What follows belongs to an exercise in optimizing a design on an open flow for small area and a short achievable clock period; a production flow would make more cautious choices.
Where RTL was checked, it was by simulation tests only, not by an equivalence proof against the original.
The series may have gaps, and a smaller design here may also do less where the tests do not look.
No functional check of the RTL was part of runs 4 to 8.
Power is estimated from default activity; no workload was simulated.

`flow/design.v`:
```
`timescale 1ns / 1ps
module yaklasik_carpma(
    input clk,
    input rst,
    input [31:0] sayi1,
    input [31:0] sayi2,
    output [63:0] tahmini_sonuc
    );
    reg [1:0]  ph;           
    reg        ilk;          
    reg        ilkn;         
    reg [7:0]  ptr;          
    reg [7:0]  gecerli;      
    reg [7:0]  etiket [0:7];
    reg [63:0] veri [0:7];
    reg [7:0]  yaz;          
    reg [7:0]  isabet;       
    reg        son;          
    reg [63:0] cikis;        
    reg [7:0]  osec;         
    reg [31:0] ra;           
    reg [3:0]  rbt;          
    reg [7:0]  bir, iki, eks;   
    reg        ust;          
    reg [48:0] ts, tc;       
    reg [15:0] ls, lc;       
    wire [7:0] tag = {ra[31:28], rbt};
    reg  [7:0] esles;
    integer i;
    always @(*) begin
        for (i = 0; i < 8; i = i + 1)
            esles[i] = gecerli[i] && (etiket[i] == tag);
    end
    wire [15:0] yb = (ph == 2'd0) ? sayi2[15:0] : sayi2[31:16];
    wire [16:0] ybx = {yb, 1'b0};
    reg [7:0] bir_n, iki_n, eks_n;
    always @(*) begin
        for (i = 0; i < 8; i = i + 1) begin
            bir_n[i] = ybx[2*i+1] ^ ybx[2*i];
            iki_n[i] = (ybx[2*i+2] & ~ybx[2*i+1] & ~ybx[2*i]) |
                       (~ybx[2*i+2] & ybx[2*i+1] & ybx[2*i]);
            eks_n[i] = ybx[2*i+2];
        end
    end
    wire [32:0] pp0 = (({33{bir[0]}} & {1'b0, ra}) | ({33{iki[0]}} & {ra, 1'b0})) ^ {33{eks[0]}};
    wire [32:0] pp1 = (({33{bir[1]}} & {1'b0, ra}) | ({33{iki[1]}} & {ra, 1'b0})) ^ {33{eks[1]}};
    wire [32:0] pp2 = (({33{bir[2]}} & {1'b0, ra}) | ({33{iki[2]}} & {ra, 1'b0})) ^ {33{eks[2]}};
    wire [32:0] pp3 = (({33{bir[3]}} & {1'b0, ra}) | ({33{iki[3]}} & {ra, 1'b0})) ^ {33{eks[3]}};
    wire [32:0] pp4 = (({33{bir[4]}} & {1'b0, ra}) | ({33{iki[4]}} & {ra, 1'b0})) ^ {33{eks[4]}};
    wire [32:0] pp5 = (({33{bir[5]}} & {1'b0, ra}) | ({33{iki[5]}} & {ra, 1'b0})) ^ {33{eks[5]}};
    wire [32:0] pp6 = (({33{bir[6]}} & {1'b0, ra}) | ({33{iki[6]}} & {ra, 1'b0})) ^ {33{eks[6]}};
    wire [32:0] pp7 = (({33{bir[7]}} & {1'b0, ra}) | ({33{iki[7]}} & {ra, 1'b0})) ^ {33{eks[7]}};
    wire [31:0] pp8 = {32{ust}} & ra;
    wire [32:0] tsa = ts[48:16] & {33{~ilk}};
    wire [32:0] tca = tc[48:16] & {33{ilkn}};
    wire s1, k2;
    wire s3, k4;
    wire s5, k6;
    wire s7, k8;
    wire s9, k10;
    wire s11, k12;
    wire s13, k14;
    wire s15, k16;
    wire s17, k18;
    wire s19, k20;
    wire s21, k22;
    wire s23, k24;
    wire s25, k26;
    wire s27, k28;
    wire s29, k30;
    wire s31, k32;
    wire s33, k34;
    wire s35, k36;
    wire s37, k38;
    wire s39, k40;
    wire s41, k42;
    wire s43, k44;
    wire s45, k46;
    wire s47, k48;
    wire s49, k50;
    wire s51, k52;
    wire s53, k54;
    wire s55, k56;
    wire s57, k58;
    wire s59, k60;
    wire s61, k62;
    wire s63, k64;
    wire s65, k66;
    wire s67, k68;
    wire s69, k70;
    wire s71, k72;
    wire s73, k74;
    wire s75, k76;
    wire s77, k78;
    wire s79, k80;
    wire s81, k82;
    wire s83, k84;
    wire s85, k86;
    wire s87, k88;
    wire s89, k90;
    wire s91, k92;
    wire s93, k94;
    wire s95, k96;
    wire s97, k98;
    wire s99, k100;
    wire s101, k102;
    wire s103, k104;
    wire s105, k106;
    wire s107, k108;
    wire s109, k110;
    wire s111, k112;
    wire s113, k114;
    wire s115, k116;
    wire s117, k118;
    wire s119, k120;
    wire s121, k122;
    wire s123, k124;
    wire s125, k126;
    wire s127, k128;
    wire s129, k130;
    wire s131, k132;
    wire s133, k134;
    wire s135, k136;
    wire s137, k138;
    wire s139, k140;
    wire s141, k142;
    wire s143, k144;
    wire s145, k146;
    wire s147, k148;
    wire s149, k150;
    wire s151, k152;
    wire s153, k154;
    wire s155, k156;
    wire s157, k158;
    wire s159, k160;
    wire s161, k162;
    wire s163, k164;
    wire s165, k166;
    wire s167, k168;
    wire s169, k170;
    wire s171, k172;
    wire s173, k174;
    wire s175, k176;
    wire s177, k178;
    wire s179, k180;
    wire s181, k182;
    wire s183, k184;
    wire s185, k186;
    wire s187, k188;
    wire s189, k190;
    wire s191, k192;
    wire s193, k194;
    wire s195, k196;
    wire s197, k198;
    wire s199, k200;
    wire s201, k202;
    wire s203, k204;
    wire s205, k206;
    wire s207, k208;
    wire s209, k210;
    wire s211, k212;
    wire s213, k214;
    wire s215, k216;
    wire s217, k218;
    wire s219, k220;
    wire s221, k222;
    wire s223, k224;
    wire s225, k226;
    wire s227, k228;
    wire s229, k230;
    wire s231, k232;
    wire s233, k234;
    wire s235, k236;
    wire s237, k238;
    wire s239, k240;
    wire s241, k242;
    wire s243, k244;
    wire s245, k246;
    wire s247, k248;
    wire s249, k250;
    wire s251, k252;
    wire s253, k254;
    wire s255, k256;
    wire s257, k258;
    wire s259, k260;
    wire s261, k262;
    wire s263, k264;
    wire s265, k266;
    wire s267, k268;
    wire s269, k270;
    wire s271, k272;
    wire s273, k274;
    wire s275, k276;
    wire s277, k278;
    wire s279, k280;
    wire s281, k282;
    wire s283, k284;
    wire s285, k286;
    wire s287, k288;
    wire s289, k290;
    wire s291, k292;
    wire s293, k294;
    wire s295, k296;
    wire s297, k298;
    wire s299, k300;
    wire s301, k302;
    wire s303, k304;
    wire s305, k306;
    wire s307, k308;
    wire s309, k310;
    wire s311, k312;
    wire s313, k314;
    wire s315, k316;
    wire s317, k318;
    wire s319, k320;
    wire s321, k322;
    wire s323, k324;
    wire s325, k326;
    wire s327, k328;
    wire s329, k330;
    wire s331, k332;
    wire s333, k334;
    wire s335, k336;
    wire s337, k338;
    wire s339, k340;
    wire s341, k342;
    wire s343, k344;
    wire s345, k346;
    wire s347, k348;
    wire s349, k350;
    wire s351, k352;
    wire s353, k354;
    wire s355, k356;
    wire s357, k358;
    wire s359, k360;
    wire s361, k362;
    wire s363, k364;
    wire s365, k366;
    wire s367, k368;
    wire s369, k370;
    wire s371, k372;
    wire s373, k374;
    wire s375, k376;
    wire s377, k378;
    wire s379, k380;
    wire s381, k382;
    wire s383, k384;
    wire s385, k386;
    wire s387, k388;
    wire s389, k390;
    wire s391, k392;
    wire s393, k394;
    wire s395, k396;
    wire s397, k398;
    wire s399, k400;
    wire s401, k402;
    wire s403, k404;
    wire s405, k406;
    wire s407, k408;
    wire s409, k410;
    wire s411, k412;
    wire s413, k414;
    wire s415, k416;
    wire s417, k418;
    wire s419, k420;
    wire s421, k422;
    wire s423, k424;
    wire s425, k426;
    wire s427, k428;
    wire s429, k430;
    wire s431, k432;
    wire s433, k434;
    wire s435, k436;
    wire s437, k438;
    wire s439, k440;
    wire s441, k442;
    wire s443, k444;
    wire s445, k446;
    wire s447, k448;
    wire s449, k450;
    wire s451, k452;
    wire s453, k454;
    wire s455, k456;
    wire s457, k458;
    wire s459, k460;
    wire s461, k462;
    wire s463, k464;
    wire s465, k466;
    wire s467, k468;
    wire s469, k470;
    wire s471, k472;
    wire s473, k474;
    wire s475, k476;
    wire s477, k478;
    wire s479, k480;
    wire s481, k482;
    wire s483, k484;
    wire s485, k486;
    wire s487, k488;
    wire s489, k490;
    wire s491, k492;
    wire s493, k494;
    wire s495, k496;
    wire s497, k498;
    wire s499, k500;
    wire s501, k502;
    wire s503, k504;
    wire s505, k506;
    wire s507, k508;
    wire s509, k510;
    wire s511, k512;
    wire s513, k514;
    wire s515, k516;
    wire s517, k518;
    wire s519, k520;
    wire s521, k522;
    wire s523, k524;
    wire s525, k526;
    wire s527, k528;
    wire s529, k530;
    wire s531, k532;
    wire s533, k534;
    wire s535, k536;
    wire s537, k538;
    wire s539, k540;
    wire s541, k542;
    wire s543, k544;
    wire s545, k546;
    wire s547, k548;
    wire s549, k550;
    wire s551, k552;
    wire s553, k554;
    wire s555, k556;
    wire s557, k558;
    wire s559, k560;
    wire s561, k562;
    wire s563, k564;
    wire s565, k566;
    wire s567, k568;
    wire s569, k570;
    wire s571, k572;
    wire s573, k574;
    wire s575, k576;
    wire s577, k578;
    wire s579, k580;
    wire s581, k582;
    wire s583, k584;
    wire s585, k586;
    wire s587, k588;
    wire s589, k590;
    wire s591, k592;
    wire s593, k594;
    wire s595, k596;
    wire s597, k598;
    wire s599, k600;
    wire s601, k602;
    wire s603, k604;
    wire s605, k606;
    wire s607, k608;
    wire s609, k610;
    wire s611, k612;
    wire s613, k614;
    wire s615, k616;
    wire s617, k618;
    wire s619, k620;
    wire s621, k622;
    wire s623, k624;
    wire s625, k626;
    wire s627, k628;
    wire s629, k630;
    wire s631, k632;
    wire s633, k634;
    wire s635, k636;
    wire s637, k638;
    wire s639, k640;
    wire s641, k642;
    wire s643, k644;
    wire s645, k646;
    wire s647, k648;
    wire s649, k650;
    wire s651, k652;
    wire s653, k654;
    wire s655, k656;
    wire s657, k658;
    yarim_toplayici us1 (eks[6], tsa[12], s1, k2);
    yarim_toplayici us3 (tsa[13], tca[13], s3, k4);
    tam_toplayici us5 (eks[7], tsa[14], tca[14], s5, k6);
    yarim_toplayici us7 (pp0[14], pp1[12], s7, k8);
    tam_toplayici us9 (tsa[15], tca[15], pp0[15], s9, k10);
    yarim_toplayici us11 (pp1[13], pp2[11], s11, k12);
    tam_toplayici us13 (tsa[16], tca[16], pp8[0], s13, k14);
    tam_toplayici us15 (pp0[16], pp1[14], pp2[12], s15, k16);
    tam_toplayici us17 (tsa[17], tca[17], pp8[1], s17, k18);
    tam_toplayici us19 (pp0[17], pp1[15], pp2[13], s19, k20);
    yarim_toplayici us21 (pp3[11], pp4[9], s21, k22);
    tam_toplayici us23 (tsa[18], tca[18], pp8[2], s23, k24);
    tam_toplayici us25 (pp0[18], pp1[16], pp2[14], s25, k26);
    tam_toplayici us27 (pp3[12], pp4[10], pp5[8], s27, k28);
    tam_toplayici us29 (tsa[19], tca[19], pp8[3], s29, k30);
    tam_toplayici us31 (pp0[19], pp1[17], pp2[15], s31, k32);
    yarim_toplayici us33 (pp3[13], pp4[11], s33, k34);
    tam_toplayici us35 (tsa[20], tca[20], pp8[4], s35, k36);
    tam_toplayici us37 (pp0[20], pp1[18], pp2[16], s37, k38);
    tam_toplayici us39 (pp3[14], pp4[12], pp5[10], s39, k40);
    tam_toplayici us41 (tsa[21], tca[21], pp8[5], s41, k42);
    tam_toplayici us43 (pp0[21], pp1[19], pp2[17], s43, k44);
    yarim_toplayici us45 (pp3[15], pp4[13], s45, k46);
    tam_toplayici us47 (tsa[22], tca[22], pp8[6], s47, k48);
    tam_toplayici us49 (pp0[22], pp1[20], pp2[18], s49, k50);
    tam_toplayici us51 (pp3[16], pp4[14], pp5[12], s51, k52);
    tam_toplayici us53 (tsa[23], tca[23], pp8[7], s53, k54);
    tam_toplayici us55 (pp0[23], pp1[21], pp2[19], s55, k56);
    yarim_toplayici us57 (pp3[17], pp4[15], s57, k58);
    tam_toplayici us59 (tsa[24], tca[24], pp8[8], s59, k60);
    tam_toplayici us61 (pp0[24], pp1[22], pp2[20], s61, k62);
    tam_toplayici us63 (pp3[18], pp4[16], pp5[14], s63, k64);
    tam_toplayici us65 (tsa[25], tca[25], pp8[9], s65, k66);
    tam_toplayici us67 (pp0[25], pp1[23], pp2[21], s67, k68);
    yarim_toplayici us69 (pp3[19], pp4[17], s69, k70);
    tam_toplayici us71 (tsa[26], tca[26], pp8[10], s71, k72);
    tam_toplayici us73 (pp0[26], pp1[24], pp2[22], s73, k74);
    tam_toplayici us75 (pp3[20], pp4[18], pp5[16], s75, k76);
    tam_toplayici us77 (tsa[27], tca[27], pp8[11], s77, k78);
    tam_toplayici us79 (pp0[27], pp1[25], pp2[23], s79, k80);
    yarim_toplayici us81 (pp3[21], pp4[19], s81, k82);
    tam_toplayici us83 (tsa[28], tca[28], pp8[12], s83, k84);
    tam_toplayici us85 (pp0[28], pp1[26], pp2[24], s85, k86);
    tam_toplayici us87 (pp3[22], pp4[20], pp5[18], s87, k88);
    tam_toplayici us89 (tsa[29], tca[29], pp8[13], s89, k90);
    tam_toplayici us91 (pp0[29], pp1[27], pp2[25], s91, k92);
    yarim_toplayici us93 (pp3[23], pp4[21], s93, k94);
    tam_toplayici us95 (tsa[30], tca[30], pp8[14], s95, k96);
    tam_toplayici us97 (pp0[30], pp1[28], pp2[26], s97, k98);
    tam_toplayici us99 (pp3[24], pp4[22], pp5[20], s99, k100);
    tam_toplayici us101 (tsa[31], tca[31], pp8[15], s101, k102);
    tam_toplayici us103 (pp0[31], pp1[29], pp2[27], s103, k104);
    yarim_toplayici us105 (pp3[25], pp4[23], s105, k106);
    tam_toplayici us107 (tsa[32], tca[32], pp8[16], s107, k108);
    tam_toplayici us109 (pp0[32], pp1[30], pp2[28], s109, k110);
    tam_toplayici us111 (pp3[26], pp4[24], pp5[22], s111, k112);
    tam_toplayici us113 (~eks[0], pp8[17], pp1[31], s113, k114);
    yarim_toplayici us115 (pp2[29], pp3[27], s115, k116);
    tam_toplayici us117 (pp8[18], pp1[32], pp2[30], s117, k118);
    yarim_toplayici us119 (eks[3], tsa[6], s119, k120);
    yarim_toplayici us121 (tsa[7], tca[7], s121, k122);
    tam_toplayici us123 (eks[4], tsa[8], tca[8], s123, k124);
    yarim_toplayici us125 (pp0[8], pp1[6], s125, k126);
    tam_toplayici us127 (tsa[9], tca[9], pp0[9], s127, k128);
    yarim_toplayici us129 (pp1[7], pp2[5], s129, k130);
    tam_toplayici us131 (eks[5], tsa[10], tca[10], s131, k132);
    tam_toplayici us133 (pp0[10], pp1[8], pp2[6], s133, k134);
    yarim_toplayici us135 (pp3[4], pp4[2], s135, k136);
    tam_toplayici us137 (tsa[11], tca[11], pp0[11], s137, k138);
    tam_toplayici us139 (pp1[9], pp2[7], pp3[5], s139, k140);
    yarim_toplayici us141 (pp4[3], pp5[1], s141, k142);
    tam_toplayici us143 (tca[12], pp0[12], pp1[10], s143, k144);
    tam_toplayici us145 (pp2[8], pp3[6], pp4[4], s145, k146);
    tam_toplayici us147 (pp5[2], pp6[0], s1, s147, k148);
    tam_toplayici us149 (pp0[13], pp1[11], pp2[9], s149, k150);
    tam_toplayici us151 (pp3[7], pp4[5], pp5[3], s151, k152);
    tam_toplayici us153 (pp6[1], k2, s3, s153, k154);
    tam_toplayici us155 (pp2[10], pp3[8], pp4[6], s155, k156);
    tam_toplayici us157 (pp5[4], pp6[2], pp7[0], s157, k158);
    tam_toplayici us159 (k4, s5, s7, s159, k160);
    tam_toplayici us161 (pp3[9], pp4[7], pp5[5], s161, k162);
    tam_toplayici us163 (pp6[3], pp7[1], k6, s163, k164);
    tam_toplayici us165 (k8, s11, s9, s165, k166);
    tam_toplayici us167 (pp3[10], pp4[8], pp5[6], s167, k168);
    tam_toplayici us169 (pp6[4], pp7[2], k12, s169, k170);
    tam_toplayici us171 (s13, k10, s15, s171, k172);
    tam_toplayici us173 (pp5[7], pp6[5], pp7[3], s173, k174);
    tam_toplayici us175 (ilkn, s21, k14, s175, k176);
    tam_toplayici us177 (s17, k16, s19, s177, k178);
    tam_toplayici us179 (pp6[6], pp7[4], ilkn, s179, k180);
    tam_toplayici us181 (k22, k18, s23, s181, k182);
    tam_toplayici us183 (k20, s25, s27, s183, k184);
    tam_toplayici us185 (pp5[9], pp6[7], pp7[5], s185, k186);
    tam_toplayici us187 (s33, k24, s29, s187, k188);
    tam_toplayici us189 (k26, k28, s31, s189, k190);
    tam_toplayici us191 (pp6[8], pp7[6], ilkn, s191, k192);
    tam_toplayici us193 (k34, k30, s35, s193, k194);
    tam_toplayici us195 (k32, s37, s39, s195, k196);
    tam_toplayici us197 (pp5[11], pp6[9], pp7[7], s197, k198);
    tam_toplayici us199 (s45, k36, s41, s199, k200);
    tam_toplayici us201 (k38, k40, s43, s201, k202);
    tam_toplayici us203 (pp6[10], pp7[8], ilkn, s203, k204);
    tam_toplayici us205 (k46, k42, s47, s205, k206);
    tam_toplayici us207 (k44, s49, s51, s207, k208);
    tam_toplayici us209 (pp5[13], pp6[11], pp7[9], s209, k210);
    tam_toplayici us211 (s57, k48, s53, s211, k212);
    tam_toplayici us213 (k50, k52, s55, s213, k214);
    tam_toplayici us215 (pp6[12], pp7[10], ilkn, s215, k216);
    tam_toplayici us217 (k58, k54, s59, s217, k218);
    tam_toplayici us219 (k56, s61, s63, s219, k220);
    tam_toplayici us221 (pp5[15], pp6[13], pp7[11], s221, k222);
    tam_toplayici us223 (s69, k60, s65, s223, k224);
    tam_toplayici us225 (k62, k64, s67, s225, k226);
    tam_toplayici us227 (pp6[14], pp7[12], ilkn, s227, k228);
    tam_toplayici us229 (k70, k66, s71, s229, k230);
    tam_toplayici us231 (k68, s73, s75, s231, k232);
    tam_toplayici us233 (pp5[17], pp6[15], pp7[13], s233, k234);
    tam_toplayici us235 (s81, k72, s77, s235, k236);
    tam_toplayici us237 (k74, k76, s79, s237, k238);
    tam_toplayici us239 (pp6[16], pp7[14], ilkn, s239, k240);
    tam_toplayici us241 (k82, k78, s83, s241, k242);
    tam_toplayici us243 (k80, s85, s87, s243, k244);
    tam_toplayici us245 (pp5[19], pp6[17], pp7[15], s245, k246);
    tam_toplayici us247 (s93, k84, s89, s247, k248);
    tam_toplayici us249 (k86, k88, s91, s249, k250);
    tam_toplayici us251 (pp6[18], pp7[16], ilkn, s251, k252);
    tam_toplayici us253 (k94, k90, s95, s253, k254);
    tam_toplayici us255 (k92, s97, s99, s255, k256);
    tam_toplayici us257 (pp5[21], pp6[19], pp7[17], s257, k258);
    tam_toplayici us259 (s105, k96, s101, s259, k260);
    tam_toplayici us261 (k98, k100, s103, s261, k262);
    tam_toplayici us263 (pp6[20], pp7[18], ilkn, s263, k264);
    tam_toplayici us265 (k106, k102, s107, s265, k266);
    tam_toplayici us267 (k104, s109, s111, s267, k268);
    tam_toplayici us269 (pp4[25], pp5[23], pp6[21], s269, k270);
    tam_toplayici us271 (pp7[19], s115, k108, s271, k272);
    tam_toplayici us273 (k110, k112, s113, s273, k274);
    tam_toplayici us275 (pp3[28], pp4[26], pp5[24], s275, k276);
    tam_toplayici us277 (pp6[22], pp7[20], ilkn, s277, k278);
    tam_toplayici us279 (k116, k114, s117, s279, k280);
    tam_toplayici us281 (~eks[1], pp8[19], pp2[31], s281, k282);
    tam_toplayici us283 (pp3[29], pp4[27], pp5[25], s283, k284);
    tam_toplayici us285 (pp6[23], pp7[21], k118, s285, k286);
    tam_toplayici us287 (pp8[20], pp2[32], pp3[30], s287, k288);
    tam_toplayici us289 (pp4[28], pp5[26], pp6[24], s289, k290);
    yarim_toplayici us291 (pp7[22], ilkn, s291, k292);
    tam_toplayici us293 (~eks[2], pp8[21], pp3[31], s293, k294);
    tam_toplayici us295 (pp4[29], pp5[27], pp6[25], s295, k296);
    tam_toplayici us297 (pp8[22], pp3[32], pp4[30], s297, k298);
    yarim_toplayici us299 (pp5[28], pp6[26], s299, k300);
    tam_toplayici us301 (~eks[3], pp8[23], pp4[31], s301, k302);
    yarim_toplayici us303 (pp8[24], pp4[32], s303, k304);
    yarim_toplayici us305 (eks[1], tsa[2], s305, k306);
    yarim_toplayici us307 (tsa[3], tca[3], s307, k308);
    tam_toplayici us309 (eks[2], tsa[4], tca[4], s309, k310);
    yarim_toplayici us311 (pp0[4], pp1[2], s311, k312);
    tam_toplayici us313 (tsa[5], tca[5], pp0[5], s313, k314);
    yarim_toplayici us315 (pp1[3], pp2[1], s315, k316);
    tam_toplayici us317 (tca[6], pp0[6], pp1[4], s317, k318);
    tam_toplayici us319 (pp2[2], pp3[0], s119, s319, k320);
    tam_toplayici us321 (pp0[7], pp1[5], pp2[3], s321, k322);
    tam_toplayici us323 (pp3[1], k120, s121, s323, k324);
    tam_toplayici us325 (pp2[4], pp3[2], pp4[0], s325, k326);
    tam_toplayici us327 (k122, s123, s125, s327, k328);
    tam_toplayici us329 (pp3[3], pp4[1], k124, s329, k330);
    tam_toplayici us331 (k126, s129, s127, s331, k332);
    tam_toplayici us333 (pp5[0], k130, s131, s333, k334);
    tam_toplayici us335 (s135, k128, s133, s335, k336);
    tam_toplayici us337 (k132, k136, s141, s337, k338);
    tam_toplayici us339 (k134, s137, s139, s339, k340);
    tam_toplayici us341 (k142, k138, k140, s341, k342);
    tam_toplayici us343 (s143, s145, s147, s343, k344);
    tam_toplayici us345 (k144, k146, k148, s345, k346);
    tam_toplayici us347 (s149, s151, s153, s347, k348);
    tam_toplayici us349 (k150, k152, k154, s349, k350);
    tam_toplayici us351 (s155, s157, s159, s351, k352);
    tam_toplayici us353 (k156, k158, s161, s353, k354);
    tam_toplayici us355 (s163, k160, s165, s355, k356);
    tam_toplayici us357 (k162, s167, k164, s357, k358);
    tam_toplayici us359 (s169, k166, s171, s359, k360);
    tam_toplayici us361 (k168, s173, k170, s361, k362);
    tam_toplayici us363 (s175, k172, s177, s363, k364);
    tam_toplayici us365 (k174, s179, k176, s365, k366);
    tam_toplayici us367 (s181, k178, s183, s367, k368);
    tam_toplayici us369 (s185, k180, k182, s369, k370);
    tam_toplayici us371 (s187, k184, s189, s371, k372);
    tam_toplayici us373 (k186, s191, k188, s373, k374);
    tam_toplayici us375 (s193, k190, s195, s375, k376);
    tam_toplayici us377 (s197, k192, k194, s377, k378);
    tam_toplayici us379 (s199, k196, s201, s379, k380);
    tam_toplayici us381 (k198, s203, k200, s381, k382);
    tam_toplayici us383 (s205, k202, s207, s383, k384);
    tam_toplayici us385 (s209, k204, k206, s385, k386);
    tam_toplayici us387 (s211, k208, s213, s387, k388);
    tam_toplayici us389 (k210, s215, k212, s389, k390);
    tam_toplayici us391 (s217, k214, s219, s391, k392);
    tam_toplayici us393 (s221, k216, k218, s393, k394);
    tam_toplayici us395 (s223, k220, s225, s395, k396);
    tam_toplayici us397 (k222, s227, k224, s397, k398);
    tam_toplayici us399 (s229, k226, s231, s399, k400);
    tam_toplayici us401 (s233, k228, k230, s401, k402);
    tam_toplayici us403 (s235, k232, s237, s403, k404);
    tam_toplayici us405 (k234, s239, k236, s405, k406);
    tam_toplayici us407 (s241, k238, s243, s407, k408);
    tam_toplayici us409 (s245, k240, k242, s409, k410);
    tam_toplayici us411 (s247, k244, s249, s411, k412);
    tam_toplayici us413 (k246, s251, k248, s413, k414);
    tam_toplayici us415 (s253, k250, s255, s415, k416);
    tam_toplayici us417 (s257, k252, k254, s417, k418);
    tam_toplayici us419 (s259, k256, s261, s419, k420);
    tam_toplayici us421 (k258, s263, k260, s421, k422);
    tam_toplayici us423 (s265, k262, s267, s423, k424);
    tam_toplayici us425 (s269, k264, k266, s425, k426);
    tam_toplayici us427 (s271, k268, s273, s427, k428);
    tam_toplayici us429 (k270, s275, s277, s429, k430);
    tam_toplayici us431 (k272, k274, s279, s431, k432);
    tam_toplayici us433 (k276, s281, s283, s433, k434);
    tam_toplayici us435 (k278, k280, s285, s435, k436);
    tam_toplayici us437 (k282, k284, s287, s437, k438);
    tam_toplayici us439 (s289, s291, k286, s439, k440);
    tam_toplayici us441 (pp7[23], k288, k290, s441, k442);
    tam_toplayici us443 (k292, s293, s295, s443, k444);
    tam_toplayici us445 (pp7[24], ilkn, s299, s445, k446);
    tam_toplayici us447 (k294, k296, s297, s447, k448);
    tam_toplayici us449 (pp5[29], pp6[27], pp7[25], s449, k450);
    tam_toplayici us451 (k300, k298, s301, s451, k452);
    tam_toplayici us453 (pp5[30], pp6[28], pp7[26], s453, k454);
    tam_toplayici us455 (ilkn, s303, k302, s455, k456);
    tam_toplayici us457 (~eks[4], pp8[25], pp5[31], s457, k458);
    tam_toplayici us459 (pp6[29], pp7[27], k304, s459, k460);
    tam_toplayici us461 (pp8[26], pp5[32], pp6[30], s461, k462);
    yarim_toplayici us463 (pp7[28], ilkn, s463, k464);
    tam_toplayici us465 (~eks[5], pp8[27], pp6[31], s465, k466);
    yarim_toplayici us467 (pp8[28], pp6[32], s467, k468);
    yarim_toplayici us469 (eks[0], tsa[0], s469, k470);
    yarim_toplayici us471 (tsa[1], tca[1], s471, k472);
    tam_toplayici us473 (tca[2], pp0[2], pp1[0], s473, k474);
    tam_toplayici us475 (pp0[3], pp1[1], k306, s475, k476);
    tam_toplayici us477 (pp2[0], k308, s309, s477, k478);
    tam_toplayici us479 (k310, k312, s315, s479, k480);
    tam_toplayici us481 (k316, k314, s317, s481, k482);
    tam_toplayici us483 (k318, k320, s321, s483, k484);
    tam_toplayici us485 (k322, k324, s325, s485, k486);
    tam_toplayici us487 (k326, s329, k328, s487, k488);
    tam_toplayici us489 (k330, s333, k332, s489, k490);
    tam_toplayici us491 (k334, s337, k336, s491, k492);
    tam_toplayici us493 (k338, k340, s341, s493, k494);
    tam_toplayici us495 (k342, s345, k344, s495, k496);
    tam_toplayici us497 (k346, s349, k348, s497, k498);
    tam_toplayici us499 (k350, s353, k352, s499, k500);
    tam_toplayici us501 (k354, s357, k356, s501, k502);
    tam_toplayici us503 (k358, s361, k360, s503, k504);
    tam_toplayici us505 (k362, s365, k364, s505, k506);
    tam_toplayici us507 (k366, s369, k368, s507, k508);
    tam_toplayici us509 (k370, s373, k372, s509, k510);
    tam_toplayici us511 (k374, s377, k376, s511, k512);
    tam_toplayici us513 (k378, s381, k380, s513, k514);
    tam_toplayici us515 (k382, s385, k384, s515, k516);
    tam_toplayici us517 (k386, s389, k388, s517, k518);
    tam_toplayici us519 (k390, s393, k392, s519, k520);
    tam_toplayici us521 (k394, s397, k396, s521, k522);
    tam_toplayici us523 (k398, s401, k400, s523, k524);
    tam_toplayici us525 (k402, s405, k404, s525, k526);
    tam_toplayici us527 (k406, s409, k408, s527, k528);
    tam_toplayici us529 (k410, s413, k412, s529, k530);
    tam_toplayici us531 (k414, s417, k416, s531, k532);
    tam_toplayici us533 (k418, s421, k420, s533, k534);
    tam_toplayici us535 (k422, s425, k424, s535, k536);
    tam_toplayici us537 (s429, k426, k428, s537, k538);
    tam_toplayici us539 (s433, k430, k432, s539, k540);
    tam_toplayici us541 (k434, s437, k436, s541, k542);
    tam_toplayici us543 (k438, s441, s443, s543, k544);
    tam_toplayici us545 (s445, k442, k444, s545, k546);
    tam_toplayici us547 (s449, k446, k448, s547, k548);
    tam_toplayici us549 (k450, s453, k452, s549, k550);
    tam_toplayici us551 (k454, s457, s459, s551, k552);
    tam_toplayici us553 (k458, s461, s463, s553, k554);
    tam_toplayici us555 (pp7[29], k462, k464, s555, k556);
    tam_toplayici us557 (pp7[30], ilkn, s467, s557, k558);
    tam_toplayici us559 (~eks[6], pp8[29], pp7[31], s559, k560);
    yarim_toplayici us561 (pp8[30], pp7[32], s561, k562);
    yarim_toplayici us563 (tca[0], pp0[0], s563, k564);
    tam_toplayici us565 (pp0[1], k470, s471, s565, k566);
    tam_toplayici us567 (k472, s305, s473, s567, k568);
    tam_toplayici us569 (s307, k474, s475, s569, k570);
    tam_toplayici us571 (s311, k476, s477, s571, k572);
    tam_toplayici us573 (s313, k478, s479, s573, k574);
    tam_toplayici us575 (s319, k480, s481, s575, k576);
    tam_toplayici us577 (s323, k482, s483, s577, k578);
    tam_toplayici us579 (s327, k484, s485, s579, k580);
    tam_toplayici us581 (k486, s331, s487, s581, k582);
    tam_toplayici us583 (s335, k488, s489, s583, k584);
    tam_toplayici us585 (s339, k490, s491, s585, k586);
    tam_toplayici us587 (s343, k492, s493, s587, k588);
    tam_toplayici us589 (s347, k494, s495, s589, k590);
    tam_toplayici us591 (s351, k496, s497, s591, k592);
    tam_toplayici us593 (k498, s355, s499, s593, k594);
    tam_toplayici us595 (s359, k500, s501, s595, k596);
    tam_toplayici us597 (s363, k502, s503, s597, k598);
    tam_toplayici us599 (s367, k504, s505, s599, k600);
    tam_toplayici us601 (s371, k506, s507, s601, k602);
    tam_toplayici us603 (s375, k508, s509, s603, k604);
    tam_toplayici us605 (s379, k510, s511, s605, k606);
    tam_toplayici us607 (s383, k512, s513, s607, k608);
    tam_toplayici us609 (s387, k514, s515, s609, k610);
    tam_toplayici us611 (s391, k516, s517, s611, k612);
    tam_toplayici us613 (s395, k518, s519, s613, k614);
    tam_toplayici us615 (s399, k520, s521, s615, k616);
    tam_toplayici us617 (s403, k522, s523, s617, k618);
    tam_toplayici us619 (s407, k524, s525, s619, k620);
    tam_toplayici us621 (s411, k526, s527, s621, k622);
    tam_toplayici us623 (s415, k528, s529, s623, k624);
    tam_toplayici us625 (s419, k530, s531, s625, k626);
    tam_toplayici us627 (s423, k532, s533, s627, k628);
    tam_toplayici us629 (s427, k534, s535, s629, k630);
    tam_toplayici us631 (s431, k536, s537, s631, k632);
    tam_toplayici us633 (s435, k538, s539, s633, k634);
    tam_toplayici us635 (s439, k540, s541, s635, k636);
    tam_toplayici us637 (k440, s543, k542, s637, k638);
    tam_toplayici us639 (s447, k544, s545, s639, k640);
    tam_toplayici us641 (s451, k546, s547, s641, k642);
    tam_toplayici us643 (s455, k548, s549, s643, k644);
    tam_toplayici us645 (k456, s551, k550, s645, k646);
    tam_toplayici us647 (k460, s553, k552, s647, k648);
    tam_toplayici us649 (s465, k554, s555, s649, k650);
    tam_toplayici us651 (k466, s557, k556, s651, k652);
    tam_toplayici us653 (k468, s559, k558, s653, k654);
    tam_toplayici us655 (ilkn, s561, k560, s655, k656);
    tam_toplayici us657 (~eks[7], pp8[31], k562, s657, k658);
    wire [48:0] ns, nc;
    assign ns[0] = s563;
    assign nc[0] = s469;
    assign ns[1] = k564;
    assign nc[1] = s565;
    assign ns[2] = k566;
    assign nc[2] = s567;
    assign ns[3] = k568;
    assign nc[3] = s569;
    assign ns[4] = k570;
    assign nc[4] = s571;
    assign ns[5] = k572;
    assign nc[5] = s573;
    assign ns[6] = k574;
    assign nc[6] = s575;
    assign ns[7] = k576;
    assign nc[7] = s577;
    assign ns[8] = k578;
    assign nc[8] = s579;
    assign ns[9] = k580;
    assign nc[9] = s581;
    assign ns[10] = k582;
    assign nc[10] = s583;
    assign ns[11] = k584;
    assign nc[11] = s585;
    assign ns[12] = k586;
    assign nc[12] = s587;
    assign ns[13] = k588;
    assign nc[13] = s589;
    assign ns[14] = k590;
    assign nc[14] = s591;
    assign ns[15] = k592;
    assign nc[15] = s593;
    assign ns[16] = k594;
    assign nc[16] = s595;
    assign ns[17] = k596;
    assign nc[17] = s597;
    assign ns[18] = k598;
    assign nc[18] = s599;
    assign ns[19] = k600;
    assign nc[19] = s601;
    assign ns[20] = k602;
    assign nc[20] = s603;
    assign ns[21] = k604;
    assign nc[21] = s605;
    assign ns[22] = k606;
    assign nc[22] = s607;
    assign ns[23] = k608;
    assign nc[23] = s609;
    assign ns[24] = k610;
    assign nc[24] = s611;
    assign ns[25] = k612;
    assign nc[25] = s613;
    assign ns[26] = k614;
    assign nc[26] = s615;
    assign ns[27] = k616;
    assign nc[27] = s617;
    assign ns[28] = k618;
    assign nc[28] = s619;
    assign ns[29] = k620;
    assign nc[29] = s621;
    assign ns[30] = k622;
    assign nc[30] = s623;
    assign ns[31] = k624;
    assign nc[31] = s625;
    assign ns[32] = k626;
    assign nc[32] = s627;
    assign ns[33] = k628;
    assign nc[33] = s629;
    assign ns[34] = k630;
    assign nc[34] = s631;
    assign ns[35] = k632;
    assign nc[35] = s633;
    assign ns[36] = k634;
    assign nc[36] = s635;
    assign ns[37] = k636;
    assign nc[37] = s637;
    assign ns[38] = k638;
    assign nc[38] = s639;
    assign ns[39] = k640;
    assign nc[39] = s641;
    assign ns[40] = k642;
    assign nc[40] = s643;
    assign ns[41] = k644;
    assign nc[41] = s645;
    assign ns[42] = k646;
    assign nc[42] = s647;
    assign ns[43] = k648;
    assign nc[43] = s649;
    assign ns[44] = k650;
    assign nc[44] = s651;
    assign ns[45] = k652;
    assign nc[45] = s653;
    assign ns[46] = k654;
    assign nc[46] = s655;
    assign ns[47] = k656;
    assign nc[47] = s657;
    assign ns[48] = k658;
    assign nc[48] = 1'b0;
    wire [7:0] okusec = son ? isabet : osec;
    reg [63:0] okunan;
    always @(*) begin
        okunan = 64'd0;
        for (i = 0; i < 8; i = i + 1)
            okunan = okunan | ({64{okusec[i]}} & veri[i]);
    end
    wire [63:0] carpim = {ts[47:0], ls} + {tc[47:0], lc};
    wire [63:0] cikis_y = okunan | ({64{son && isabet == 8'd0}} & carpim);
    wire [63:0] cikis_n;
    sifirla usif[63:0] (.d(cikis_y), .r(rst), .q(cikis_n));
    always @(posedge clk) begin
        ra <= sayi1;
        rbt <= sayi2[31:28];
        bir <= bir_n;
        iki <= iki_n;
        eks <= eks_n;
        ust <= yb[15];
        ts <= ns;
        tc <= nc;
        ls <= ts[15:0];
        lc <= tc[15:0];
        isabet <= esles;
        yaz <= (ph == 2'd2 && esles == 8'd0) ? ptr : 8'd0;
        cikis <= cikis_n;
        if (rst) begin
            ph <= 2'd0;
            ilk <= 1'b0;
            ilkn <= 1'b1;
            son <= 1'b0;
            osec <= 8'd0;
            ptr <= 8'd1;
            gecerli <= 8'd0;
        end else begin
            ph <= ph + 2'd1;
            ilk <= (ph == 2'd0);
            ilkn <= (ph != 2'd0);
            son <= (ph == 2'd2);
            if (son) begin
                osec <= (isabet == 8'd0) ? ptr : isabet;
                if (isabet == 8'd0) begin
                    gecerli <= gecerli | ptr;
                    ptr <= {ptr[6:0], ptr[7]};
                end
            end
        end
    end
    always @(posedge clk) begin
        for (i = 0; i < 8; i = i + 1)
            if (yaz[i]) begin
                veri[i] <= carpim;
                etiket[i] <= tag;
            end
    end
    assign tahmini_sonuc = cikis;
endmodule
module tam_toplayici(input a, input b, input c, output s, output co);
    assign s = a ^ b ^ c;
    assign co = (a & b) | (a & c) | (b & c);
endmodule
module sifirla(input d, input r, output q);
    assign q = d & ~r;
endmodule
module yarim_toplayici(input a, input b, output s, output co);
    assign s = a ^ b;
    assign co = a & b;
endmodule
```
`flow/constraint.sdc`:
```
create_clock -name core_clock -period 11.0 [get_ports {clk}]
set_input_delay 2.2000 -clock core_clock [delete_from_list [all_inputs] [get_ports {clk}]]
set_output_delay 2.2000 -clock core_clock [all_outputs]
set_load 0.01 [all_outputs]
```
`flow/config.mk`:
```
export PLATFORM = sky130hd
export DESIGN_NAME = yaklasik_carpma
export DESIGN_NICKNAME = yaklasik_carpma
export VERILOG_FILES = /design/flow/design.v
export SDC_FILE = /design/flow/constraint.sdc
export NUM_CORES = 4
export LEC_CHECK = 0
export CAP_MARGIN = 20
export CORE_MARGIN = 2
export CORE_UTILIZATION = 65
export CTS_BUF_LIST = sky130_fd_sc_hd__clkbuf_4 sky130_fd_sc_hd__clkbuf_8
export SLEW_MARGIN = 20
export SYNTH_HIERARCHICAL = 1
export SYNTH_MINIMUM_KEEP_SIZE = 0
```
`flow/run.sh`:
```
#!/bin/bash
# synth_recipe.tcl (not shown) runs the flow's synth.tcl, then flattens the netlist and writes it again
# the make line also repeats each setting of config.mk as NAME=value (left out here)
make -C /OpenROAD-flow-scripts/flow DESIGN_CONFIG=/design/flow/config.mk WORK_HOME=/design/flow/orfs CLKGATE_MAP_FILE= SYNTH_SCRIPT=/design/flow/synth_recipe.tcl finish
```
**Run 1: supply network**

Pins as bars on the die edge. Tap cells in gray.
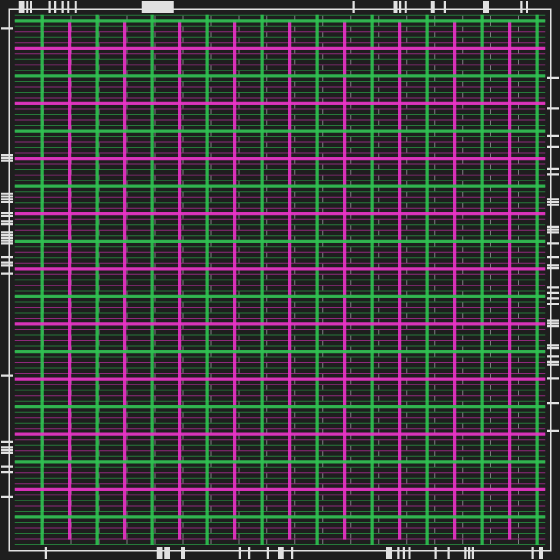
green -> VSS
magenta -> VDD
rows = 96
met1 rails = 97
signal pins = 130
met5 straps = 19
tap cells = 882
Peak VDD IR: 232 µV
DIE HEIGHT: 266 µm

**Run 1: cell classes on the final placement**

Fill, decap, tap and diode cells in gray.
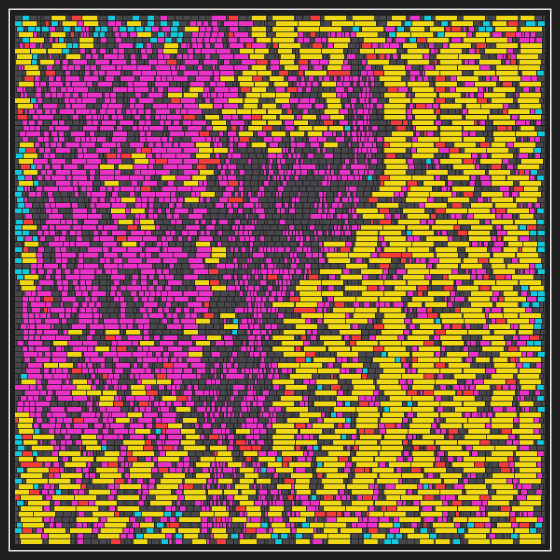
cyan -> remaining buffers and delay cells  # cells 175
yellow -> sequential cells  # cells 874
red -> clock drivers and dummy loads  # cells 260
magenta -> remaining logic cells  # cells 2215

**Run 1: clock wires, drivers and flops**

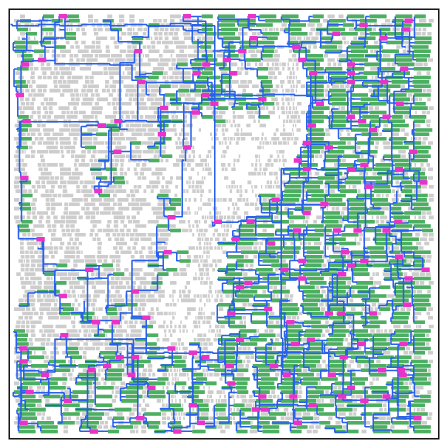
magenta -> clock-net drivers  # count 143
blue -> clock wires  # length 10200 µm
green -> flip-flops  # count 874
routed clock nets = 144
flops lie = spread over the die
worst-skew pair later-pin latency: 800 ps
clock skew: 48.2 ps
Clk network pwr share: 16.0%

**Run 1: routed metal, one color a layer**

Scale bar: 100 µm.
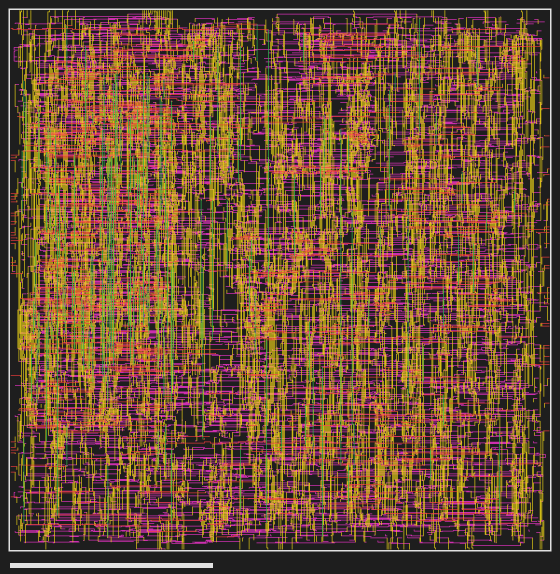
magenta -> M1  # wire length 49.3 mm
red -> M3  # wire length 11300 µm
green -> M4  # wire length 5110 µm
yellow -> M2  # wire length 57.3 mm
WL per Instance: 27.9 µm
Vias: 29400
GRT Util Overall: 35.1%
DRT Wirelength: 123000 µm

==> impl_metrics.csv, run 1 <==
group,metric,value,unit
synthesis,ys.flop_type,"edfxtp_1",
worst_setup_path,crit_fanout,17,
synthesis,ys_seq_area_share,52.0,%
synthesis,synth-async-reset-ratio,0,%
global_routing,grt_pass1_vias,30500,
synthesis,synth_common_cells,"576 x edfxtp_1, 377 x a22oi_1, 340 x xnor2_1",
placed_design,place_area,0.0465,mm²
cts,postCtsSetupBuffers,0,
power,p_leak,0.0173,µW
floorplan,io_pins,130,
finish,design_area,0.0496,mm²
run,maxCapViolCount,0,
global_routing,grt_start_max_net_pins,68,
routing,first_pass_iters,6,
finish,final_cells,4407,
timing,timing.hold.ws,322,ps
timing,tightest_slew,1170,ps
synthesis,synthTopCellsByArea,"edfxtp_1 39%, dfxtp_1 13%, fa_1 13%",
power,swShare,42.0,%
synthesis,synth_cell_types,83,
synthesis,synth-seq-cells,874,
global_routing,grt_pass1_wl,185000,µm
synthesis,synth_top_cell_by_area,"edfxtp_1",
finish,finish.utilization,72.5,%
routing,wl_met1,49300,µm
synthesis,synth_edf_count,576,
timing,rsz0062_at_grt,"false",
min_path,hold_class,"reg -> reg",
worst_setup_path,crit_path_end_kind,"flip-flop",
timing,max_freq,0.252,GHz
placed_design,port-buffer-count,129,
synthesis,netlist_area,0.0448,mm²
routing,drc_errors,0,
worst_setup_path,startpoint_type,"flip-flop",
cts,clk_pin_slew_worst_paths,60,ps
synthesis,syn_area_per_cell,13.4,µm²
routing,routed.top_layer,"met4",
status,status,"finished clean",
floorplan,start_util,65.5,%
timing,fin_crit_sh,36.1,%
synthesis,yosysMostFrequentCell,"edfxtp_1",
finish,nNetsFinal,3870,
cts,cts_buffers,143,
cts,ctsResizeCount,0,
routing,postRouteAntennaNets,0,
finish,drive_gt1_share,12.1,%
placed_design,place_congestion,0.937,
synthesis,syn_nets,3810,
power,intPower,10800,µW
worst_setup_path,worst-endpoint-required,11640,ps
synthesis,synth_top_area_share,38.6,%
power,pwr-share-comb,52.8,%
routing,viasPerCell,6.68,
synthesis,synthCells,3349,
placed_design,dpl.hpwl,77000,µm
routing,wl_met3,11300,µm
synthesis,yosysWarnings,9,
floorplan,core,0.0683,mm²
routing,initialDrtViolationCount,3165,
global_routing,antenna_found_initial,1,
cts,cts_hold_buf,0,
placed_design,numPlacedInstances,4146,
timing,fin_crit,3970,ps
cts,ctsHtreeMaxLevel,4,
timing,tns,0,ps
finish,syn2layout_area_growth,10.8,%
timing,slew_viol_final,0,
worst_setup_path,cp.arrival,4610,ps
floorplan,dieArea,0.0710,mm²
floorplan,rows,96,
power,p_sw,7800,µW
global_routing,overflow,0,
timing,maxSlewHeadroom,21.7,%
routing,dr_wl_met2,57300,µm
cts,clockBufferDepth,3,
worst_setup_path,critPathKind,"reg -> reg",
cts,cts.sinks,874,
timing,report.final.hold_viol_count,0,
cts,cts_root_buffer,"clkbuf_8",
power,cellPowerDensity,375,mW/mm²
cts,cts_tree,"built",
floorplan,fp.dieW,266,µm
power,power_frac_seq,31.2,%
timing,final-setup-viol-count,0,
## run 1: worst max-delay path, stage by stage, from the launching register on
cell	delay, ps
dfxtp_1	960
a22oi_1	240
xnor2_1	200
fa_1	590
fa_1	470
fa_1	410
fa_1	510
fa_1	410
## run 1: through the flow
stage	total power, µW	setup WS (ps)
floorplan	12100	6970
CTS	18500	7030
global route	19800	6900
finish	18600	7030
global placement	15000	6680
detailed placement	15400	6640
## run 1: modules after synthesis (local to each module, per instance)
module / flip-flops and latches / times used / cells inside
sifirla: 0 / 64 / 1
yaklasik_carpma: 874 / 1 / 2956
tam_toplayici: 0 / 297 / 1
yarim_toplayici: 0 / 32 / 1
## run 1: worst paths after layout
check,start,to,slack [ps],depth (start not counted)
worst max register to register,ra[15]$_DFF_P_,tc[16]$_DFF_P_,7030,7
worst min register to register,ts[15]$_DFF_P_,ls[15]$_DFF_P_,320,0
worst min-delay path,ts[15]$_DFF_P_,ls[15]$_DFF_P_,320,0
worst max-delay path,ra[15]$_DFF_P_,tc[16]$_DFF_P_,7030,7
## run 1: power by group through the flow
stage | registers [µW] | logic (µW) | clock network, µW
2_1_floorplan | 5600 | 6500 | 0
6_report | 5800 | 9810 | 2980
3_3_place_gp | 5830 | 9140 | 0
5_1_grt | 5820 | 10800 | 3160
4_1_cts | 5780 | 9650 | 3020
3_5_place_dp | 5840 | 9600 | 0
## run 1: sequential cells by signal, indices dropped and copies added (netlist names), 16 cells and up
| register | cells |
|---|---|
| cikis | 64 |
| etiket | 64 |
| lc | 16 |
| ls | 16 |
| ra | 32 |
| tc | 48 |
| ts | 49 |
| veri | 512 |
## run 1: layer usage
metal	vias to the layer above	GRT usage, %
li1	12500	-
met1	14900	48.2
met2	1804	54.6
met3	314	7.05
met4	0	15.8
met5	-	0
## run 1: cell families after synthesis
logic type | Yosys count | synth area share, %
flops | 874 | 52.0
compound gates | 807 | 13.2
simple gates | 568 | 7.81
fa+ha+maj | 395 | 16.0
xor+xnor | 393 | 7.71
buf+inv | 284 | 2.60
mux | 27 | 0.632
other cells | 1 | 0.00838
## run 1: area by class of cell
class                           instances  area (µm²)
Sequential cell                       874       23300
Multi-Input combinational cell       2191       20400
Fill cell                            4524       18800
Clock buffer                          216        2630
Timing Repair Buffer                  175        1640
Tap cell                              882        1100
Clock inverter                         44         454
Inverter                               24        90.1
Antenna cell                            1        2.50
## run 1: layout by cell type, fill, tap and decap left out, drive strengths merged, types with 46 or more instances in the layout
cell           netlist  routed
dfxtp              298     298
ha                  97      97
o21ai               60      60
buf                 51      46
fa                 298     298
nand4               69      69
clkbuf             209     217
and2                81      81
nor2                62      62
a21oi              112     112
nand2              150     150
xnor2              340     340
a22o                64      64
clkdlybuf4s50        0     128
edfxtp             576     576
xor2                53      53
a221oi              71      71
nor2b              102     102
a22oi              377     377
--- run 2 (diff from run 1) ---
==> flow/flow/run.sh (new file) <==
#!/bin/bash
# The standard layout, with two changes to how it is made:
# - timing repair aims at a tighter slack target (repair_timing -setup_margin),
#   so that it also works on paths that already meet the clock period;
# - the port buffers are plain buf_1 cells (repair resizes them as needed).
set -euo pipefail
export SETUP_SLACK_MARGIN=7.5
export BUFFER_PORTS_ARGS="-buffer_cell sky130_fd_sc_hd__buf_1"
bash standard.sh > standard_run.log 2>&1
==> flow/standard.sh (new file) <==
#!/bin/bash
# synth_recipe.tcl (not shown) runs the flow's synth.tcl, then flattens the netlist and writes it again
# the make line also repeats each setting of config.mk as NAME=value (left out here)
make -C /OpenROAD-flow-scripts/flow DESIGN_CONFIG=/design/flow/config.mk WORK_HOME=/design/flow/orfs CLKGATE_MAP_FILE= SYNTH_SCRIPT=/design/flow/synth_recipe.tcl "${@:-finish}"
--- a/flow/config.mk
+++ b/flow/config.mk
@@ -9,4 +9,5 @@
 export CORE_MARGIN = 2
-export CORE_UTILIZATION = 65
-export CTS_BUF_LIST = sky130_fd_sc_hd__clkbuf_4 sky130_fd_sc_hd__clkbuf_8
+export CORE_UTILIZATION = 30
+export CTS_CLUSTER_DIAMETER = 120
+export CTS_CLUSTER_SIZE = 18
 export SLEW_MARGIN = 20
removed: flow/run.sh
**Run 2: cell placement**

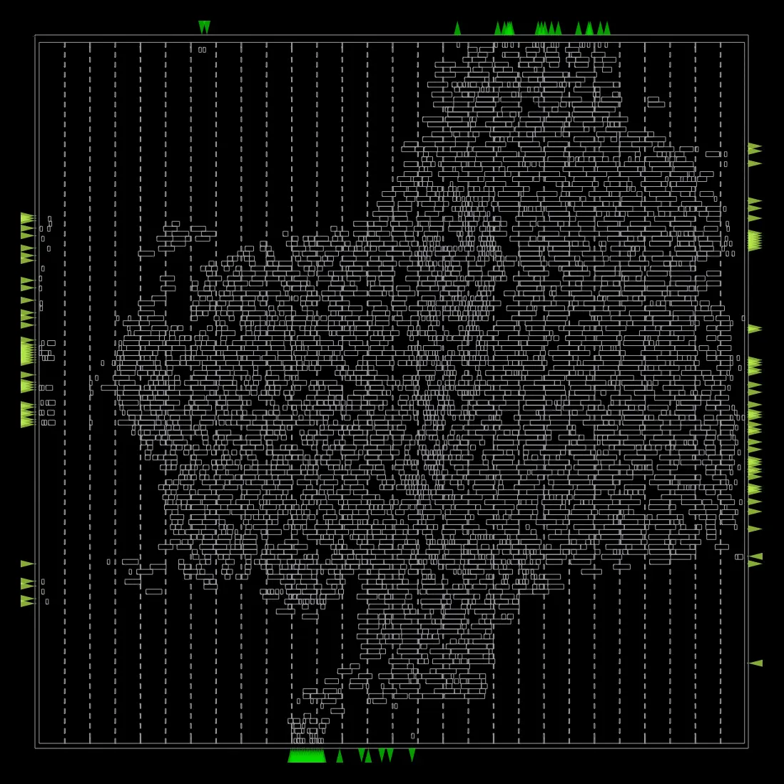
row count: 141
Finished Layout Cells: 5336

**Run 2: cell classes on the final placement**

Fill, decap, tap and diode cells in gray.
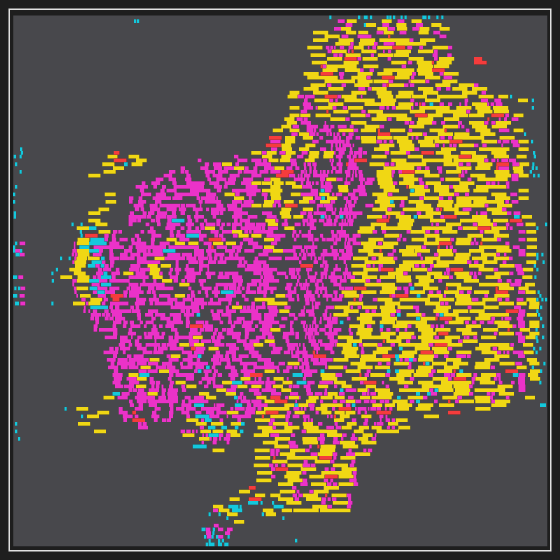
magenta -> remaining logic cells  # cells 2215
red -> clock drivers and dummy loads  # cells 103
cyan -> remaining buffers and delay cells  # cells 213
yellow -> sequential cells  # cells 874

==> run 2 against run 1 <==
Flip-flop and latch count unchanged. Global-route usage decreased by 19 points. Final area increased by 0.63%. Clock skew increased by 16 ps. Synthesized cell count unchanged. Critical path type unchanged. Via count decreased by 3.6%. Utilization decreased by 39 points.
==> impl_metrics.csv, run 2 <==
group,metric,value,unit
floorplan,io_pins,130,
routing,viasPerCell,5.32,
finish,final_cell_mix,"576 x edfxtp_1, 374 x a22oi_1, 319 x xnor2_1",
placed_design,port-buffer-count,129,
floorplan,die_height,390,µm
worst_setup_path,crit_path_end_kind,"flip-flop",
timing,report.final.hold_viol_count,0,
timing,max_freq,0.289,GHz
finish,reg_top3,"veri (512), cikis (64), etiket (64)",
routing,vias,28400,
global_routing,track_usage,16.2,%
cts,clk_pin_slew_worst_paths,80,ps
global_routing,grt_start_max_net_pins,66,
worst_setup_path,worst-endpoint-required,11570,ps
global_routing,grt_util_met2,25.4,%
routing,routed_wl,127000,µm
worst_setup_path,cp.arrival,4030,ps
synthesis,synth_top_area_share,38.6,%
routing,wl_per_cell,23.7,µm
timing,fin_crit_sh,31.5,%
synthesis,synth-async-reset-ratio,0,%
worst_setup_path,critPathKind,"reg -> reg",
timing,slew_viol_final,0,
cts,cts_buffers,56,
synthesis,synth-seq-cells,874,
timing,maxSlewHeadroom,28.6,%
synthesis,syn_area_per_cell,13.4,µm²
placed_design,dpl.hpwl,78300,µm
synthesis,yosysMostFrequentCell,"edfxtp_1",
global_routing,grt.busiest_layer,"met2",
synthesis,synthCells,3349,
run,maxCapViolCount,0,
cts,clk_latency,710,ps
routing,initialDrtViolationCount,2912,
finish,finish.utilization,33.7,%
global_routing,met3_usage,3.61,%
floorplan,fp.dieW,390,µm
floorplan,start_util,30.2,%
timing,tns,0,ps
floorplan,dieArea,0.152,mm²
cts,cts_root_buffer,"clkbuf_16",
min_path,hold_class,"reg -> reg",
status,status,"finished clean",
synthesis,synthTopCellsByArea,"edfxtp_1 39%, dfxtp_1 13%, fa_1 13%",
global_routing,met1_usage,22.9,%
global_routing,grt_pass1_wl,188000,µm
synthesis,synth_common_cells,"576 x edfxtp_1, 377 x a22oi_1, 340 x xnor2_1",
synthesis,yosysWarnings,9,
routing,drc_errors,0,
global_routing,grt_pass1_vias,28600,
synthesis,synth_edf_count,576,
finish,layout_commonest_cell,"edfxtp_1",
placed_design,place_congestion,0.869,
cts,cts.sinks,874,
finish,n_fill_cell,14400,
timing,final-setup-viol-count,0,
finish,nNetsFinal,3821,
power,p_leak,0.0167,µW
global_routing,overflow,0,
worst_setup_path,startpoint_type,"flip-flop",
cts,cts_tree,"built",
synthesis,ys.flop_type,"edfxtp_1",
finish,largest_reg_flops,512,
power,cellPowerDensity,358,mW/mm²
finish,regArea,0.0234,mm²
floorplan,core,0.148,mm²
timing,tightest_slew,1070,ps
synthesis,ys_seq_area_share,52.0,%
synthesis,synth_top_cell_by_area,"edfxtp_1",
timing,rsz0062_at_grt,"true",
power,ir_worst_vdd,193,µV
finish,syn2layout_area_growth,11.5,%
worst_setup_path,crit_fanout,35,
routing,postRouteAntennaNets,0,
synthesis,netlist_area,0.0448,mm²
timing,fin_crit,3460,ps
cts,ctsHtreeMaxLevel,2,
finish,largest-register,"veri",
synthesis,syn_nets,3810,
timing,clock_skew,63.9,ps
finish,multiInputGateArea,0.0207,mm²
global_routing,antenna_found_initial,5,
finish,drive_gt1_share,10.7,%
routing,first_pass_iters,5,
cts,clockBufferDepth,3,
synthesis,synth_cell_types,83,
-- run 2: path summary, 6_finish.rpt --
| check | startpoint | to | slack, ps | cells past startpoint |
|---|---|---|---|---|
| max | eks[4]$_DFF_P_ | tc[21]$_DFF_P_ | 7540 | 7 |
| min | tc[15]$_DFF_P_ | lc[15]$_DFF_P_ | 360 | 0 |
| max reg2reg | eks[4]$_DFF_P_ | tc[21]$_DFF_P_ | 7540 | 7 |
| min reg2reg | tc[15]$_DFF_P_ | lc[15]$_DFF_P_ | 360 | 0 |
-- run 2: layer usage --
layer | up-vias | wire [µm]
met5 | - | 55
met4 | 8 | 2680
met3 | 195 | 10700
met2 | 1288 | 57500
met1 | 14600 | 55500
li1 | 12300 | -
-- run 2: cells by family after synthesis --
group / after synthesis / share of synthesized area (%)
xor gates and xnor gates: 393 / 7.71
muxes: 27 / 0.632
DFF: 874 / 52.0
and+or+nand+nor: 568 / 7.81
adders and majority gates: 395 / 16.0
buffers and inverters: 284 / 2.60
AOI/OAI and AO/OA: 807 / 13.2
other: 1 / 0.00838
-- run 2: where the power goes --
part / switching (µW) / internal (µW) / total [µW]
clock: 1140 / 989 / 2130
combinational: 6050 / 3890 / 9940
sequential: 395 / 5400 / 5790
total: 7580 / 10300 / 17900
-- run 2: critical path, cell delays in order, from the launching register on --
cell and delay, ps:
dfxtp_2 330, clkbuf_8 400, xnor2_1 170, fa_1 550
fa_1 480, fa_1 410, fa_1 510, fa_1 430
-- run 2: timing repair --
item                                    in CTS  in global routing
gates cloned                                 0                  4
endpoints found under the setup margin     146                205
setup buffers                                9                 27
gates resized for setup                     76                107
hold buffers                                 0                  0
pin swaps                                    0                 11
-- run 2: final cells by class --
class | count | share of cell area (%)
tap | 1930 | 4.84
inverter | 24 | 0.181
antenna | 1 | 0.00502
clock buffer | 95 | 3.14
timing repair buffer | 213 | 3.12
multi-input combinational | 2191 | 41.5
clock inverter | 8 | 0.238
sequential | 874 | 47.0
-- run 2: per-module statistics from Yosys, one instance, submodules excluded --
module / area, µm² / cells inside / times used
sifirla: 13.8 / 1 / 64
tam_toplayici: 20.0 / 1 / 297
yaklasik_carpma: 37500 / 2956 / 1
yarim_toplayici: 12.5 / 1 / 32
-- run 2: through the flow --
stage          total power, µW  setup slack, ps  area (µm²)  cells  hold slack [ps]
2_1_floorplan            12100             7470       44900   3349              334
3_3_place_gp             14900             6560       47000   5192              344
3_5_place_dp             15200             6500       47000   5192              353
4_1_cts                  17500             7430       49100   5304              365
5_1_grt                  19200             7470       49900   5335              370
6_report                 17900             7540       49900   5336              364
--- run 3 (diff from run 2) ---
--- a/flow/config.mk
+++ b/flow/config.mk
@@ -11,3 +11,3 @@
 export CTS_CLUSTER_DIAMETER = 120
-export CTS_CLUSTER_SIZE = 18
+export CTS_CLUSTER_SIZE = 22
 export SLEW_MARGIN = 20
**Run 3: clock wires, drivers and flops**

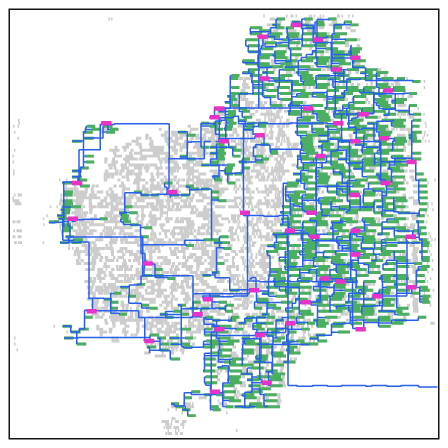
magenta -> clock-net drivers  # count 48
green -> flip-flops  # count 874
blue -> clock wires  # length 10200 µm
routed clock nets = 49
Clk network pwr share: 11.1%
worst-skew pair later-pin latency: 690 ps
clock skew: 60.2 ps

**Run 3: routed metal, one color a layer**

Scale bar: 100 µm.
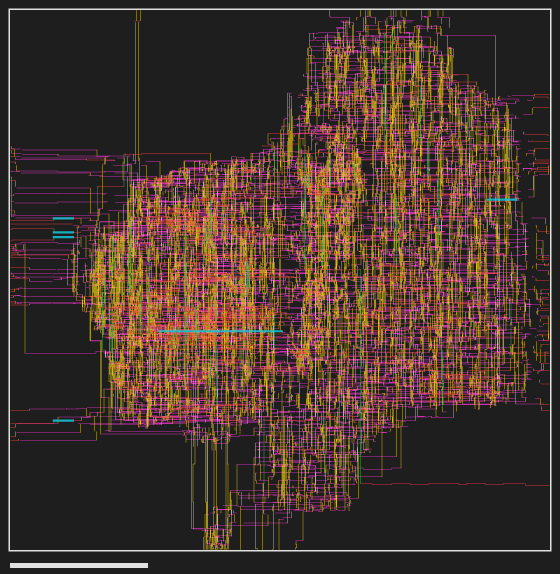
yellow -> M2  # wire length 57.4 mm
cyan -> M5  # wire length 164 µm
green -> M4  # wire length 2470 µm
magenta -> M1  # wire length 55.8 mm
red -> M3  # wire length 10200 µm

==> run 3 against run 2 <==
Still clean on timing, DRC and antenna. Total power decreased by 0.85%. Final area decreased by 0.61%. Global-route usage shrank 0.062 points. Wire length down 0.41%. Area after synthesis unchanged. Synthesized cell count unchanged. First-iteration DRC count decreased by 9.8%. Critical path depth grew 1. Count of clock-buffer cells in the layout shrank 18. Maximum frequency is 0.17% higher. Critical endpoint is now tc[28]$_DFF_P_.
==> impl_metrics.csv, run 3 <==
group,metric,value,unit
synthesis,synth-async-reset-ratio,0,%
worst_setup_path,crit_path_end_kind,"flip-flop",
cts,clockBufferDepth,3,
worst_setup_path,crit_slowest_cell,"fa_2",
finish,syn2layout_area_growth,10.8,%
finish,largest_reg_flops,512,
min_path,hold_class,"reg -> reg",
min_path,whs_path_depth,0,
cts,cts_hold_buf,0,
routing,viasPerCell,5.31,
timing,fin_crit,3450,ps
power,p_leak,0.0165,µW
global_routing,grt_pass1_wl,187000,µm
global_routing,grt.busiest_layer,"met2",
worst_setup_path,regToRegStartpoint,"bir[0]$_DFF_P_",
routing,initialDrtViolationCount,2628,
finish,layout_commonest_cell,"edfxtp_1",
worst_setup_path,worst-endpoint-required,11570,ps
worst_setup_path,critPathKind,"reg -> reg",
synthesis,synth_top_cell_by_area,"edfxtp_1",
timing,max_freq,0.289,GHz
timing,rsz0062_at_grt,"true",
worst_setup_path,max_stage_delay,600,ps
floorplan,dieArea,0.152,mm²
worst_setup_path,reg2reg_to,"tc[28]$_DFF_P_",
cts,ctsHtreeMaxLevel,2,
finish,drive_gt1_share,10.5,%
timing,tns,0,ps
timing,report.final.hold_viol_count,0,
min_path,hp-start,"ts[15]$_DFF_P_",
floorplan,io_pins,130,
cts,cts_root_buffer,"clkbuf_16",
timing,final-setup-viol-count,0,
placed_design,place_area,0.0470,mm²
routing,routed_wl,126000,µm
global_routing,antenna_found_initial,6,
synthesis,ys_seq_area_share,52.0,%
worst_setup_path,r2r_slack,7550,ps
synthesis,yosysWarnings,9,
finish,final_cell_mix,"576 x edfxtp_1, 373 x a22oi_1, 320 x xnor2_1",
worst_setup_path,reg2reg_depth,8,
routing,postRouteAntennaNets,0,
power,cellPowerDensity,357,mW/mm²
worst_setup_path,worst_path_most_repeated_cell,"fa_2",
synthesis,synth-seq-cells,874,
routing,vias,28300,
timing,slew_viol_final,0,
routing,wl_per_cell,23.7,µm
floorplan,core,0.148,mm²
synthesis,synth_cell_types,83,
finish,largest-register,"veri",
run,maxCapViolCount,0,
finish,nNetsFinal,3809,
floorplan,rows,141,
timing,tightest_slew,1070,ps
synthesis,synthCells,3349,
global_routing,grt_util_met2,25.3,%
placed_design,port-buffer-count,129,
global_routing,overflow,0,
worst_setup_path,worstPathCellList,"buf_4 > a22oi_1 > xnor2_1 > fa_2 > fa_2 > fa_2 > fa_1 > fa_1",
global_routing,track_usage,16.1,%
worst_setup_path,cp_top_family,"adder cells",
global_routing,met3_usage,3.44,%
cts,cts_buffers,48,
status,status,"finished clean",
worst_setup_path,crit_start,"bir[0]$_DFF_P_",
global_routing,met1_usage,22.8,%
worst_setup_path,crit_fanout,8,
placed_design,place_congestion,0.869,
routing,first_pass_iters,6,
cts,clk_pin_slew_worst_paths,100,ps
finish,design_area,0.0496,mm²
worst_setup_path,cp.arrival,4030,ps
cts,cts.sinks,874,
placed_design,dpl.hpwl,78300,µm
power,power.total,17700,µW
synthesis,netlist_area,0.0448,mm²
floorplan,start_util,30.2,%
timing,maxSlewHeadroom,28.7,%
finish,reg_top3,"veri (512), cikis (64), etiket (64)",
power,ir_worst_vdd,181,µV
synthesis,syn_nets,3810,
floorplan,die_height,390,µm
synthesis,synthTopCellsByArea,"edfxtp_1 39%, dfxtp_1 13%, fa_1 13%",
floorplan,fp.dieW,390,µm
routing,drc_errors,0,
timing,timing.final.ws_setup,7550,ps
synthesis,synth_top_area_share,38.6,%
synthesis,yosysMostFrequentCell,"edfxtp_1",
timing,fin_crit_sh,31.4,%
synthesis,synth_edf_count,576,
cts,cts_tree,"built",
global_routing,grt_start_max_net_pins,66,
min_path,min_to,"ls[15]$_DFF_P_",
worst_setup_path,critPathBufInv,1,
worst_setup_path,startpoint_type,"flip-flop",
global_routing,grt_pass1_vias,28500,
synthesis,syn_area_per_cell,13.4,µm²
synthesis,synth_common_cells,"576 x edfxtp_1, 377 x a22oi_1, 340 x xnor2_1",
placed_design,pre_cts_ws,6500,ps
synthesis,ys.flop_type,"edfxtp_1",
-- run 3: cell counts after synthesis --
No cell type changed its count.
-- run 3: cell families (layout without fill, tap and decap cells) --
kind of cell / after synthesis / count (layout) / share of synthesized area [%]
xor gates and xnor gates: 393 / 393 / 7.71
muxes: 27 / 27 / 0.632
other: 1 / 4 / 0.00838
and+or+nand+nor: 568 / 568 / 7.81
AOI/OAI and AO/OA: 807 / 807 / 13.2
DFF: 874 / 874 / 52.0
buffers and inverters: 284 / 320 / 2.60
adders and majority gates: 395 / 395 / 16.0
-- run 3: power breakdown --
part,internal [µW],total [µW],switching (µW)
Sequential,5400,5790,393
Combinational,3910,9960,6050
Clock,846,1960,1120
-- run 3: area by class of cell --
cell class	instances	area, µm²
well taps	1930	2410
flip-flops and latches	874	23400
diodes	3	7.51
fillers	14500	98400
clock buffers	77	1310
repair buffers	209	1470
inverters	24	90.1
clock inverters	10	130
multi-input cells	2191	20700
-- run 3: modules after synthesis, one instance, submodules excluded --
| module | area (µm²) | copies in the design |
|---|---|---|
| sifirla | 13.8 | 64 |
| yaklasik_carpma | 37500 | 1 |
| yarim_toplayici | 12.5 | 32 |
| tam_toplayici | 20.0 | 297 |
-- run 3: how the worst max path moves through the flow --
stage          cells after the start                 to  slack [ps]
2_1_floorplan                     10     tc[31]$_DFF_P_        7470
3_3_place_gp                       4   cikis[2]$_DFF_P_        6560
3_5_place_dp                       4   cikis[0]$_DFF_P_        6500
4_1_cts                           12  cikis[24]$_DFF_P_        7470
5_1_grt                           12  cikis[24]$_DFF_P_        7410
6_report                           8     tc[28]$_DFF_P_        7550
-- run 3: metal layers --
| metal | vias to the layer above | wire length [µm] |
|---|---|---|
| met2 | 1245 | 57400 |
| met3 | 179 | 10200 |
| met4 | 12 | 2470 |
| li1 | 12300 | - |
| met5 | - | 163 |
| met1 | 14500 | 55800 |
-- run 3: through the flow --
stage / hold WS (ps) / std cells / util (%)
finish: 361 / 5318 / 33.5
global route: 369 / 5315 / 33.5
CTS: 363 / 5288 / 33.0
detailed placement: 353 / 5192 / 31.7
global placement: 344 / 5192 / 31.7
floorplan: 334 / 3349 / -
-- run 3: timing repair --
item                       4_1_cts  5_1_grt
gates resized for setup         77      111
pin swaps                        0       10
cloned                           0        2
setup buffers                    9       25
setup endpoints to repair      147      197
--- run 4 (diff from run 3) ---
--- a/flow/design.v
+++ b/flow/design.v
@@ -25,3 +25,3 @@
     reg [48:0] ts, tc;       
-    reg [15:0] ls, lc;       
+    reg [16:0] lt;           
     wire [7:0] tag = {ra[31:28], rbt};
@@ -812,3 +812,3 @@
     assign nc[48] = 1'b0;
-    wire [7:0] okusec = son ? isabet : osec;
+    wire [7:0] okusec = (son ? isabet : osec) & {8{~rst}};
     reg [63:0] okunan;
@@ -819,6 +819,5 @@
     end
-    wire [63:0] carpim = {ts[47:0], ls} + {tc[47:0], lc};
-    wire [63:0] cikis_y = okunan | ({64{son && isabet == 8'd0}} & carpim);
-    wire [63:0] cikis_n;
-    sifirla usif[63:0] (.d(cikis_y), .r(rst), .q(cikis_n));
+    wire [47:0] ust48 = ts[47:0] + tc[47:0] + {47'd0, lt[16]};
+    wire [63:0] carpim = {ust48, lt[15:0]};
+    wire [63:0] cikis_n = okunan | ({64{son && !rst && isabet == 8'd0}} & carpim);
     always @(posedge clk) begin
@@ -832,4 +831,3 @@
         tc <= nc;
-        ls <= ts[15:0];
-        lc <= tc[15:0];
+        lt <= {1'b0, ts[15:0]} + {1'b0, tc[15:0]};
         isabet <= esles;
@@ -872,5 +870,2 @@
 endmodule
-module sifirla(input d, input r, output q);
-    assign q = d & ~r;
-endmodule
 module yarim_toplayici(input a, input b, output s, output co);
**Run 4: cell classes on the final placement**

Fill, decap, tap and diode cells in gray.
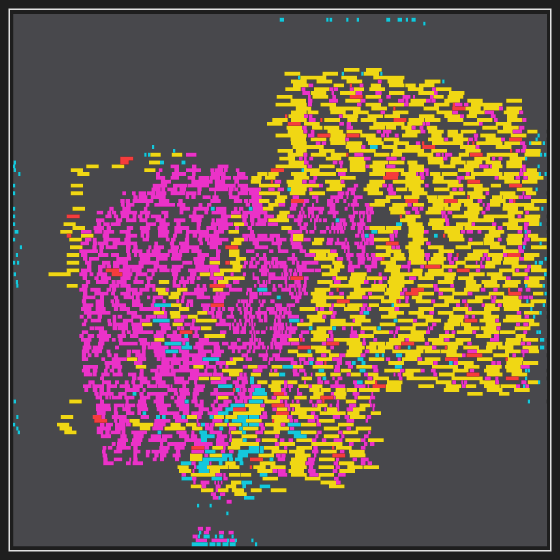
red -> clock drivers and dummy loads  # cells 88
yellow -> sequential cells  # cells 859
magenta -> remaining logic cells  # cells 2042
cyan -> remaining buffers and delay cells  # cells 234

**Run 4: clock wires, drivers and flops**

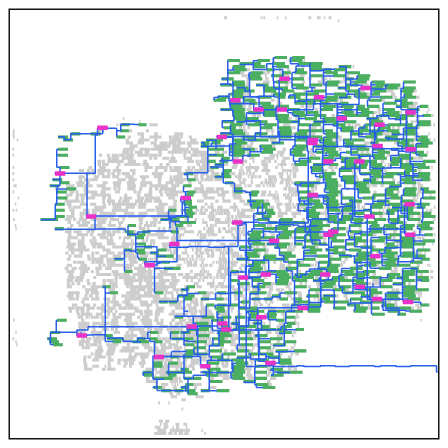
green -> flip-flops  # count 859
magenta -> clock-net drivers  # count 47
blue -> clock wires  # length 9150 µm
routed clock nets = 48

==> run 4 against run 3 <==
Still clean on timing, DRC and antenna. Via count shrank 4.9%. First-iteration DRC count shrank 0.27%. Clock power is essentially flat. Setup slack lost 83 ps. Maximum frequency shrank 2.3%. Critical path depth is the same. Final cell count shrank 3.9%. Clock skew grew 6.0 ps. Total power shrank 1.1%. Largest power group unchanged. Highest routed layer unchanged.
==> impl_metrics.csv, run 4 <==
group,metric,value,unit
status,status,"finished clean",
finish,largest-register,"veri",
routing,initialDrtViolationCount,2621,
finish,layout_commonest_cell,"edfxtp_1",
global_routing,overflow,0,
synthesis,syn_nets,3595,
floorplan,rows,138,
global_routing,grt_pass1_wl,186000,µm
worst_setup_path,cp_top_family,"adder cells",
global_routing,grt_pass1_vias,27200,
run,maxCapViolCount,0,
worst_setup_path,worst_path_most_repeated_cell,"fa_1",
floorplan,start_util,30.2,%
worst_setup_path,critPathBufInv,1,
worst_setup_path,crit_fanout,16,
worst_setup_path,max_stage_delay,540,ps
finish,finish.utilization,34.1,%
floorplan,fp.dieW,381,µm
power,cellPowerDensity,363,mW/mm²
timing,max_freq,0.283,GHz
timing,fin_crit_sh,32.2,%
cts,cts_buffers,47,
routing,wl_per_cell,24.9,µm
worst_setup_path,cp.arrival,4010,ps
synthesis,ys_seq_area_share,53.9,%
global_routing,met3_usage,2.49,%
timing,final-setup-viol-count,0,
synthesis,yosysWarnings,9,
timing,rsz0062_at_grt,"true",
global_routing,grt.busiest_layer,"met2",
global_routing,met1_usage,23.4,%
power,ir_worst_vdd,312,µV
cts,cts_tree,"built",
finish,syn2layout_area_growth,13.1,%
cts,clk_latency,670,ps
timing,slew_viol_final,0,
placed_design,numPlacedInstances,4963,
synthesis,synth_common_cells,"576 x edfxtp_1, 376 x a22oi_1, 328 x xnor2_1",
cts,cts_root_buffer,"clkbuf_16",
worst_setup_path,worstPathCellList,"buf_12 > a22oi_2 > xnor2_1 > fa_1 > fa_1 > fa_2 > fa_1 > fa_1",
finish,final_cells,5113,
worst_setup_path,worst-endpoint-required,11480,ps
synthesis,synthCells,3148,
worst_setup_path,crit_path_end_kind,"flip-flop",
placed_design,place_congestion,0.905,
routing,postRouteAntennaNets,0,
min_path,hold_class,"reg -> reg",
global_routing,grt_util_met2,27.8,%
synthesis,yosysMostFrequentCell,"edfxtp_1",
timing,tightest_slew,1120,ps
timing,fin_crit,3540,ps
global_routing,grt_start_max_net_pins,66,
cts,cts_hold_buf,0,
finish,nNetsFinal,3631,
routing,drc_errors,0,
cts,cts.sinks,859,
cts,ctsHtreeMaxLevel,2,
synthesis,synth-seq-cells,859,
finish,antenna-diode-count,0,
timing,timing.hold.ws,444,ps
synthesis,ys.flop_type,"edfxtp_1",
timing,report.final.hold_viol_count,0,
routing,vias,26900,
finish,reg_top3,"veri (512), cikis (64), etiket (64)",
placed_design,dpl.hpwl,76100,µm
worst_setup_path,critPathKind,"reg -> reg",
synthesis,synth_edf_count,576,
finish,final_cell_mix,"576 x edfxtp_1, 340 x a22oi_1, 313 x xnor2_1",
synthesis,synthTopCellsByArea,"edfxtp_1 41%, fa_1 14%, dfxtp_1 13%",
routing,routed_wl,127000,µm
synthesis,syn_area_per_cell,13.5,µm²
floorplan,dieArea,0.145,mm²
timing,tns,0,ps
synthesis,synth_cell_types,58,
floorplan,io_pins,130,
cts,clk_pin_slew_worst_paths,100,ps
routing,first_pass_iters,6,
floorplan,core,0.141,mm²
timing,maxSlewHeadroom,25.0,%
global_routing,antenna_found_initial,1,
cts,clockBufferDepth,3,
routing,viasPerCell,5.25,
global_routing,track_usage,17.0,%
synthesis,synth_top_cell_by_area,"edfxtp_1",
min_path,whs_path_depth,1,
power,p_leak,0.0162,µW
finish,design_area,0.0482,mm²
worst_setup_path,worst-path-stages,8,
worst_setup_path,startpoint_type,"flip-flop",
finish,drive_gt1_share,10.9,%
synthesis,synth_top_area_share,40.6,%
synthesis,synth-async-reset-ratio,0,%
placed_design,place_area,0.0449,mm²
worst_setup_path,reg2reg_depth,8,
finish,largest_reg_flops,512,
worst_setup_path,crit_slowest_cell,"fa_1",
synthesis,netlist_area,0.0426,mm²
placed_design,port-buffer-count,129,
timing,clock_skew,66.2,ps
floorplan,die_height,381,µm
## run 4: changes by cell type in the layout (fill, tap and decap cells not counted), sizes merged, moves of 15 or more
cell and change:
a21oi -31, buf +21, dfxtp -15, ha -16, inv +17, nand2 -27
nor2b -63
## run 4: stage by stage
stage	power, µW	setup WS (ps)
3_3_place_gp	14800	6020
5_1_grt	18600	7400
4_1_cts	17100	7500
3_5_place_dp	15000	6010
6_report	17500	7460
2_1_floorplan	11200	7420
## run 4: per-layer routing
| metal | up-vias | share of wire, % | wire length, µm |
|---|---|---|---|
| li1 | 11600 | - | - |
| met1 | 13900 | 43 | 55300 |
| met2 | 1160 | 47 | 59300 |
| met3 | 207 | 7.0 | 8960 |
| met4 | 2 | 2.9 | 3660 |
| met5 | - | 0.0079 | 10 |
## run 4: power breakdown
group	leakage, µW	switching (µW)	internal (µW)
Combinational	0.00793	6190	3940
Clock	0.000696	1080	860
Sequential	0.00757	352	5100
## run 4: final timing paths
| path | from | end | slack [ps] |
|---|---|---|---|
| worst max register to register | bir[0]$_DFF_P_ | tc[21]$_DFF_P_ | 7460 |
| worst min register to register | ph[0]$_SDFF_PP0_ | ph[0]$_SDFF_PP0_ | 440 |
| worst min-delay path | ph[0]$_SDFF_PP0_ | ph[0]$_SDFF_PP0_ | 440 |
| worst max-delay path | bir[0]$_DFF_P_ | tc[21]$_DFF_P_ | 7460 |
## run 4: layout make-up
type                       instances  area (µm²)
multi-input combinational       1999       19100
inverter                          43         161
timing repair buffer             234        1970
clock buffer                      79        1300
fill                           13700       93000
sequential                       859       23200
tap                             1890        2360
clock inverter                     9         180
## run 4: worst reg2reg max path, stage by stage (launching register included)
cell     delay, ps
dfxtp_4        370
buf_12         180
a22oi_2        130
xnor2_1        270
fa_1           480
fa_1           540
fa_2           370
fa_1           480
fa_1           520
## run 4: timing repair
item	CTS	global route
setup endpoints to repair	215	157
cloned	6	4
setup buffers	31	21
resized for setup	157	82
endpoints found under the hold margin	0	0
pin swaps	9	50
## run 4: modules after synthesis, one instance, submodules excluded
module / cell area, µm² / cells
tam_toplayici: 20.0 / 1
yaklasik_carpma: 36300 / 2819
yarim_toplayici: 12.5 / 1
## run 4: logic make-up (layout without fill, tap and decap cells)
group                    count (synthesis)  after routing  synth area share, %
XOR/XNOR                               393            393                 8.08
flip-flops                             859            859                 53.9
other                                    1              1              0.00880
AND/OR/NAND/NOR                        457            459                 5.50
AO/OA/AOI/OAI                          732            732                 12.6
adder cells (fa/ha/maj)                381            381                 16.5
multiplexers                            33             33                0.781
buffers and inverters                  292            365                 2.68
--- run 5 (diff from run 4) ---
--- a/flow/config.mk
+++ b/flow/config.mk
@@ -11,3 +11,3 @@
 export CTS_CLUSTER_DIAMETER = 120
-export CTS_CLUSTER_SIZE = 22
+export CTS_CLUSTER_SIZE = 26
 export SLEW_MARGIN = 20
**Run 5: cell placement**

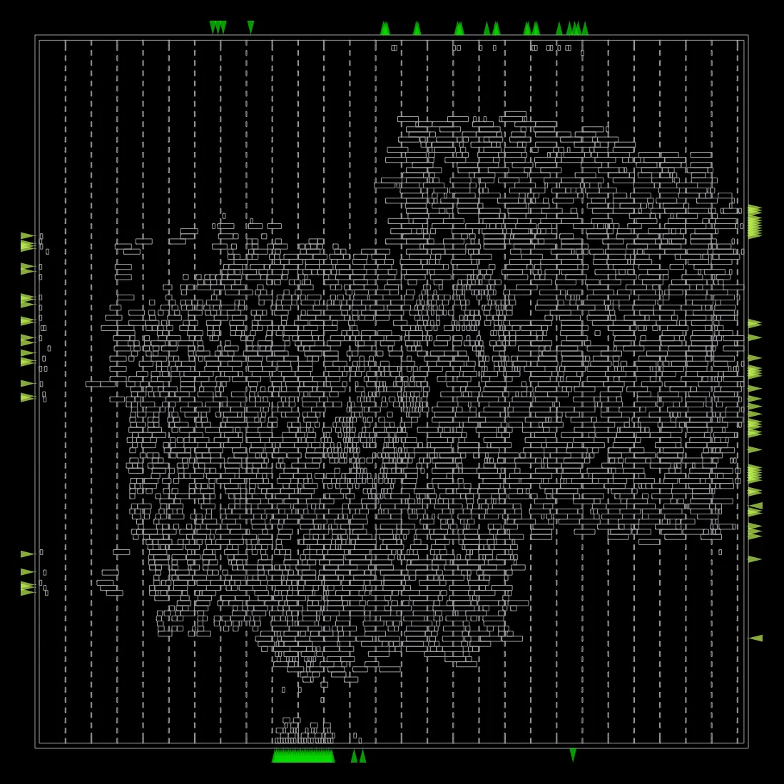
core area: 0.141 mm²
Seq cells: 859
sequential share of cell area: 48.2%

**Run 5: cell classes on the final placement**

Fill, decap, tap and diode cells in gray.
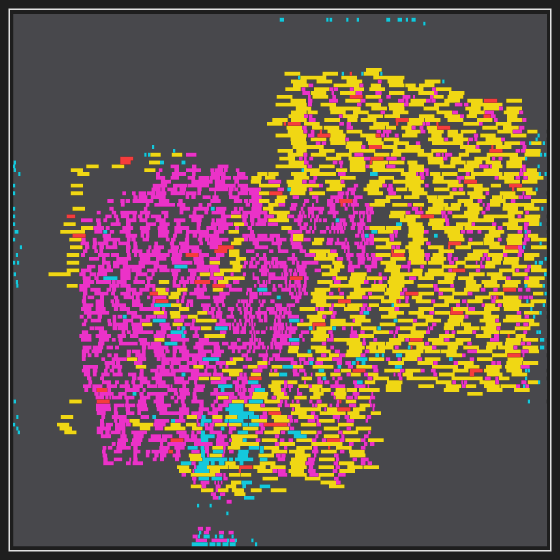
yellow -> sequential cells  # cells 859
magenta -> remaining logic cells  # cells 2042
cyan -> remaining buffers and delay cells  # cells 239
red -> clock drivers and dummy loads  # cells 77
Finished Cell Area: 0.0480 mm²
Final Core Density: 34.0%
row count: 138

==> run 5 against run 4 <==
Count of clock-buffer cells in the layout down 12. Sequential power about the same. Wire length up 0.60%. Final area down 0.37%. Critical path depth unchanged. Clock skew down 19 ps. Synthesized cell count unchanged. First-iteration DRC count up 5.3%. Critical endpoint unchanged. Highest routed layer unchanged.
==> impl_metrics.csv, run 5 <==
group,metric,value,unit
global_routing,track_usage,16.9,%
floorplan,io_pins,130,
cts,ctsHtreeMaxLevel,2,
timing,rsz0062_at_grt,"true",
global_routing,grt_start_max_net_pins,66,
synthesis,synth_common_cells,"576 x edfxtp_1, 376 x a22oi_1, 328 x xnor2_1",
routing,initialDrtViolationCount,2761,
finish,nNetsFinal,3631,
power,cellPowerDensity,363,mW/mm²
timing,final-setup-viol-count,0,
synthesis,synthCells,3148,
cts,clk_latency,660,ps
cts,cts_root_buffer,"clkbuf_16",
synthesis,netlist_area,0.0426,mm²
worst_setup_path,crit_slowest_cell,"fa_2",
placed_design,port-buffer-count,129,
status,status,"finished clean",
synthesis,yosysWarnings,9,
routing,routed_wl,128000,µm
worst_setup_path,crit_path_end_kind,"flip-flop",
run,maxCapViolCount,0,
timing,slew_viol_final,0,
routing,vias,26900,
finish,largest_reg_flops,512,
worst_setup_path,worstPathCellList,"buf_12 > a22oi_1 > xnor2_1 > fa_2 > fa_2 > fa_1 > fa_1 > fa_1",
power,ir_worst_vdd,315,µV
placed_design,dpl.hpwl,76100,µm
timing,clock_skew,47.5,ps
finish,reg_top3,"veri (512), cikis (64), etiket (64)",
worst_setup_path,startpoint_type,"flip-flop",
synthesis,yosysMostFrequentCell,"edfxtp_1",
synthesis,syn_area_per_cell,13.5,µm²
power,p_leak,0.0161,µW
placed_design,place_congestion,0.905,
timing,fin_crit,3540,ps
timing,report.final.hold_viol_count,0,
cts,clk_pin_slew_worst_paths,100,ps
timing,timing.final.ws_setup,7460,ps
worst_setup_path,worst-endpoint-required,11510,ps
routing,postRouteAntennaNets,0,
global_routing,grt_pass1_wl,184000,µm
finish,syn2layout_area_growth,12.7,%
cts,cts.sinks,859,
finish,drive_gt1_share,9.92,%
global_routing,overflow,0,
floorplan,dieArea,0.145,mm²
timing,fin_crit_sh,32.2,%
synthesis,synth_cell_types,58,
timing,tightest_slew,1140,ps
synthesis,synth-async-reset-ratio,0,%
synthesis,synth_top_area_share,40.6,%
synthesis,synth_edf_count,576,
placed_design,place_area,0.0449,mm²
cts,clockBufferDepth,3,
routing,drc_errors,0,
floorplan,fp.dieW,381,µm
placed_design,pre_cts_ws,6010,ps
routing,first_pass_iters,6,
synthesis,synthTopCellsByArea,"edfxtp_1 41%, fa_1 14%, dfxtp_1 13%",
synthesis,synth-seq-cells,859,
synthesis,synth_top_cell_by_area,"edfxtp_1",
synthesis,ys_seq_area_share,53.9,%
min_path,whs_path_depth,1,
timing,tns,0,ps
synthesis,ys.flop_type,"edfxtp_1",
finish,layout_commonest_cell,"edfxtp_1",
worst_setup_path,crit_fanout,16,
timing,maxSlewHeadroom,23.4,%
worst_setup_path,reg2reg_depth,8,
floorplan,start_util,30.2,%
worst_setup_path,critPathKind,"reg -> reg",
floorplan,die_height,381,µm
worst_setup_path,max_stage_delay,620,ps
cts,cts_buffers,42,
synthesis,syn_nets,3595,
worst_setup_path,cp.arrival,4050,ps
finish,largest-register,"veri",
global_routing,antenna_found_initial,2,
finish,final_cell_mix,"576 x edfxtp_1, 354 x a22oi_1, 319 x xnor2_1",
worst_setup_path,worst_path_most_repeated_cell,"fa_1",
timing,max_freq,0.282,GHz
global_routing,grt_pass1_vias,27100,
cts,cts_tree,"built",
routing,wl_per_cell,25.1,µm
min_path,hold_class,"reg -> reg",
routing,viasPerCell,5.26,
run 5: cell families (layout without fill, tap and decap cells):
logic type                 count (synthesis)  in the layout  synth area share (%)
DFF                                      859            859                  53.9
AOI/OAI and AO/OA                        732            732                  12.6
and+or+nand+nor                          457            459                  5.50
xor gates and xnor gates                 393            393                  8.08
adders and majority gates                381            381                  16.5
buffers and inverters                    292            359                  2.68
muxes                                     33             33                 0.781
other                                      1              2               0.00880
run 5: area by class of cell:
type	instances	area [µm²]
tap	1890	2360
clock buffer	67	1150
multi-input combinational	1999	18900
clock inverter	10	175
timing repair buffer	239	2080
sequential	859	23200
inverter	43	161
fill	13700	93200
antenna	1	2.50
run 5: repair_timing:
action,4_1_cts,5_1_grt
buffers inserted,25,31
gates cloned,4,7
gates resized for setup,127,81
pin swaps,3,31
hold buffers,0,0
endpoints found under the setup margin,215,165
run 5: per-layer routing:
| layer | GRT usage [%] | wire [µm] |
|---|---|---|
| met3 | 3.54 | 10400 |
| met4 | 5.34 | 4040 |
| met2 | 27.2 | 59500 |
| met5 | 0 | 35 |
| met1 | 22.8 | 54000 |
run 5: path summary, 6_finish.rpt:
kind | startpoint | endpoint | slack [ps]
worst min register to register | ph[0]$_SDFF_PP0_ | ph[0]$_SDFF_PP0_ | 440
worst min-delay path | ph[0]$_SDFF_PP0_ | ph[0]$_SDFF_PP0_ | 440
worst max-delay path | bir[0]$_DFF_P_ | tc[21]$_DFF_P_ | 7460
worst max register to register | bir[0]$_DFF_P_ | tc[21]$_DFF_P_ | 7460
run 5: modules after synthesis (local to each module, per instance):
module | copies in the design | flops+latches | cells inside
yaklasik_carpma | 1 | 859 | 2819
tam_toplayici | 297 | 0 | 1
yarim_toplayici | 32 | 0 | 1
run 5: worst max-delay path: cells and delay by family, from the launching register on:
kind            cells  cell delay (ps)
compound gates      1              220
fa+ha+maj           5             2500
xor+xnor            1              140
flops               1              370
buf+inv             1              150
run 5: metrics by stage:
| step | cells | power [µW] | hold slack, ps |
|---|---|---|---|
| after floorplan | 3148 | 11200 | 393 |
| after global placement | 4963 | 14800 | 404 |
| after detailed placement | 4963 | 15000 | 404 |
| after CTS | 5069 | 17000 | 418 |
| after global routing | 5107 | 18600 | 442 |
| final | 5108 | 17400 | 437 |
run 5: power breakdown:
part / internal (µW) / switching [µW]
Combinational: 3950 / 6190
Sequential: 5100 / 349
Clock: 764 / 1070
--- run 6 (diff from run 5) ---
--- a/flow/config.mk
+++ b/flow/config.mk
@@ -9,5 +9,5 @@
 export CORE_MARGIN = 2
-export CORE_UTILIZATION = 30
+export CORE_UTILIZATION = 50
 export CTS_CLUSTER_DIAMETER = 120
-export CTS_CLUSTER_SIZE = 26
+export CTS_CLUSTER_SIZE = 22
 export SLEW_MARGIN = 20
**Run 6: routed metal, one color a layer**

Scale bar: 100 µm.
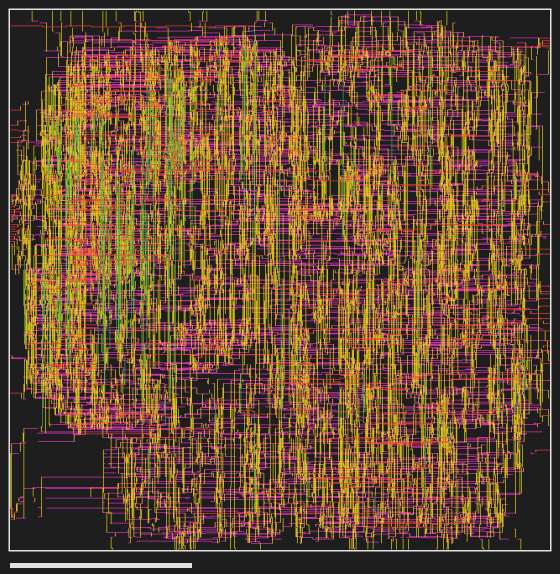
magenta -> M1  # wire length 50.7 mm
green -> M4  # wire length 4590 µm
yellow -> M2  # wire length 61.6 mm
red -> M3  # wire length 8290 µm

**Run 6: clock wires, drivers and flops**

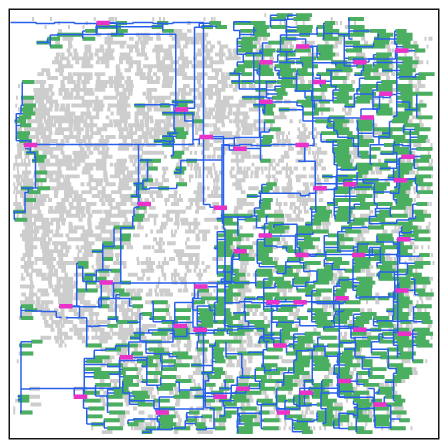
magenta -> clock-net drivers  # count 46
blue -> clock wires  # length 9100 µm
green -> flip-flops  # count 859
routed clock nets = 47
flops lie = spread over the die

==> run 6 against run 5 <==
Flip-flop and latch count did not move. Register-to-register slack improved by 30 ps. Via count rose by 0.82%. Utilization rose by 22 points. Area after synthesis did not move. Highest routed layer is now met4.
==> impl_metrics.csv, run 6 <==
group,metric,value,unit
synthesis,synthTopCellsByArea,"edfxtp_1 41%, fa_1 14%, dfxtp_1 13%",
worst_setup_path,max_stage_delay,550,ps
placed_design,pre_cts_ws,6060,ps
synthesis,ys.flop_type,"edfxtp_1",
timing,fin_crit,3510,ps
power,p_leak,0.0162,µW
routing,drc_errors,0,
synthesis,ys_seq_area_share,53.9,%
timing,max_freq,0.285,GHz
worst_setup_path,worstPathCellList,"buf_12 > a22oi_1 > xnor2_1 > fa_1 > fa_1 > fa_2 > fa_1 > fa_1",
global_routing,grt_start_max_net_pins,68,
routing,initialDrtViolationCount,2642,
synthesis,syn_area_per_cell,13.5,µm²
synthesis,synth-async-reset-ratio,0,%
worst_setup_path,startpoint_type,"flip-flop",
floorplan,rows,107,
global_routing,track_usage,28.0,%
placed_design,dpl.hpwl,77000,µm
floorplan,io_pins,130,
synthesis,yosysMostFrequentCell,"edfxtp_1",
finish,layout_commonest_cell,"edfxtp_1",
worst_setup_path,crit_slowest_cell,"fa_1",
timing,fin_crit_sh,31.9,%
floorplan,dieArea,0.0876,mm²
worst_setup_path,cp.arrival,4010,ps
min_path,hold_class,"reg -> reg",
status,status,"finished clean",
synthesis,synth-seq-cells,859,
worst_setup_path,crit_fanout,8,
synthesis,synthCells,3148,
finish,largest_reg_flops,512,
worst_setup_path,critPathBufInv,1,
floorplan,fp.dieW,296,µm
timing,slew_viol_final,0,
placed_design,port-buffer-count,129,
worst_setup_path,crit_path_end_kind,"flip-flop",
timing,tns,0,ps
finish,largest-register,"veri",
synthesis,netlist_area,0.0426,mm²
global_routing,grt.busiest_layer,"met2",
synthesis,synth_top_cell_by_area,"edfxtp_1",
global_routing,grt_pass1_wl,182000,µm
worst_setup_path,worst-endpoint-required,11500,ps
global_routing,antenna_found_initial,0,
worst_setup_path,critPathKind,"reg -> reg",
placed_design,place_congestion,0.888,
worst_setup_path,worst_path_most_repeated_cell,"fa_1",
power,cellPowerDensity,372,mW/mm²
routing,wl_per_cell,28.7,µm
floorplan,core,0.0847,mm²
finish,reg_top3,"veri (512), cikis (64), etiket (64)",
floorplan,die_height,296,µm
routing,viasPerCell,6.20,
cts,clk_pin_slew_worst_paths,100,ps
cts,ctsHtreeMaxLevel,2,
timing,final-setup-viol-count,0,
cts,cts_root_buffer,"clkbuf_16",
routing,postRouteAntennaNets,0,
global_routing,overflow,0,
synthesis,synth_top_area_share,40.6,%
floorplan,start_util,50.3,%
cts,clk_latency,640,ps
worst_setup_path,cp_top_family,"adder cells",
timing,tightest_slew,1180,ps
finish,final_cells,4368,
timing,clock_skew,29.9,ps
cts,cts_hold_buf,0,
finish,drive_gt1_share,9.77,%
cts,clockBufferDepth,3,
routing,first_pass_iters,6,
global_routing,met1_usage,37.5,%
cts,cts.sinks,859,
finish,syn2layout_area_growth,10.8,%
placed_design,numPlacedInstances,4222,
routing,routed_wl,125000,µm
finish,final_cell_mix,"576 x edfxtp_1, 355 x a22oi_1, 317 x xnor2_1",
synthesis,syn_nets,3595,
timing,maxSlewHeadroom,20.9,%
global_routing,grt_pass1_vias,27900,
synthesis,synth_edf_count,576,
synthesis,synth_common_cells,"576 x edfxtp_1, 376 x a22oi_1, 328 x xnor2_1",
finish,nNetsFinal,3633,
timing,rsz0062_at_grt,"true",
timing,timing.final.ws_setup,7490,ps
synthesis,yosysWarnings,9,
finish,antenna-diode-count,0,
timing,report.final.hold_viol_count,0,
routing,vias,27100,
run,maxCapViolCount,0,
global_routing,met3_usage,3.39,%
synthesis,synth_cell_types,58,
cts,cts_tree,"built",
global_routing,grt_util_met2,47.8,%
power,ir_worst_vdd,272,µV
cts,cts_buffers,46,
==> run 6: metrics by stage <==
stage	hold WS, ps	total power [µW]	instance area, µm²	util [%]
5_1_grt	438	18600	47200	55.7
3_3_place_gp	403	14900	44000	52.0
3_5_place_dp	404	15200	44100	52.0
2_1_floorplan	393	11200	42700	-
6_report	428	17600	47200	55.7
4_1_cts	424	17200	46200	54.5
==> run 6: worst reg2reg max path, stage by stage (launching register included) <==
cell and delay [ps]:
dfxtp_4 410, buf_12 170, a22oi_1 250, xnor2_1 180
fa_1 480, fa_1 510, fa_2 370, fa_1 490
fa_1 550
==> run 6: worst paths after layout <==
path / from / endpoint / slack, ps / cells after the start
max reg2reg: bir[1]$_DFF_P_ / tc[25]$_DFF_P_ / 7490 / 8
min reg2reg: ph[0]$_SDFF_PP0_ / ph[0]$_SDFF_PP0_ / 430 / 1
min: ph[0]$_SDFF_PP0_ / ph[0]$_SDFF_PP0_ / 430 / 1
max: bir[1]$_DFF_P_ / tc[25]$_DFF_P_ / 7490 / 8
==> run 6: metal layers <==
| layer | wire, µm | share of wire, % |
|---|---|---|
| met4 | 4590 | 3.7 |
| met2 | 61600 | 49 |
| met5 | 0 | 0 |
| met3 | 8290 | 6.6 |
| met1 | 50700 | 41 |
==> run 6: cell families (layout without fill, tap and decap cells) <==
family | Yosys count | in the layout | share of synthesized area (%)
flops | 859 | 859 | 53.9
compound gates | 732 | 732 | 12.6
simple gates | 457 | 459 | 5.50
xor+xnor | 393 | 393 | 8.08
fa+ha+maj | 381 | 381 | 16.5
buf+inv | 292 | 366 | 2.68
mux | 33 | 33 | 0.781
other cells | 1 | 1 | 0.00880
==> run 6: power by group <==
| group | total (µW) | internal [µW] | switching [µW] |
|---|---|---|---|
| Clock | 1890 | 830 | 1060 |
| Combinational | 10200 | 3980 | 6250 |
| Sequential | 5450 | 5100 | 356 |
==> run 6: cell type report <==
type | count | area [µm²]
inverter | 43 | 161
sequential | 859 | 23200
timing repair buffer | 237 | 2070
clock buffer | 79 | 1300
fill | 6932 | 37500
tap | 1144 | 1430
multi-input combinational | 1999 | 19000
clock inverter | 7 | 120
==> run 6: repair_timing <==
action                                  4_1_cts  5_1_grt
pin swaps                                     4       50
endpoints found under the setup margin      204      162
buffers inserted                             13       33
gates resized for setup                     113       94
cloned                                        4       10
==> run 6: modules after synthesis, one instance, submodules excluded <==
module | flip-flops and latches | cells | times used
tam_toplayici | 0 | 1 | 297
yaklasik_carpma | 859 | 2819 | 1
yarim_toplayici | 0 | 1 | 32
--- run 7 (diff from run 6) ---
--- a/flow/flow/run.sh
+++ b/flow/flow/run.sh
@@ -6,3 +6,3 @@
 set -euo pipefail
-export SETUP_SLACK_MARGIN=7.5
+export SETUP_SLACK_MARGIN=7.4
 export BUFFER_PORTS_ARGS="-buffer_cell sky130_fd_sc_hd__buf_1"
**Run 7: supply network**

Pins as bars on the die edge. Tap cells in gray.
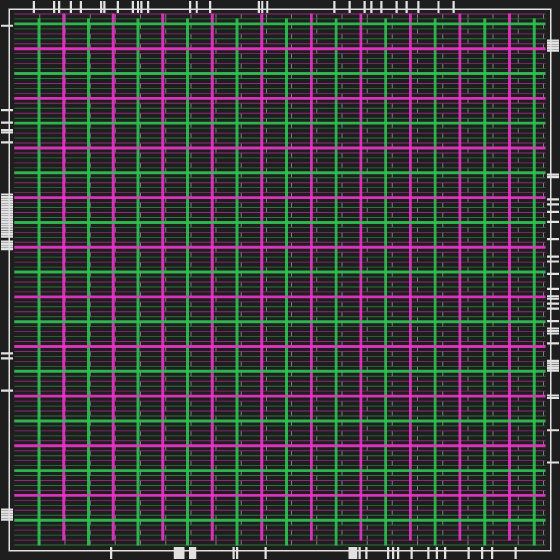
magenta -> VDD
green -> VSS
met1 rails = 108
met5 straps = 21
signal pins = 130
DIE HEIGHT: 296 µm
Die W: 296 µm
core area: 0.0847 mm²
Peak VDD IR: 254 µV

**Run 7: cell placement**

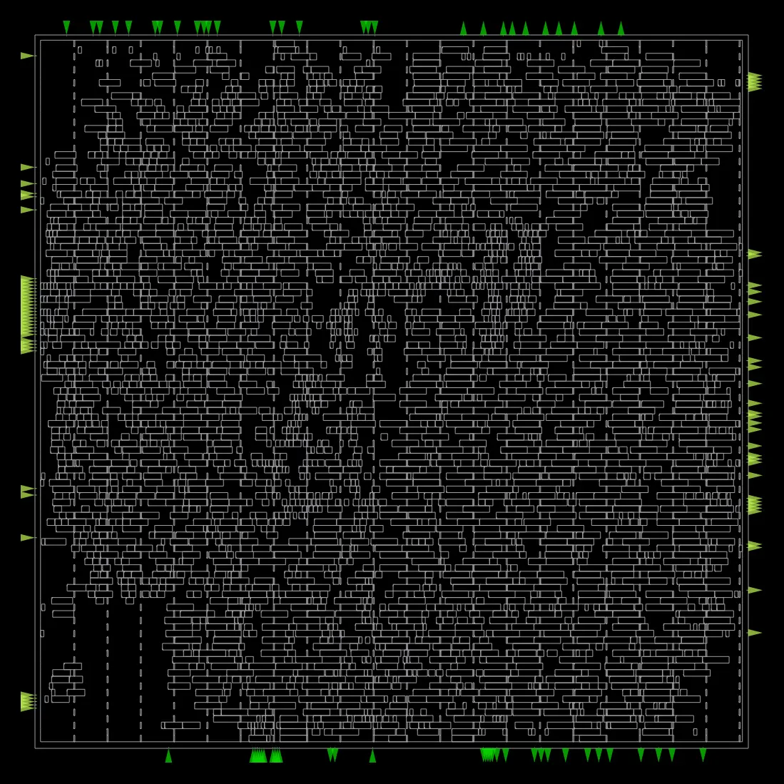
Finished Layout Cells: 4324
fillcell total: 6996
row count: 107
Final Core Density: 54.6%
sequential share of cell area: 50.0%

==> run 7 against run 6 <==
Area after synthesis is the same. Non-clock buffer count is 39 lower. Sequential power about the same. Clock power hardly changed. Wire length down 2.5%. Clock skew is 12 ps lower. Largest cell class unchanged.
==> impl_metrics.csv, run 7 <==
group,metric,value,unit
floorplan,start_util,50.3,%
cts,clk_latency,630,ps
run,maxCapViolCount,0,
worst_setup_path,critPathKind,"in -> reg",
synthesis,yosysMostFrequentCell,"edfxtp_1",
timing,fin_crit_sh,32.6,%
global_routing,grt_pass1_wl,180000,µm
worst_setup_path,worst-endpoint-required,11570,ps
synthesis,synthTopCellsByArea,"edfxtp_1 41%, fa_1 14%, dfxtp_1 13%",
timing,timing.hold.ws,432,ps
synthesis,synth_cell_types,58,
global_routing,grt_start_max_net_pins,62,
routing,viasPerCell,6.19,
finish,largest_reg_flops,512,
min_path,hold_class,"reg -> reg",
global_routing,overflow,0,
worst_setup_path,reg2reg_depth,6,
synthesis,netlist_area,0.0426,mm²
global_routing,grt_pass1_vias,27700,
synthesis,synth_edf_count,576,
timing,tns,0,ps
cts,ctsHtreeMaxLevel,2,
status,status,"finished clean",
synthesis,synthCells,3148,
timing,maxSlewHeadroom,24.7,%
power,p_sw,7490,µW
worst_setup_path,cp.arrival,4150,ps
routing,initialDrtViolationCount,2670,
finish,largest-register,"veri",
worst_setup_path,crit_slowest_cell,"buf_4",
cts,cts_buffers,46,
timing,slew_viol_final,0,
min_path,whs_path_depth,1,
power,clkPwrFrac,10.9,%
global_routing,track_usage,27.7,%
synthesis,synth_top_cell_by_area,"edfxtp_1",
cts,cts_tree,"built",
global_routing,antenna_found_initial,1,
synthesis,syn_area_per_cell,13.5,µm²
worst_setup_path,worstPathCellList,"clkbuf_2 > buf_12 > nor2_4 > buf_4 > buf_4 > nand3_1 > mux2i_1 > or3_1",
worst_setup_path,worst-path-stages,8,
finish,antenna-diode-count,0,
placed_design,dpl.hpwl,77500,µm
power,p_leak,0.0158,µW
timing,report.final.hold_viol_count,0,
timing,final-setup-viol-count,0,
worst_setup_path,critPathBufInv,4,
placed_design,port-buffer-count,129,
power,cellPowerDensity,372,mW/mm²
worst_setup_path,cp_top_family,"buffers and inverters",
placed_design,place_congestion,0.903,
synthesis,synth-seq-cells,859,
timing,rsz0062_at_grt,"false",
synthesis,yosysWarnings,9,
worst_setup_path,worst_path_most_repeated_cell,"buf_4",
power,pwr-share-comb,57.2,%
timing,max_freq,0.279,GHz
power,power_frac_seq,31.8,%
routing,first_pass_iters,8,
cts,cts_root_buffer,"clkbuf_16",
worst_setup_path,startpoint_type,"primary input",
routing,wl_per_cell,28.2,µm
cts,cts.sinks,859,
floorplan,dieArea,0.0876,mm²
synthesis,syn_nets,3595,
synthesis,ys.flop_type,"edfxtp_1",
synthesis,ys_seq_area_share,53.9,%
routing,vias,26800,
synthesis,synth_top_area_share,40.6,%
cts,clockBufferDepth,3,
cts,cts_hold_buf,0,
routing,routed_wl,122000,µm
finish,design_area,0.0462,mm²
floorplan,io_pins,130,
routing,drc_errors,0,
timing,tightest_slew,1120,ps
finish,drive_gt1_share,6.73,%
cts,clk_pin_slew_worst_paths,90,ps
worst_setup_path,crit_path_end_kind,"flip-flop",
synthesis,synth-async-reset-ratio,0,%
finish,reg_top3,"veri (512), cikis (64), etiket (64)",
power,swShare,43.6,%
worst_setup_path,max_stage_delay,590,ps
worst_setup_path,crit_fanout,38,
timing,clock_skew,18.1,ps
routing,postRouteAntennaNets,0,
placed_design,place_area,0.0441,mm²
synthesis,synth_common_cells,"576 x edfxtp_1, 376 x a22oi_1, 328 x xnor2_1",
finish,nNetsFinal,3593,
finish,syn2layout_area_growth,8.50,%
finish,final_cell_mix,"576 x edfxtp_1, 376 x a22oi_1, 323 x xnor2_1",
power,intPower,9700,µW
timing,fin_crit,3580,ps
finish,layout_commonest_cell,"edfxtp_1",
==> run 7: cell counts after synthesis <==
Identical to the previous run, type by type.
==> run 7: logic make-up (layout without fill, tap and decap cells) <==
| group | after synthesis | in the layout | share of synthesized area [%] |
|---|---|---|---|
| fa+ha+maj | 381 | 381 | 16.5 |
| xor+xnor | 393 | 393 | 8.08 |
| mux | 33 | 33 | 0.781 |
| compound gates | 732 | 732 | 12.6 |
| buf+inv | 292 | 323 | 2.68 |
| other cells | 1 | 1 | 0.00880 |
| simple gates | 457 | 458 | 5.50 |
| flops | 859 | 859 | 53.9 |
==> run 7: routing by layer <==
metal	vias to the layer above	wire, µm	GRT usage (%)	part of all wire [%]
li1	11500	-	-	-
met1	13900	49300	36.5	40
met2	1148	60300	47.8	49
met3	228	7770	3.40	6.4
met4	2	4610	8.81	3.8
met5	-	15	0	0.012
==> run 7: area by class of cell <==
class	count	area, µm²
Inverter	43	161
Clock buffer	75	1300
Sequential cell	859	23100
Multi-Input combinational cell	1998	18700
Tap cell	1144	1430
Timing Repair Buffer	198	1400
Fill cell	6996	38500
Clock inverter	7	85.1
==> run 7: through the flow <==
stage | utilization (%) | total power (µW) | setup slack [ps] | instances
after floorplan | - | 11200 | 7400 | 3148
after global routing | 54.6 | 18300 | 7400 | 4324
after global placement | 52.0 | 14800 | 6380 | 4223
after detailed placement | 52.0 | 15100 | 6370 | 4223
after CTS | 54.0 | 17000 | 7380 | 4308
final | 54.6 | 17200 | 7420 | 4324
==> run 7: path summary, 6_finish.rpt <==
check | from | end | slack, ps
worst max-delay path | rst | cikis[52]$_DFF_P_ | 7420
worst min-delay path | ph[0]$_SDFF_PP0_ | ph[0]$_SDFF_PP0_ | 430
worst max register to register | ra[1]$_DFF_P_ | tc[19]$_DFF_P_ | 7420
worst min register to register | ph[0]$_SDFF_PP0_ | ph[0]$_SDFF_PP0_ | 430
==> run 7: timing repair <==
item | CTS | global route
resized for setup | 65 | 65
pin swaps | 1 | 3
setup endpoints to repair | 172 | 137
gates cloned | 1 | 0
setup buffers | 2 | 16
==> run 7: per-module statistics from Yosys (local to each module, per instance) <==
module           cell area (µm²)  cells  copies in the design  flip-flops and latches
yaklasik_carpma            36300   2819                     1                     859
tam_toplayici               20.0      1                   297                       0
yarim_toplayici             12.5      1                    32                       0
==> run 7: power by group through the flow <==
stage	registers, µW	clock network [µW]	logic [µW]
2_1_floorplan	5310	0	5860
3_3_place_gp	5560	0	9260
3_5_place_dp	5580	0	9480
4_1_cts	5500	1920	9570
5_1_grt	5500	2020	10800
6_report	5470	1880	9840
--- run 8 (diff from run 7) ---
--- a/flow/flow/run.sh
+++ b/flow/flow/run.sh
@@ -6,3 +6,3 @@
 set -euo pipefail
-export SETUP_SLACK_MARGIN=7.4
+export SETUP_SLACK_MARGIN=8.0
 export BUFFER_PORTS_ARGS="-buffer_cell sky130_fd_sc_hd__buf_1"
--- a/flow/config.mk
+++ b/flow/config.mk
@@ -9,3 +9,3 @@
 export CORE_MARGIN = 2
-export CORE_UTILIZATION = 50
+export CORE_UTILIZATION = 30
 export CTS_CLUSTER_DIAMETER = 120
**Run 8: routed metal, one color a layer**

Scale bar: 100 µm.
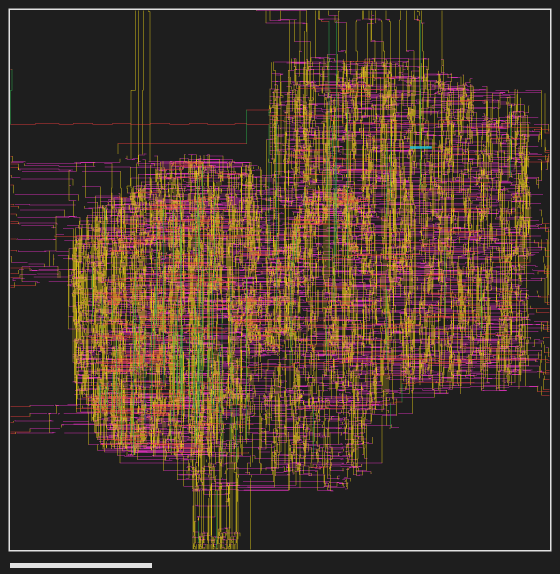
green -> M4  # wire length 4650 µm
red -> M3  # wire length 9450 µm
magenta -> M1  # wire length 57.3 mm
cyan -> M5  # wire length 13.8 µm
yellow -> M2  # wire length 63.1 mm
WL per Instance: 25.7 µm
DRT Wirelength: 134000 µm

**Run 8: clock wires, drivers and flops**

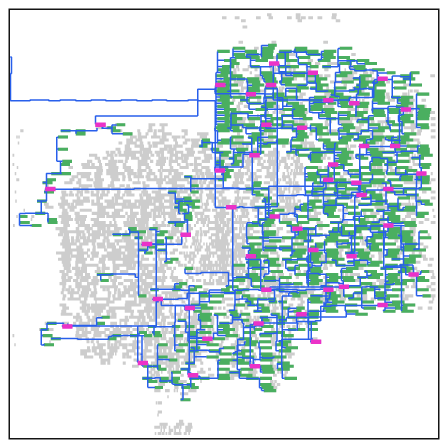
green -> flip-flops  # count 859
magenta -> clock-net drivers  # count 47
blue -> clock wires  # length 9770 µm
routed clock nets = 48
Clk network pwr share: 10.1%
worst-skew pair later-pin latency: 710 ps
clock skew: 78.6 ps

==> run 8 against run 7 <==
Non-clock buffer count is 163 higher. Sequential share of layout area fell by 5.4 points. First-iteration DRC count increased by 4.4%. Critical path depth unchanged. Count of clock-buffer cells in the layout increased by 5. Utilization down 18 points. Die area up 66%. Still clean on timing, DRC and antenna. Final area grew 13%. Wire length up 10%. Area after synthesis unchanged.
==> impl_metrics.csv, run 8 <==
group,metric,value,unit
synthesis,syn_nets,3595,
synthesis,ys.flop_type,"edfxtp_1",
routing,drc_errors,0,
synthesis,ys_seq_area_share,53.9,%
worst_setup_path,crit_slowest_cell,"fa_2",
worst_setup_path,worst_path_most_repeated_cell,"fa_2",
timing,report.final.hold_viol_count,0,
placed_design,numPlacedInstances,4973,
synthesis,yosysWarnings,9,
finish,largest-register,"veri",
global_routing,antenna_found_initial,2,
routing,viasPerCell,5.24,
floorplan,dieArea,0.145,mm²
run,maxCapViolCount,0,
synthesis,syn_area_per_cell,13.5,µm²
global_routing,grt_pass1_vias,27800,
synthesis,synth_common_cells,"576 x edfxtp_1, 376 x a22oi_1, 328 x xnor2_1",
timing,tightest_slew,1040,ps
worst_setup_path,worstPathCellList,"clkbuf_16 > a22oi_1 > xnor2_1 > fa_2 > fa_1 > fa_2 > fa_2 > fa_1",
power,p_leak,0.0178,µW
synthesis,yosysMostFrequentCell,"edfxtp_1",
finish,finish.utilization,37.0,%
power,cellPowerDensity,368,mW/mm²
synthesis,synth_top_area_share,40.6,%
timing,slew_viol_final,0,
worst_setup_path,max_stage_delay,540,ps
synthesis,synthTopCellsByArea,"edfxtp_1 41%, fa_1 14%, dfxtp_1 13%",
worst_setup_path,cp_top_family,"adder cells",
synthesis,synth_edf_count,576,
worst_setup_path,critPathBufInv,1,
min_path,hold_class,"reg -> reg",
timing,tns,0,ps
worst_setup_path,critPathKind,"reg -> reg",
power,power.total,19200,µW
worst_setup_path,worst-endpoint-required,11540,ps
worst_setup_path,worst-path-stages,8,
cts,cts_buffers,47,
floorplan,die_height,381,µm
synthesis,synth-seq-cells,859,
worst_setup_path,startpoint_type,"flip-flop",
timing,final-setup-viol-count,0,
cts,cts_root_buffer,"clkbuf_16",
routing,initialDrtViolationCount,2788,
finish,largest_reg_flops,512,
routing,postRouteAntennaNets,0,
placed_design,place_congestion,0.885,
worst_setup_path,reg2reg_depth,8,
global_routing,grt_start_max_net_pins,59,
floorplan,start_util,30.2,%
finish,reg_top3,"veri (512), cikis (64), etiket (64)",
routing,first_pass_iters,5,
finish,final_cell_mix,"576 x edfxtp_1, 273 x xnor2_1, 238 x a22oi_1",
floorplan,fp.dieW,381,µm
status,status,"finished clean",
worst_setup_path,cp.arrival,4020,ps
worst_setup_path,crit_fanout,8,
cts,ctsHtreeMaxLevel,2,
finish,drive_gt1_share,27.3,%
floorplan,rows,138,
cts,cts_hold_buf,0,
synthesis,synthCells,3148,
synthesis,synth_cell_types,58,
synthesis,synth_top_cell_by_area,"edfxtp_1",
cts,clockBufferDepth,3,
global_routing,overflow,0,
floorplan,core,0.141,mm²
cts,clk_pin_slew_worst_paths,100,ps
finish,layout_commonest_cell,"edfxtp_1",
finish,final_cells,5243,
power,ir_worst_vdd,319,µV
synthesis,synth-async-reset-ratio,0,%
floorplan,io_pins,130,
global_routing,track_usage,17.8,%
finish,nNetsFinal,3760,
routing,vias,27500,
placed_design,port-buffer-count,129,
placed_design,dpl.hpwl,77600,µm
min_path,whs_path_depth,1,
timing,maxSlewHeadroom,31.0,%
finish,syn2layout_area_growth,22.5,%
synthesis,netlist_area,0.0426,mm²
global_routing,grt_pass1_wl,194000,µm
timing,max_freq,0.287,GHz
cts,cts_tree,"built",
worst_setup_path,crit_path_end_kind,"flip-flop",
timing,rsz0062_at_grt,"true",
cts,cts.sinks,859,
timing,fin_crit_sh,31.7,%
timing,fin_crit,3480,ps
## run 8: power breakdown
group	leakage [µW]	internal [µW]	total [µW]	switching (µW)
sequential	0.00760	5090	5450	358
combinational	0.00949	5030	11800	6790
clock	0.000682	845	1930	1090
total	0.0178	11000	19200	8240
## run 8: cell families after synthesis
kind of cell,after synthesis,synth area share [%]
other,1,0.00880
and+or+nand+nor,457,5.50
xor gates and xnor gates,393,8.08
muxes,33,0.781
adders and majority gates,381,16.5
buffers and inverters,292,2.68
DFF,859,53.9
AOI/OAI and AO/OA,732,12.6
## run 8: final cells by class
| cell class | count | area, µm² |
|---|---|---|
| Antenna cell | 1 | 2.50 |
| Clock buffer | 80 | 1320 |
| Clock inverter | 8 | 121 |
| Fill cell | 13400 | 89000 |
| Inverter | 43 | 161 |
| Multi-Input combinational cell | 2001 | 20900 |
| Sequential cell | 859 | 23300 |
| Tap cell | 1890 | 2360 |
| Timing Repair Buffer | 361 | 4090 |
## run 8: modules after synthesis, one instance, submodules excluded
module	times used	area [µm²]	flops+latches
yaklasik_carpma	1	36300	859
tam_toplayici	297	20.0	0
yarim_toplayici	32	12.5	0
## run 8: repair_timing
item | CTS | global route
endpoints found under the hold margin | 0 | 0
setup endpoints to repair | 452 | 321
gates resized for setup | 548 | 160
setup buffers | 87 | 65
pin swaps | 86 | 103
gates cloned | 18 | 11
## run 8: per-stage QoR
| step | setup slack [ps] | hold slack (ps) | instance area (µm²) |
|---|---|---|---|
| floorplan | 7610 | 393 | 44600 |
| global placement | 5860 | 400 | 45900 |
| detailed placement | 5850 | 407 | 45900 |
| CTS | 7510 | 420 | 50700 |
| global route | 7470 | 448 | 52200 |
| finish | 7520 | 419 | 52200 |
## run 8: path summary, 6_finish.rpt
check | from | end | slack, ps
worst max register to register | bir[2]$_DFF_P_ | tc[28]$_DFF_P_ | 7520
worst min-delay path | ph[0]$_SDFF_PP0_ | ph[0]$_SDFF_PP0_ | 420
worst min register to register | ph[0]$_SDFF_PP0_ | ph[0]$_SDFF_PP0_ | 420
worst max-delay path | bir[2]$_DFF_P_ | tc[28]$_DFF_P_ | 7520
## run 8: routing by layer
layer	part of all wire, %	wire, µm	GRT usage (%)
met1	43	57300	24.6
met2	47	63100	28.9
met5	0.0097	13	0
met3	7.0	9450	2.76
met4	3.5	4650	4.99
--- run 9 (diff from run 8) ---
--- a/flow/design.v
+++ b/flow/design.v
@@ -27,19 +27,39 @@
     wire [7:0] tag = {ra[31:28], rbt};
-    reg  [7:0] esles;
+    wire [7:0] esles;
     integer i;
-    always @(*) begin
-        for (i = 0; i < 8; i = i + 1)
-            esles[i] = gecerli[i] && (etiket[i] == tag);
-    end
+    assign esles[0] = gecerli[0] && (etiket[0] == tag);
+    assign esles[1] = gecerli[1] && (etiket[1] == tag);
+    assign esles[2] = gecerli[2] && (etiket[2] == tag);
+    assign esles[3] = gecerli[3] && (etiket[3] == tag);
+    assign esles[4] = gecerli[4] && (etiket[4] == tag);
+    assign esles[5] = gecerli[5] && (etiket[5] == tag);
+    assign esles[6] = gecerli[6] && (etiket[6] == tag);
+    assign esles[7] = gecerli[7] && (etiket[7] == tag);
     wire [15:0] yb = (ph == 2'd0) ? sayi2[15:0] : sayi2[31:16];
     wire [16:0] ybx = {yb, 1'b0};
-    reg [7:0] bir_n, iki_n, eks_n;
-    always @(*) begin
-        for (i = 0; i < 8; i = i + 1) begin
-            bir_n[i] = ybx[2*i+1] ^ ybx[2*i];
-            iki_n[i] = (ybx[2*i+2] & ~ybx[2*i+1] & ~ybx[2*i]) |
-                       (~ybx[2*i+2] & ybx[2*i+1] & ybx[2*i]);
-            eks_n[i] = ybx[2*i+2];
-        end
-    end
+    wire [7:0] bir_n, iki_n, eks_n;
+    assign bir_n[0] = ybx[1] ^ ybx[0];
+    assign iki_n[0] = (ybx[2] & ~ybx[1] & ~ybx[0]) | (~ybx[2] & ybx[1] & ybx[0]);
+    assign eks_n[0] = ybx[2];
+    assign bir_n[1] = ybx[3] ^ ybx[2];
+    assign iki_n[1] = (ybx[4] & ~ybx[3] & ~ybx[2]) | (~ybx[4] & ybx[3] & ybx[2]);
+    assign eks_n[1] = ybx[4];
+    assign bir_n[2] = ybx[5] ^ ybx[4];
+    assign iki_n[2] = (ybx[6] & ~ybx[5] & ~ybx[4]) | (~ybx[6] & ybx[5] & ybx[4]);
+    assign eks_n[2] = ybx[6];
+    assign bir_n[3] = ybx[7] ^ ybx[6];
+    assign iki_n[3] = (ybx[8] & ~ybx[7] & ~ybx[6]) | (~ybx[8] & ybx[7] & ybx[6]);
+    assign eks_n[3] = ybx[8];
+    assign bir_n[4] = ybx[9] ^ ybx[8];
+    assign iki_n[4] = (ybx[10] & ~ybx[9] & ~ybx[8]) | (~ybx[10] & ybx[9] & ybx[8]);
+    assign eks_n[4] = ybx[10];
+    assign bir_n[5] = ybx[11] ^ ybx[10];
+    assign iki_n[5] = (ybx[12] & ~ybx[11] & ~ybx[10]) | (~ybx[12] & ybx[11] & ybx[10]);
+    assign eks_n[5] = ybx[12];
+    assign bir_n[6] = ybx[13] ^ ybx[12];
+    assign iki_n[6] = (ybx[14] & ~ybx[13] & ~ybx[12]) | (~ybx[14] & ybx[13] & ybx[12]);
+    assign eks_n[6] = ybx[14];
+    assign bir_n[7] = ybx[15] ^ ybx[14];
+    assign iki_n[7] = (ybx[16] & ~ybx[15] & ~ybx[14]) | (~ybx[16] & ybx[15] & ybx[14]);
+    assign eks_n[7] = ybx[16];
     wire [32:0] pp0 = (({33{bir[0]}} & {1'b0, ra}) | ({33{iki[0]}} & {ra, 1'b0})) ^ {33{eks[0]}};
@@ -813,8 +833,11 @@
     wire [7:0] okusec = (son ? isabet : osec) & {8{~rst}};
-    reg [63:0] okunan;
-    always @(*) begin
-        okunan = 64'd0;
-        for (i = 0; i < 8; i = i + 1)
-            okunan = okunan | ({64{okusec[i]}} & veri[i]);
-    end
+    wire [63:0] okunan =
+        ({64{okusec[0]}} & veri[0]) |
+        ({64{okusec[1]}} & veri[1]) |
+        ({64{okusec[2]}} & veri[2]) |
+        ({64{okusec[3]}} & veri[3]) |
+        ({64{okusec[4]}} & veri[4]) |
+        ({64{okusec[5]}} & veri[5]) |
+        ({64{okusec[6]}} & veri[6]) |
+        ({64{okusec[7]}} & veri[7]);
     wire [47:0] ust48 = ts[47:0] + tc[47:0] + {47'd0, lt[16]};
--- a/flow/flow/run.sh
+++ b/flow/flow/run.sh
@@ -6,3 +6,3 @@
 set -euo pipefail
-export SETUP_SLACK_MARGIN=8.0
+export SETUP_SLACK_MARGIN=7.5
 export BUFFER_PORTS_ARGS="-buffer_cell sky130_fd_sc_hd__buf_1"
--- a/flow/config.mk
+++ b/flow/config.mk
@@ -9,3 +9,3 @@
 export CORE_MARGIN = 2
-export CORE_UTILIZATION = 30
+export CORE_UTILIZATION = 50
 export CTS_CLUSTER_DIAMETER = 120
**Run 9: supply network**

Pins as bars on the die edge. Tap cells in gray.
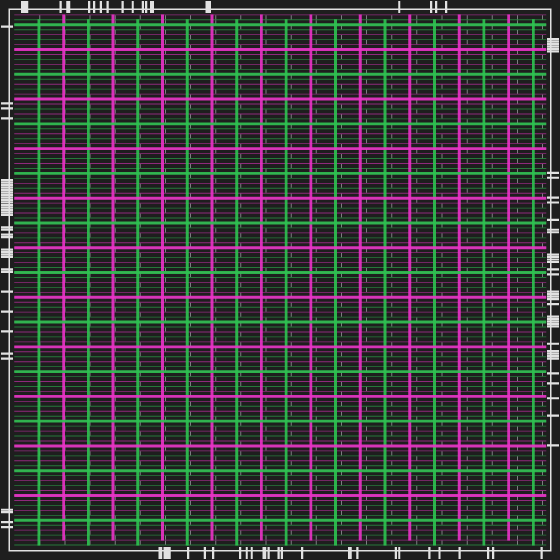
magenta -> VDD
green -> VSS
met4 straps = 21
tap cells = 1144
signal pins = 130
rows = 107
DIE HEIGHT: 296 µm
core area: 0.0850 mm²

**Run 9: clock wires, drivers and flops**

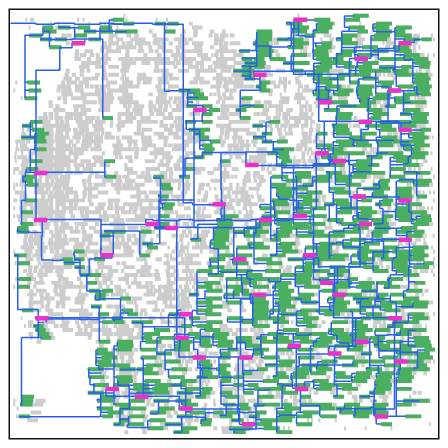
magenta -> clock-net drivers  # count 46
green -> flip-flops  # count 859
blue -> clock wires  # length 9310 µm
flops lie = spread over the die
routed clock nets = 47

==> run 9 against run 8 <==
Highest routed layer is now met4. Area after synthesis is 0.33% higher. Register-to-register slack lost 90 ps. Critical path depth is the same. Largest power group unchanged. Global-route usage up 9.3 points. Final cell count fell by 16%. Utilization grew 19 points. Final area shrank 9.2%. Largest cell class unchanged. Total power fell by 10%. Critical endpoint is now tc[27]$_DFF_P_.
==> impl_metrics.csv, run 9 <==
group,metric,value,unit
timing,tightest_slew,1140,ps
worst_setup_path,crit_fanout,9,
global_routing,grt_start_max_net_pins,68,
worst_setup_path,max_stage_delay,520,ps
floorplan,start_util,50.3,%
timing,final-setup-viol-count,0,
min_path,min_to,"ph[0]$_SDFF_PP0_",
cts,cts_root_buffer,"clkbuf_16",
floorplan,fp.dieW,296,µm
routing,viasPerCell,6.20,
timing,fin_crit,3570,ps
timing,rsz0062_at_grt,"true",
cts,cts.sinks,859,
routing,postRouteAntennaNets,0,
synthesis,ys_seq_area_share,53.7,%
synthesis,synth_common_cells,"576 x edfxtp_1, 378 x a22oi_1, 334 x xnor2_1",
finish,nNetsFinal,3646,
worst_setup_path,worstPathCellList,"buf_4 > a22oi_1 > xnor2_1 > fa_1 > fa_1 > fa_1 > fa_1 > fa_1",
synthesis,ys.flop_type,"edfxtp_1",
synthesis,synth-async-reset-ratio,0,%
cts,cts_buffers,46,
worst_setup_path,worst-endpoint-required,11520,ps
finish,design_area,0.0474,mm²
cts,ctsHtreeMaxLevel,2,
synthesis,synth-seq-cells,859,
routing,initialDrtViolationCount,2609,
worst_setup_path,regToRegStartpoint,"ra[15]$_DFF_P_",
run,maxCapViolCount,0,
synthesis,synth_top_area_share,40.5,%
placed_design,port-buffer-count,129,
timing,report.final.hold_viol_count,0,
finish,final_cell_mix,"576 x edfxtp_1, 367 x a22oi_1, 321 x xnor2_1",
synthesis,syn_nets,3599,
placed_design,numPlacedInstances,4210,
global_routing,overflow,0,
power,ir_worst_vdd,323,µV
power,p_leak,0.0164,µW
synthesis,synthCells,3152,
min_path,whs_path_depth,1,
routing,wl_per_cell,27.8,µm
worst_setup_path,crit_slowest_cell,"fa_1",
status,status,"finished clean",
worst_setup_path,crit_path_end_kind,"flip-flop",
placed_design,place_area,0.0441,mm²
routing,first_pass_iters,6,
floorplan,io_pins,130,
synthesis,netlist_area,0.0428,mm²
timing,maxSlewHeadroom,21.7,%
worst_setup_path,reg2reg_depth,8,
finish,antenna-diode-count,0,
routing,drc_errors,0,
worst_setup_path,reg2reg_to,"tc[27]$_DFF_P_",
cts,cts_hold_buf,0,
worst_setup_path,crit_start,"ra[15]$_DFF_P_",
## run 9: cell count changes in the layout (fill, tap and decap cells not counted), moves of 61 or more
cell | previous run | this run
a22oi_1 | 238 | 367
a22oi_2 | 138 | 11
buf_4 | 124 | 63
buf_1 | 64 | 126
buf_6 | 69 | 7
fa_2 | 104 | 10
fa_1 | 196 | 290
## run 9: power breakdown
group | internal, µW | leakage, µW | switching, µW | total (µW)
Combinational | 4030 | 0.00815 | 5960 | 9980
Sequential | 5060 | 0.00756 | 340 | 5410
Clock | 836 | 0.000668 | 1060 | 1890
## run 9: stage by stage
step                utilization, %  setup slack (ps)  total power (µW)  hold slack [ps]
global route                  55.8              7390             18500              456
CTS                           54.3              7500             16800              418
finish                        55.8              7430             17300              416
floorplan                        -              7490             11100              393
detailed placement            51.9              6290             14700              405
global placement              51.9              6270             14400              400
## run 9: worst max path at each step
stage                        end  slack [ps]  depth (start not counted)
2_1_floorplan     tc[33]$_DFF_P_        7490                         10
3_3_place_gp   cikis[52]$_DFF_P_        6270                          8
3_5_place_dp   cikis[55]$_DFF_P_        6290                          8
4_1_cts           tc[19]$_DFF_P_        7500                          7
5_1_grt           tc[27]$_DFF_P_        7390                          8
6_report          tc[27]$_DFF_P_        7430                          8
## run 9: per-layer routing
| metal | part of all wire [%] | wire (µm) | vias to the layer above | track usage [%] |
|---|---|---|---|---|
| met2 | 49 | 59300 | 1203 | 45.6 |
| met4 | 3.0 | 3710 | 0 | 7.70 |
| met3 | 6.5 | 7950 | 236 | 3.58 |
| met5 | 0 | 0 | - | 0 |
| li1 | - | - | 11600 | - |
| met1 | 42 | 50900 | 14100 | 37.1 |
## run 9: area by class of cell
cell class                 instances  area, µm²  area share (%)
timing repair buffer             253       2130            4.49
clock inverter                     8        134           0.282
tap                             1144       1430            3.02
sequential                       859      23100            48.8
multi-input combinational       1999      19200            40.4
clock buffer                      78       1270            2.68
inverter                          40        150           0.317
## run 9: critical path, delay by kind of cell (launching register included)
kind,cells,cell delay [ps]
xor+xnor,1,190
flops,1,420
fa+ha+maj,5,2350
buf+inv,1,210
compound gates,1,280
## run 9: timing repair
| item | in CTS | in global routing |
|---|---|---|
| gates cloned | 2 | 6 |
| resized for setup | 114 | 90 |
| endpoints found under the setup margin | 262 | 230 |
| setup buffers | 14 | 63 |
| pin swaps | 5 | 37 |
## run 9: kinds of logic (layout without fill, tap and decap cells)
family,count (synthesis),after routing,share of synthesized area [%]
flops,859,859,53.7
compound gates,736,736,12.8
simple gates,453,455,5.59
xor+xnor,393,394,8.05
fa+ha+maj,381,381,16.4
buf+inv,297,379,2.68
mux,32,32,0.758
other cells,1,1,0.00877

==> notes/layouts.md <==
Pictures saved along the way, in no particular order.

Cell classes on the final placement.
Fill, decap, tap and diode cells in gray.
(a)
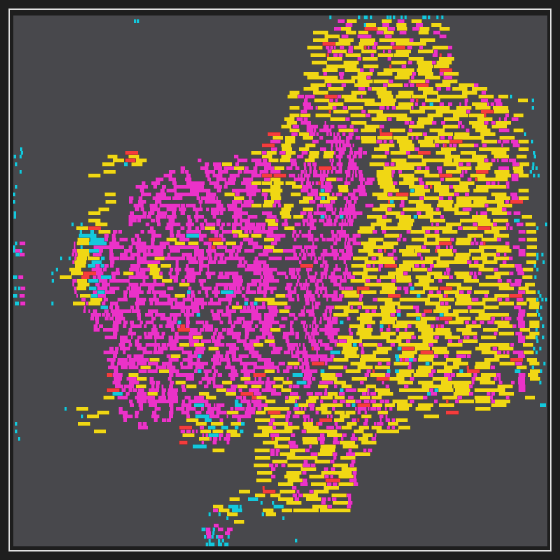
(b)
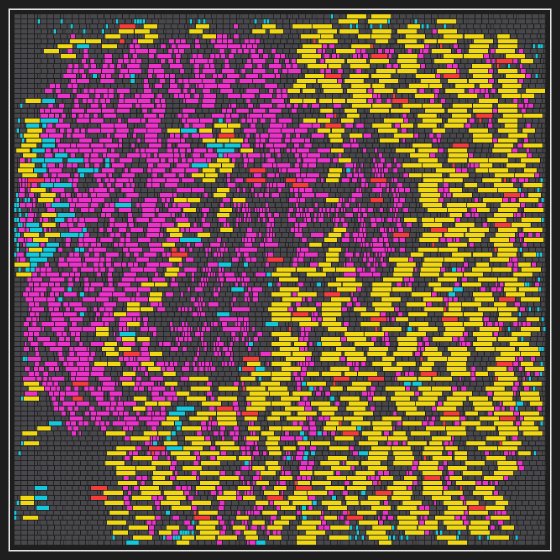
- most cells: (a)
- highest utilization: (b)
(b): run 6
(a): run 3

Key to (b):
cyan -> remaining buffers and delay cells  # cells 237
magenta -> remaining logic cells  # cells 2042
red -> clock drivers and dummy loads  # cells 86
yellow -> sequential cells  # cells 859


## Gallery

Cell placement.
Plate I
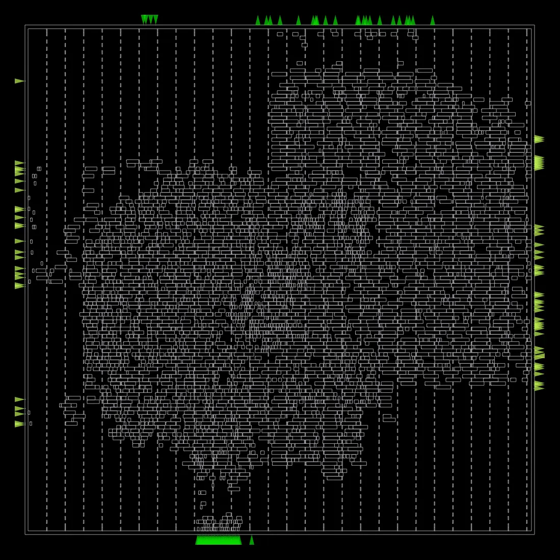
Plate II
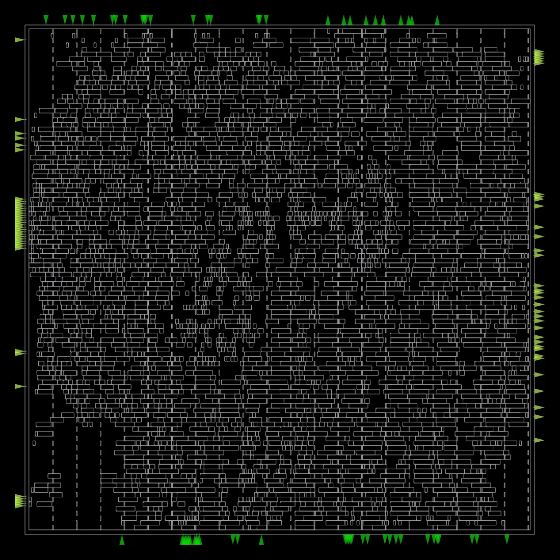
Plate III
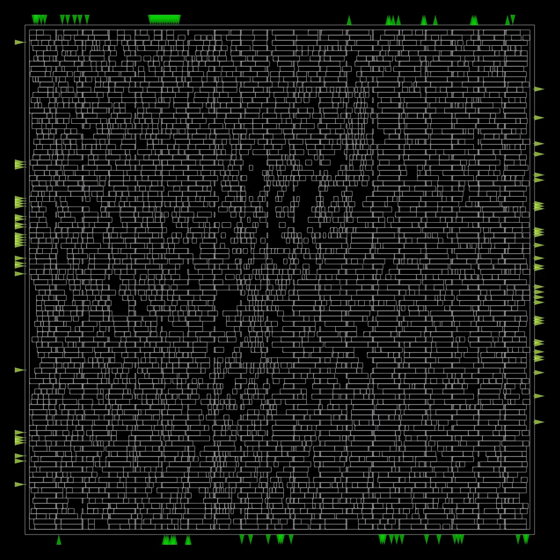
run 6: Plate II
run 1: Plate III
run 8: Plate I
The one with the most cells is Plate I.
The one with the highest utilization is Plate III.

[separate check: timing with driven ports]
The results above use ideal ports. As a check the final layouts listed here were re-extracted and re-timed, cells and wires unchanged.
Step 1 (the two cells are an assumption about what drives the block):
set clk [get_ports {clk}]
set_driving_cell -lib_cell sky130_fd_sc_hd__clkbuf_16 $clk
set_driving_cell -lib_cell sky130_fd_sc_hd__buf_2 [delete_from_list [all_inputs] $clk]
Step 2 also shifts input and output timing later by t, the mid clock arrival at the registers, as if the neighbouring blocks saw the same clock.
a / b / c = no drivers / after step 1 / after step 2; a / b = the first two.
run	t, ns	setup WS [ns]	hold WS [ns]	worst register clock-pin slew, ns	pins driven straight from the clock port
run 1	0.847	7.029 / 7.025 / 6.583	0.322 / 0.322 / 0.322	0.07 / 0.07	1
run 2	0.755	7.540 / 7.538 / 6.938	0.364 / 0.364 / 0.364	0.09 / 0.09	1
run 3	0.729	7.546 / 7.546 / 6.943	0.361 / 0.361 / 0.361	0.10 / 0.10	1
run 4	0.709	7.463 / 7.461 / 6.828	0.444 / 0.444 / 0.444	0.10 / 0.10	1
run 5	0.706	7.456 / 7.450 / 6.817	0.437 / 0.437 / 0.437	0.11 / 0.11	1
run 6	0.691	7.486 / 7.486 / 6.853	0.428 / 0.428 / 0.428	0.10 / 0.10	1
run 7	0.691	7.419 / 7.423 / 6.775	0.432 / 0.432 / 0.432	0.10 / 0.10	1
run 8	0.741	7.517 / 7.498 / 7.083	0.419 / 0.419 / 0.419	0.10 / 0.10	1
run 9	0.699	7.429 / 7.429 / 6.864	0.416 / 0.416 / 0.416	0.10 / 0.10	1
After both steps every run listed still meets setup and hold. For run 7, which loses most, drivers alone change the setup slack by +0.004 ns; drivers and shift together by -0.644 ns.
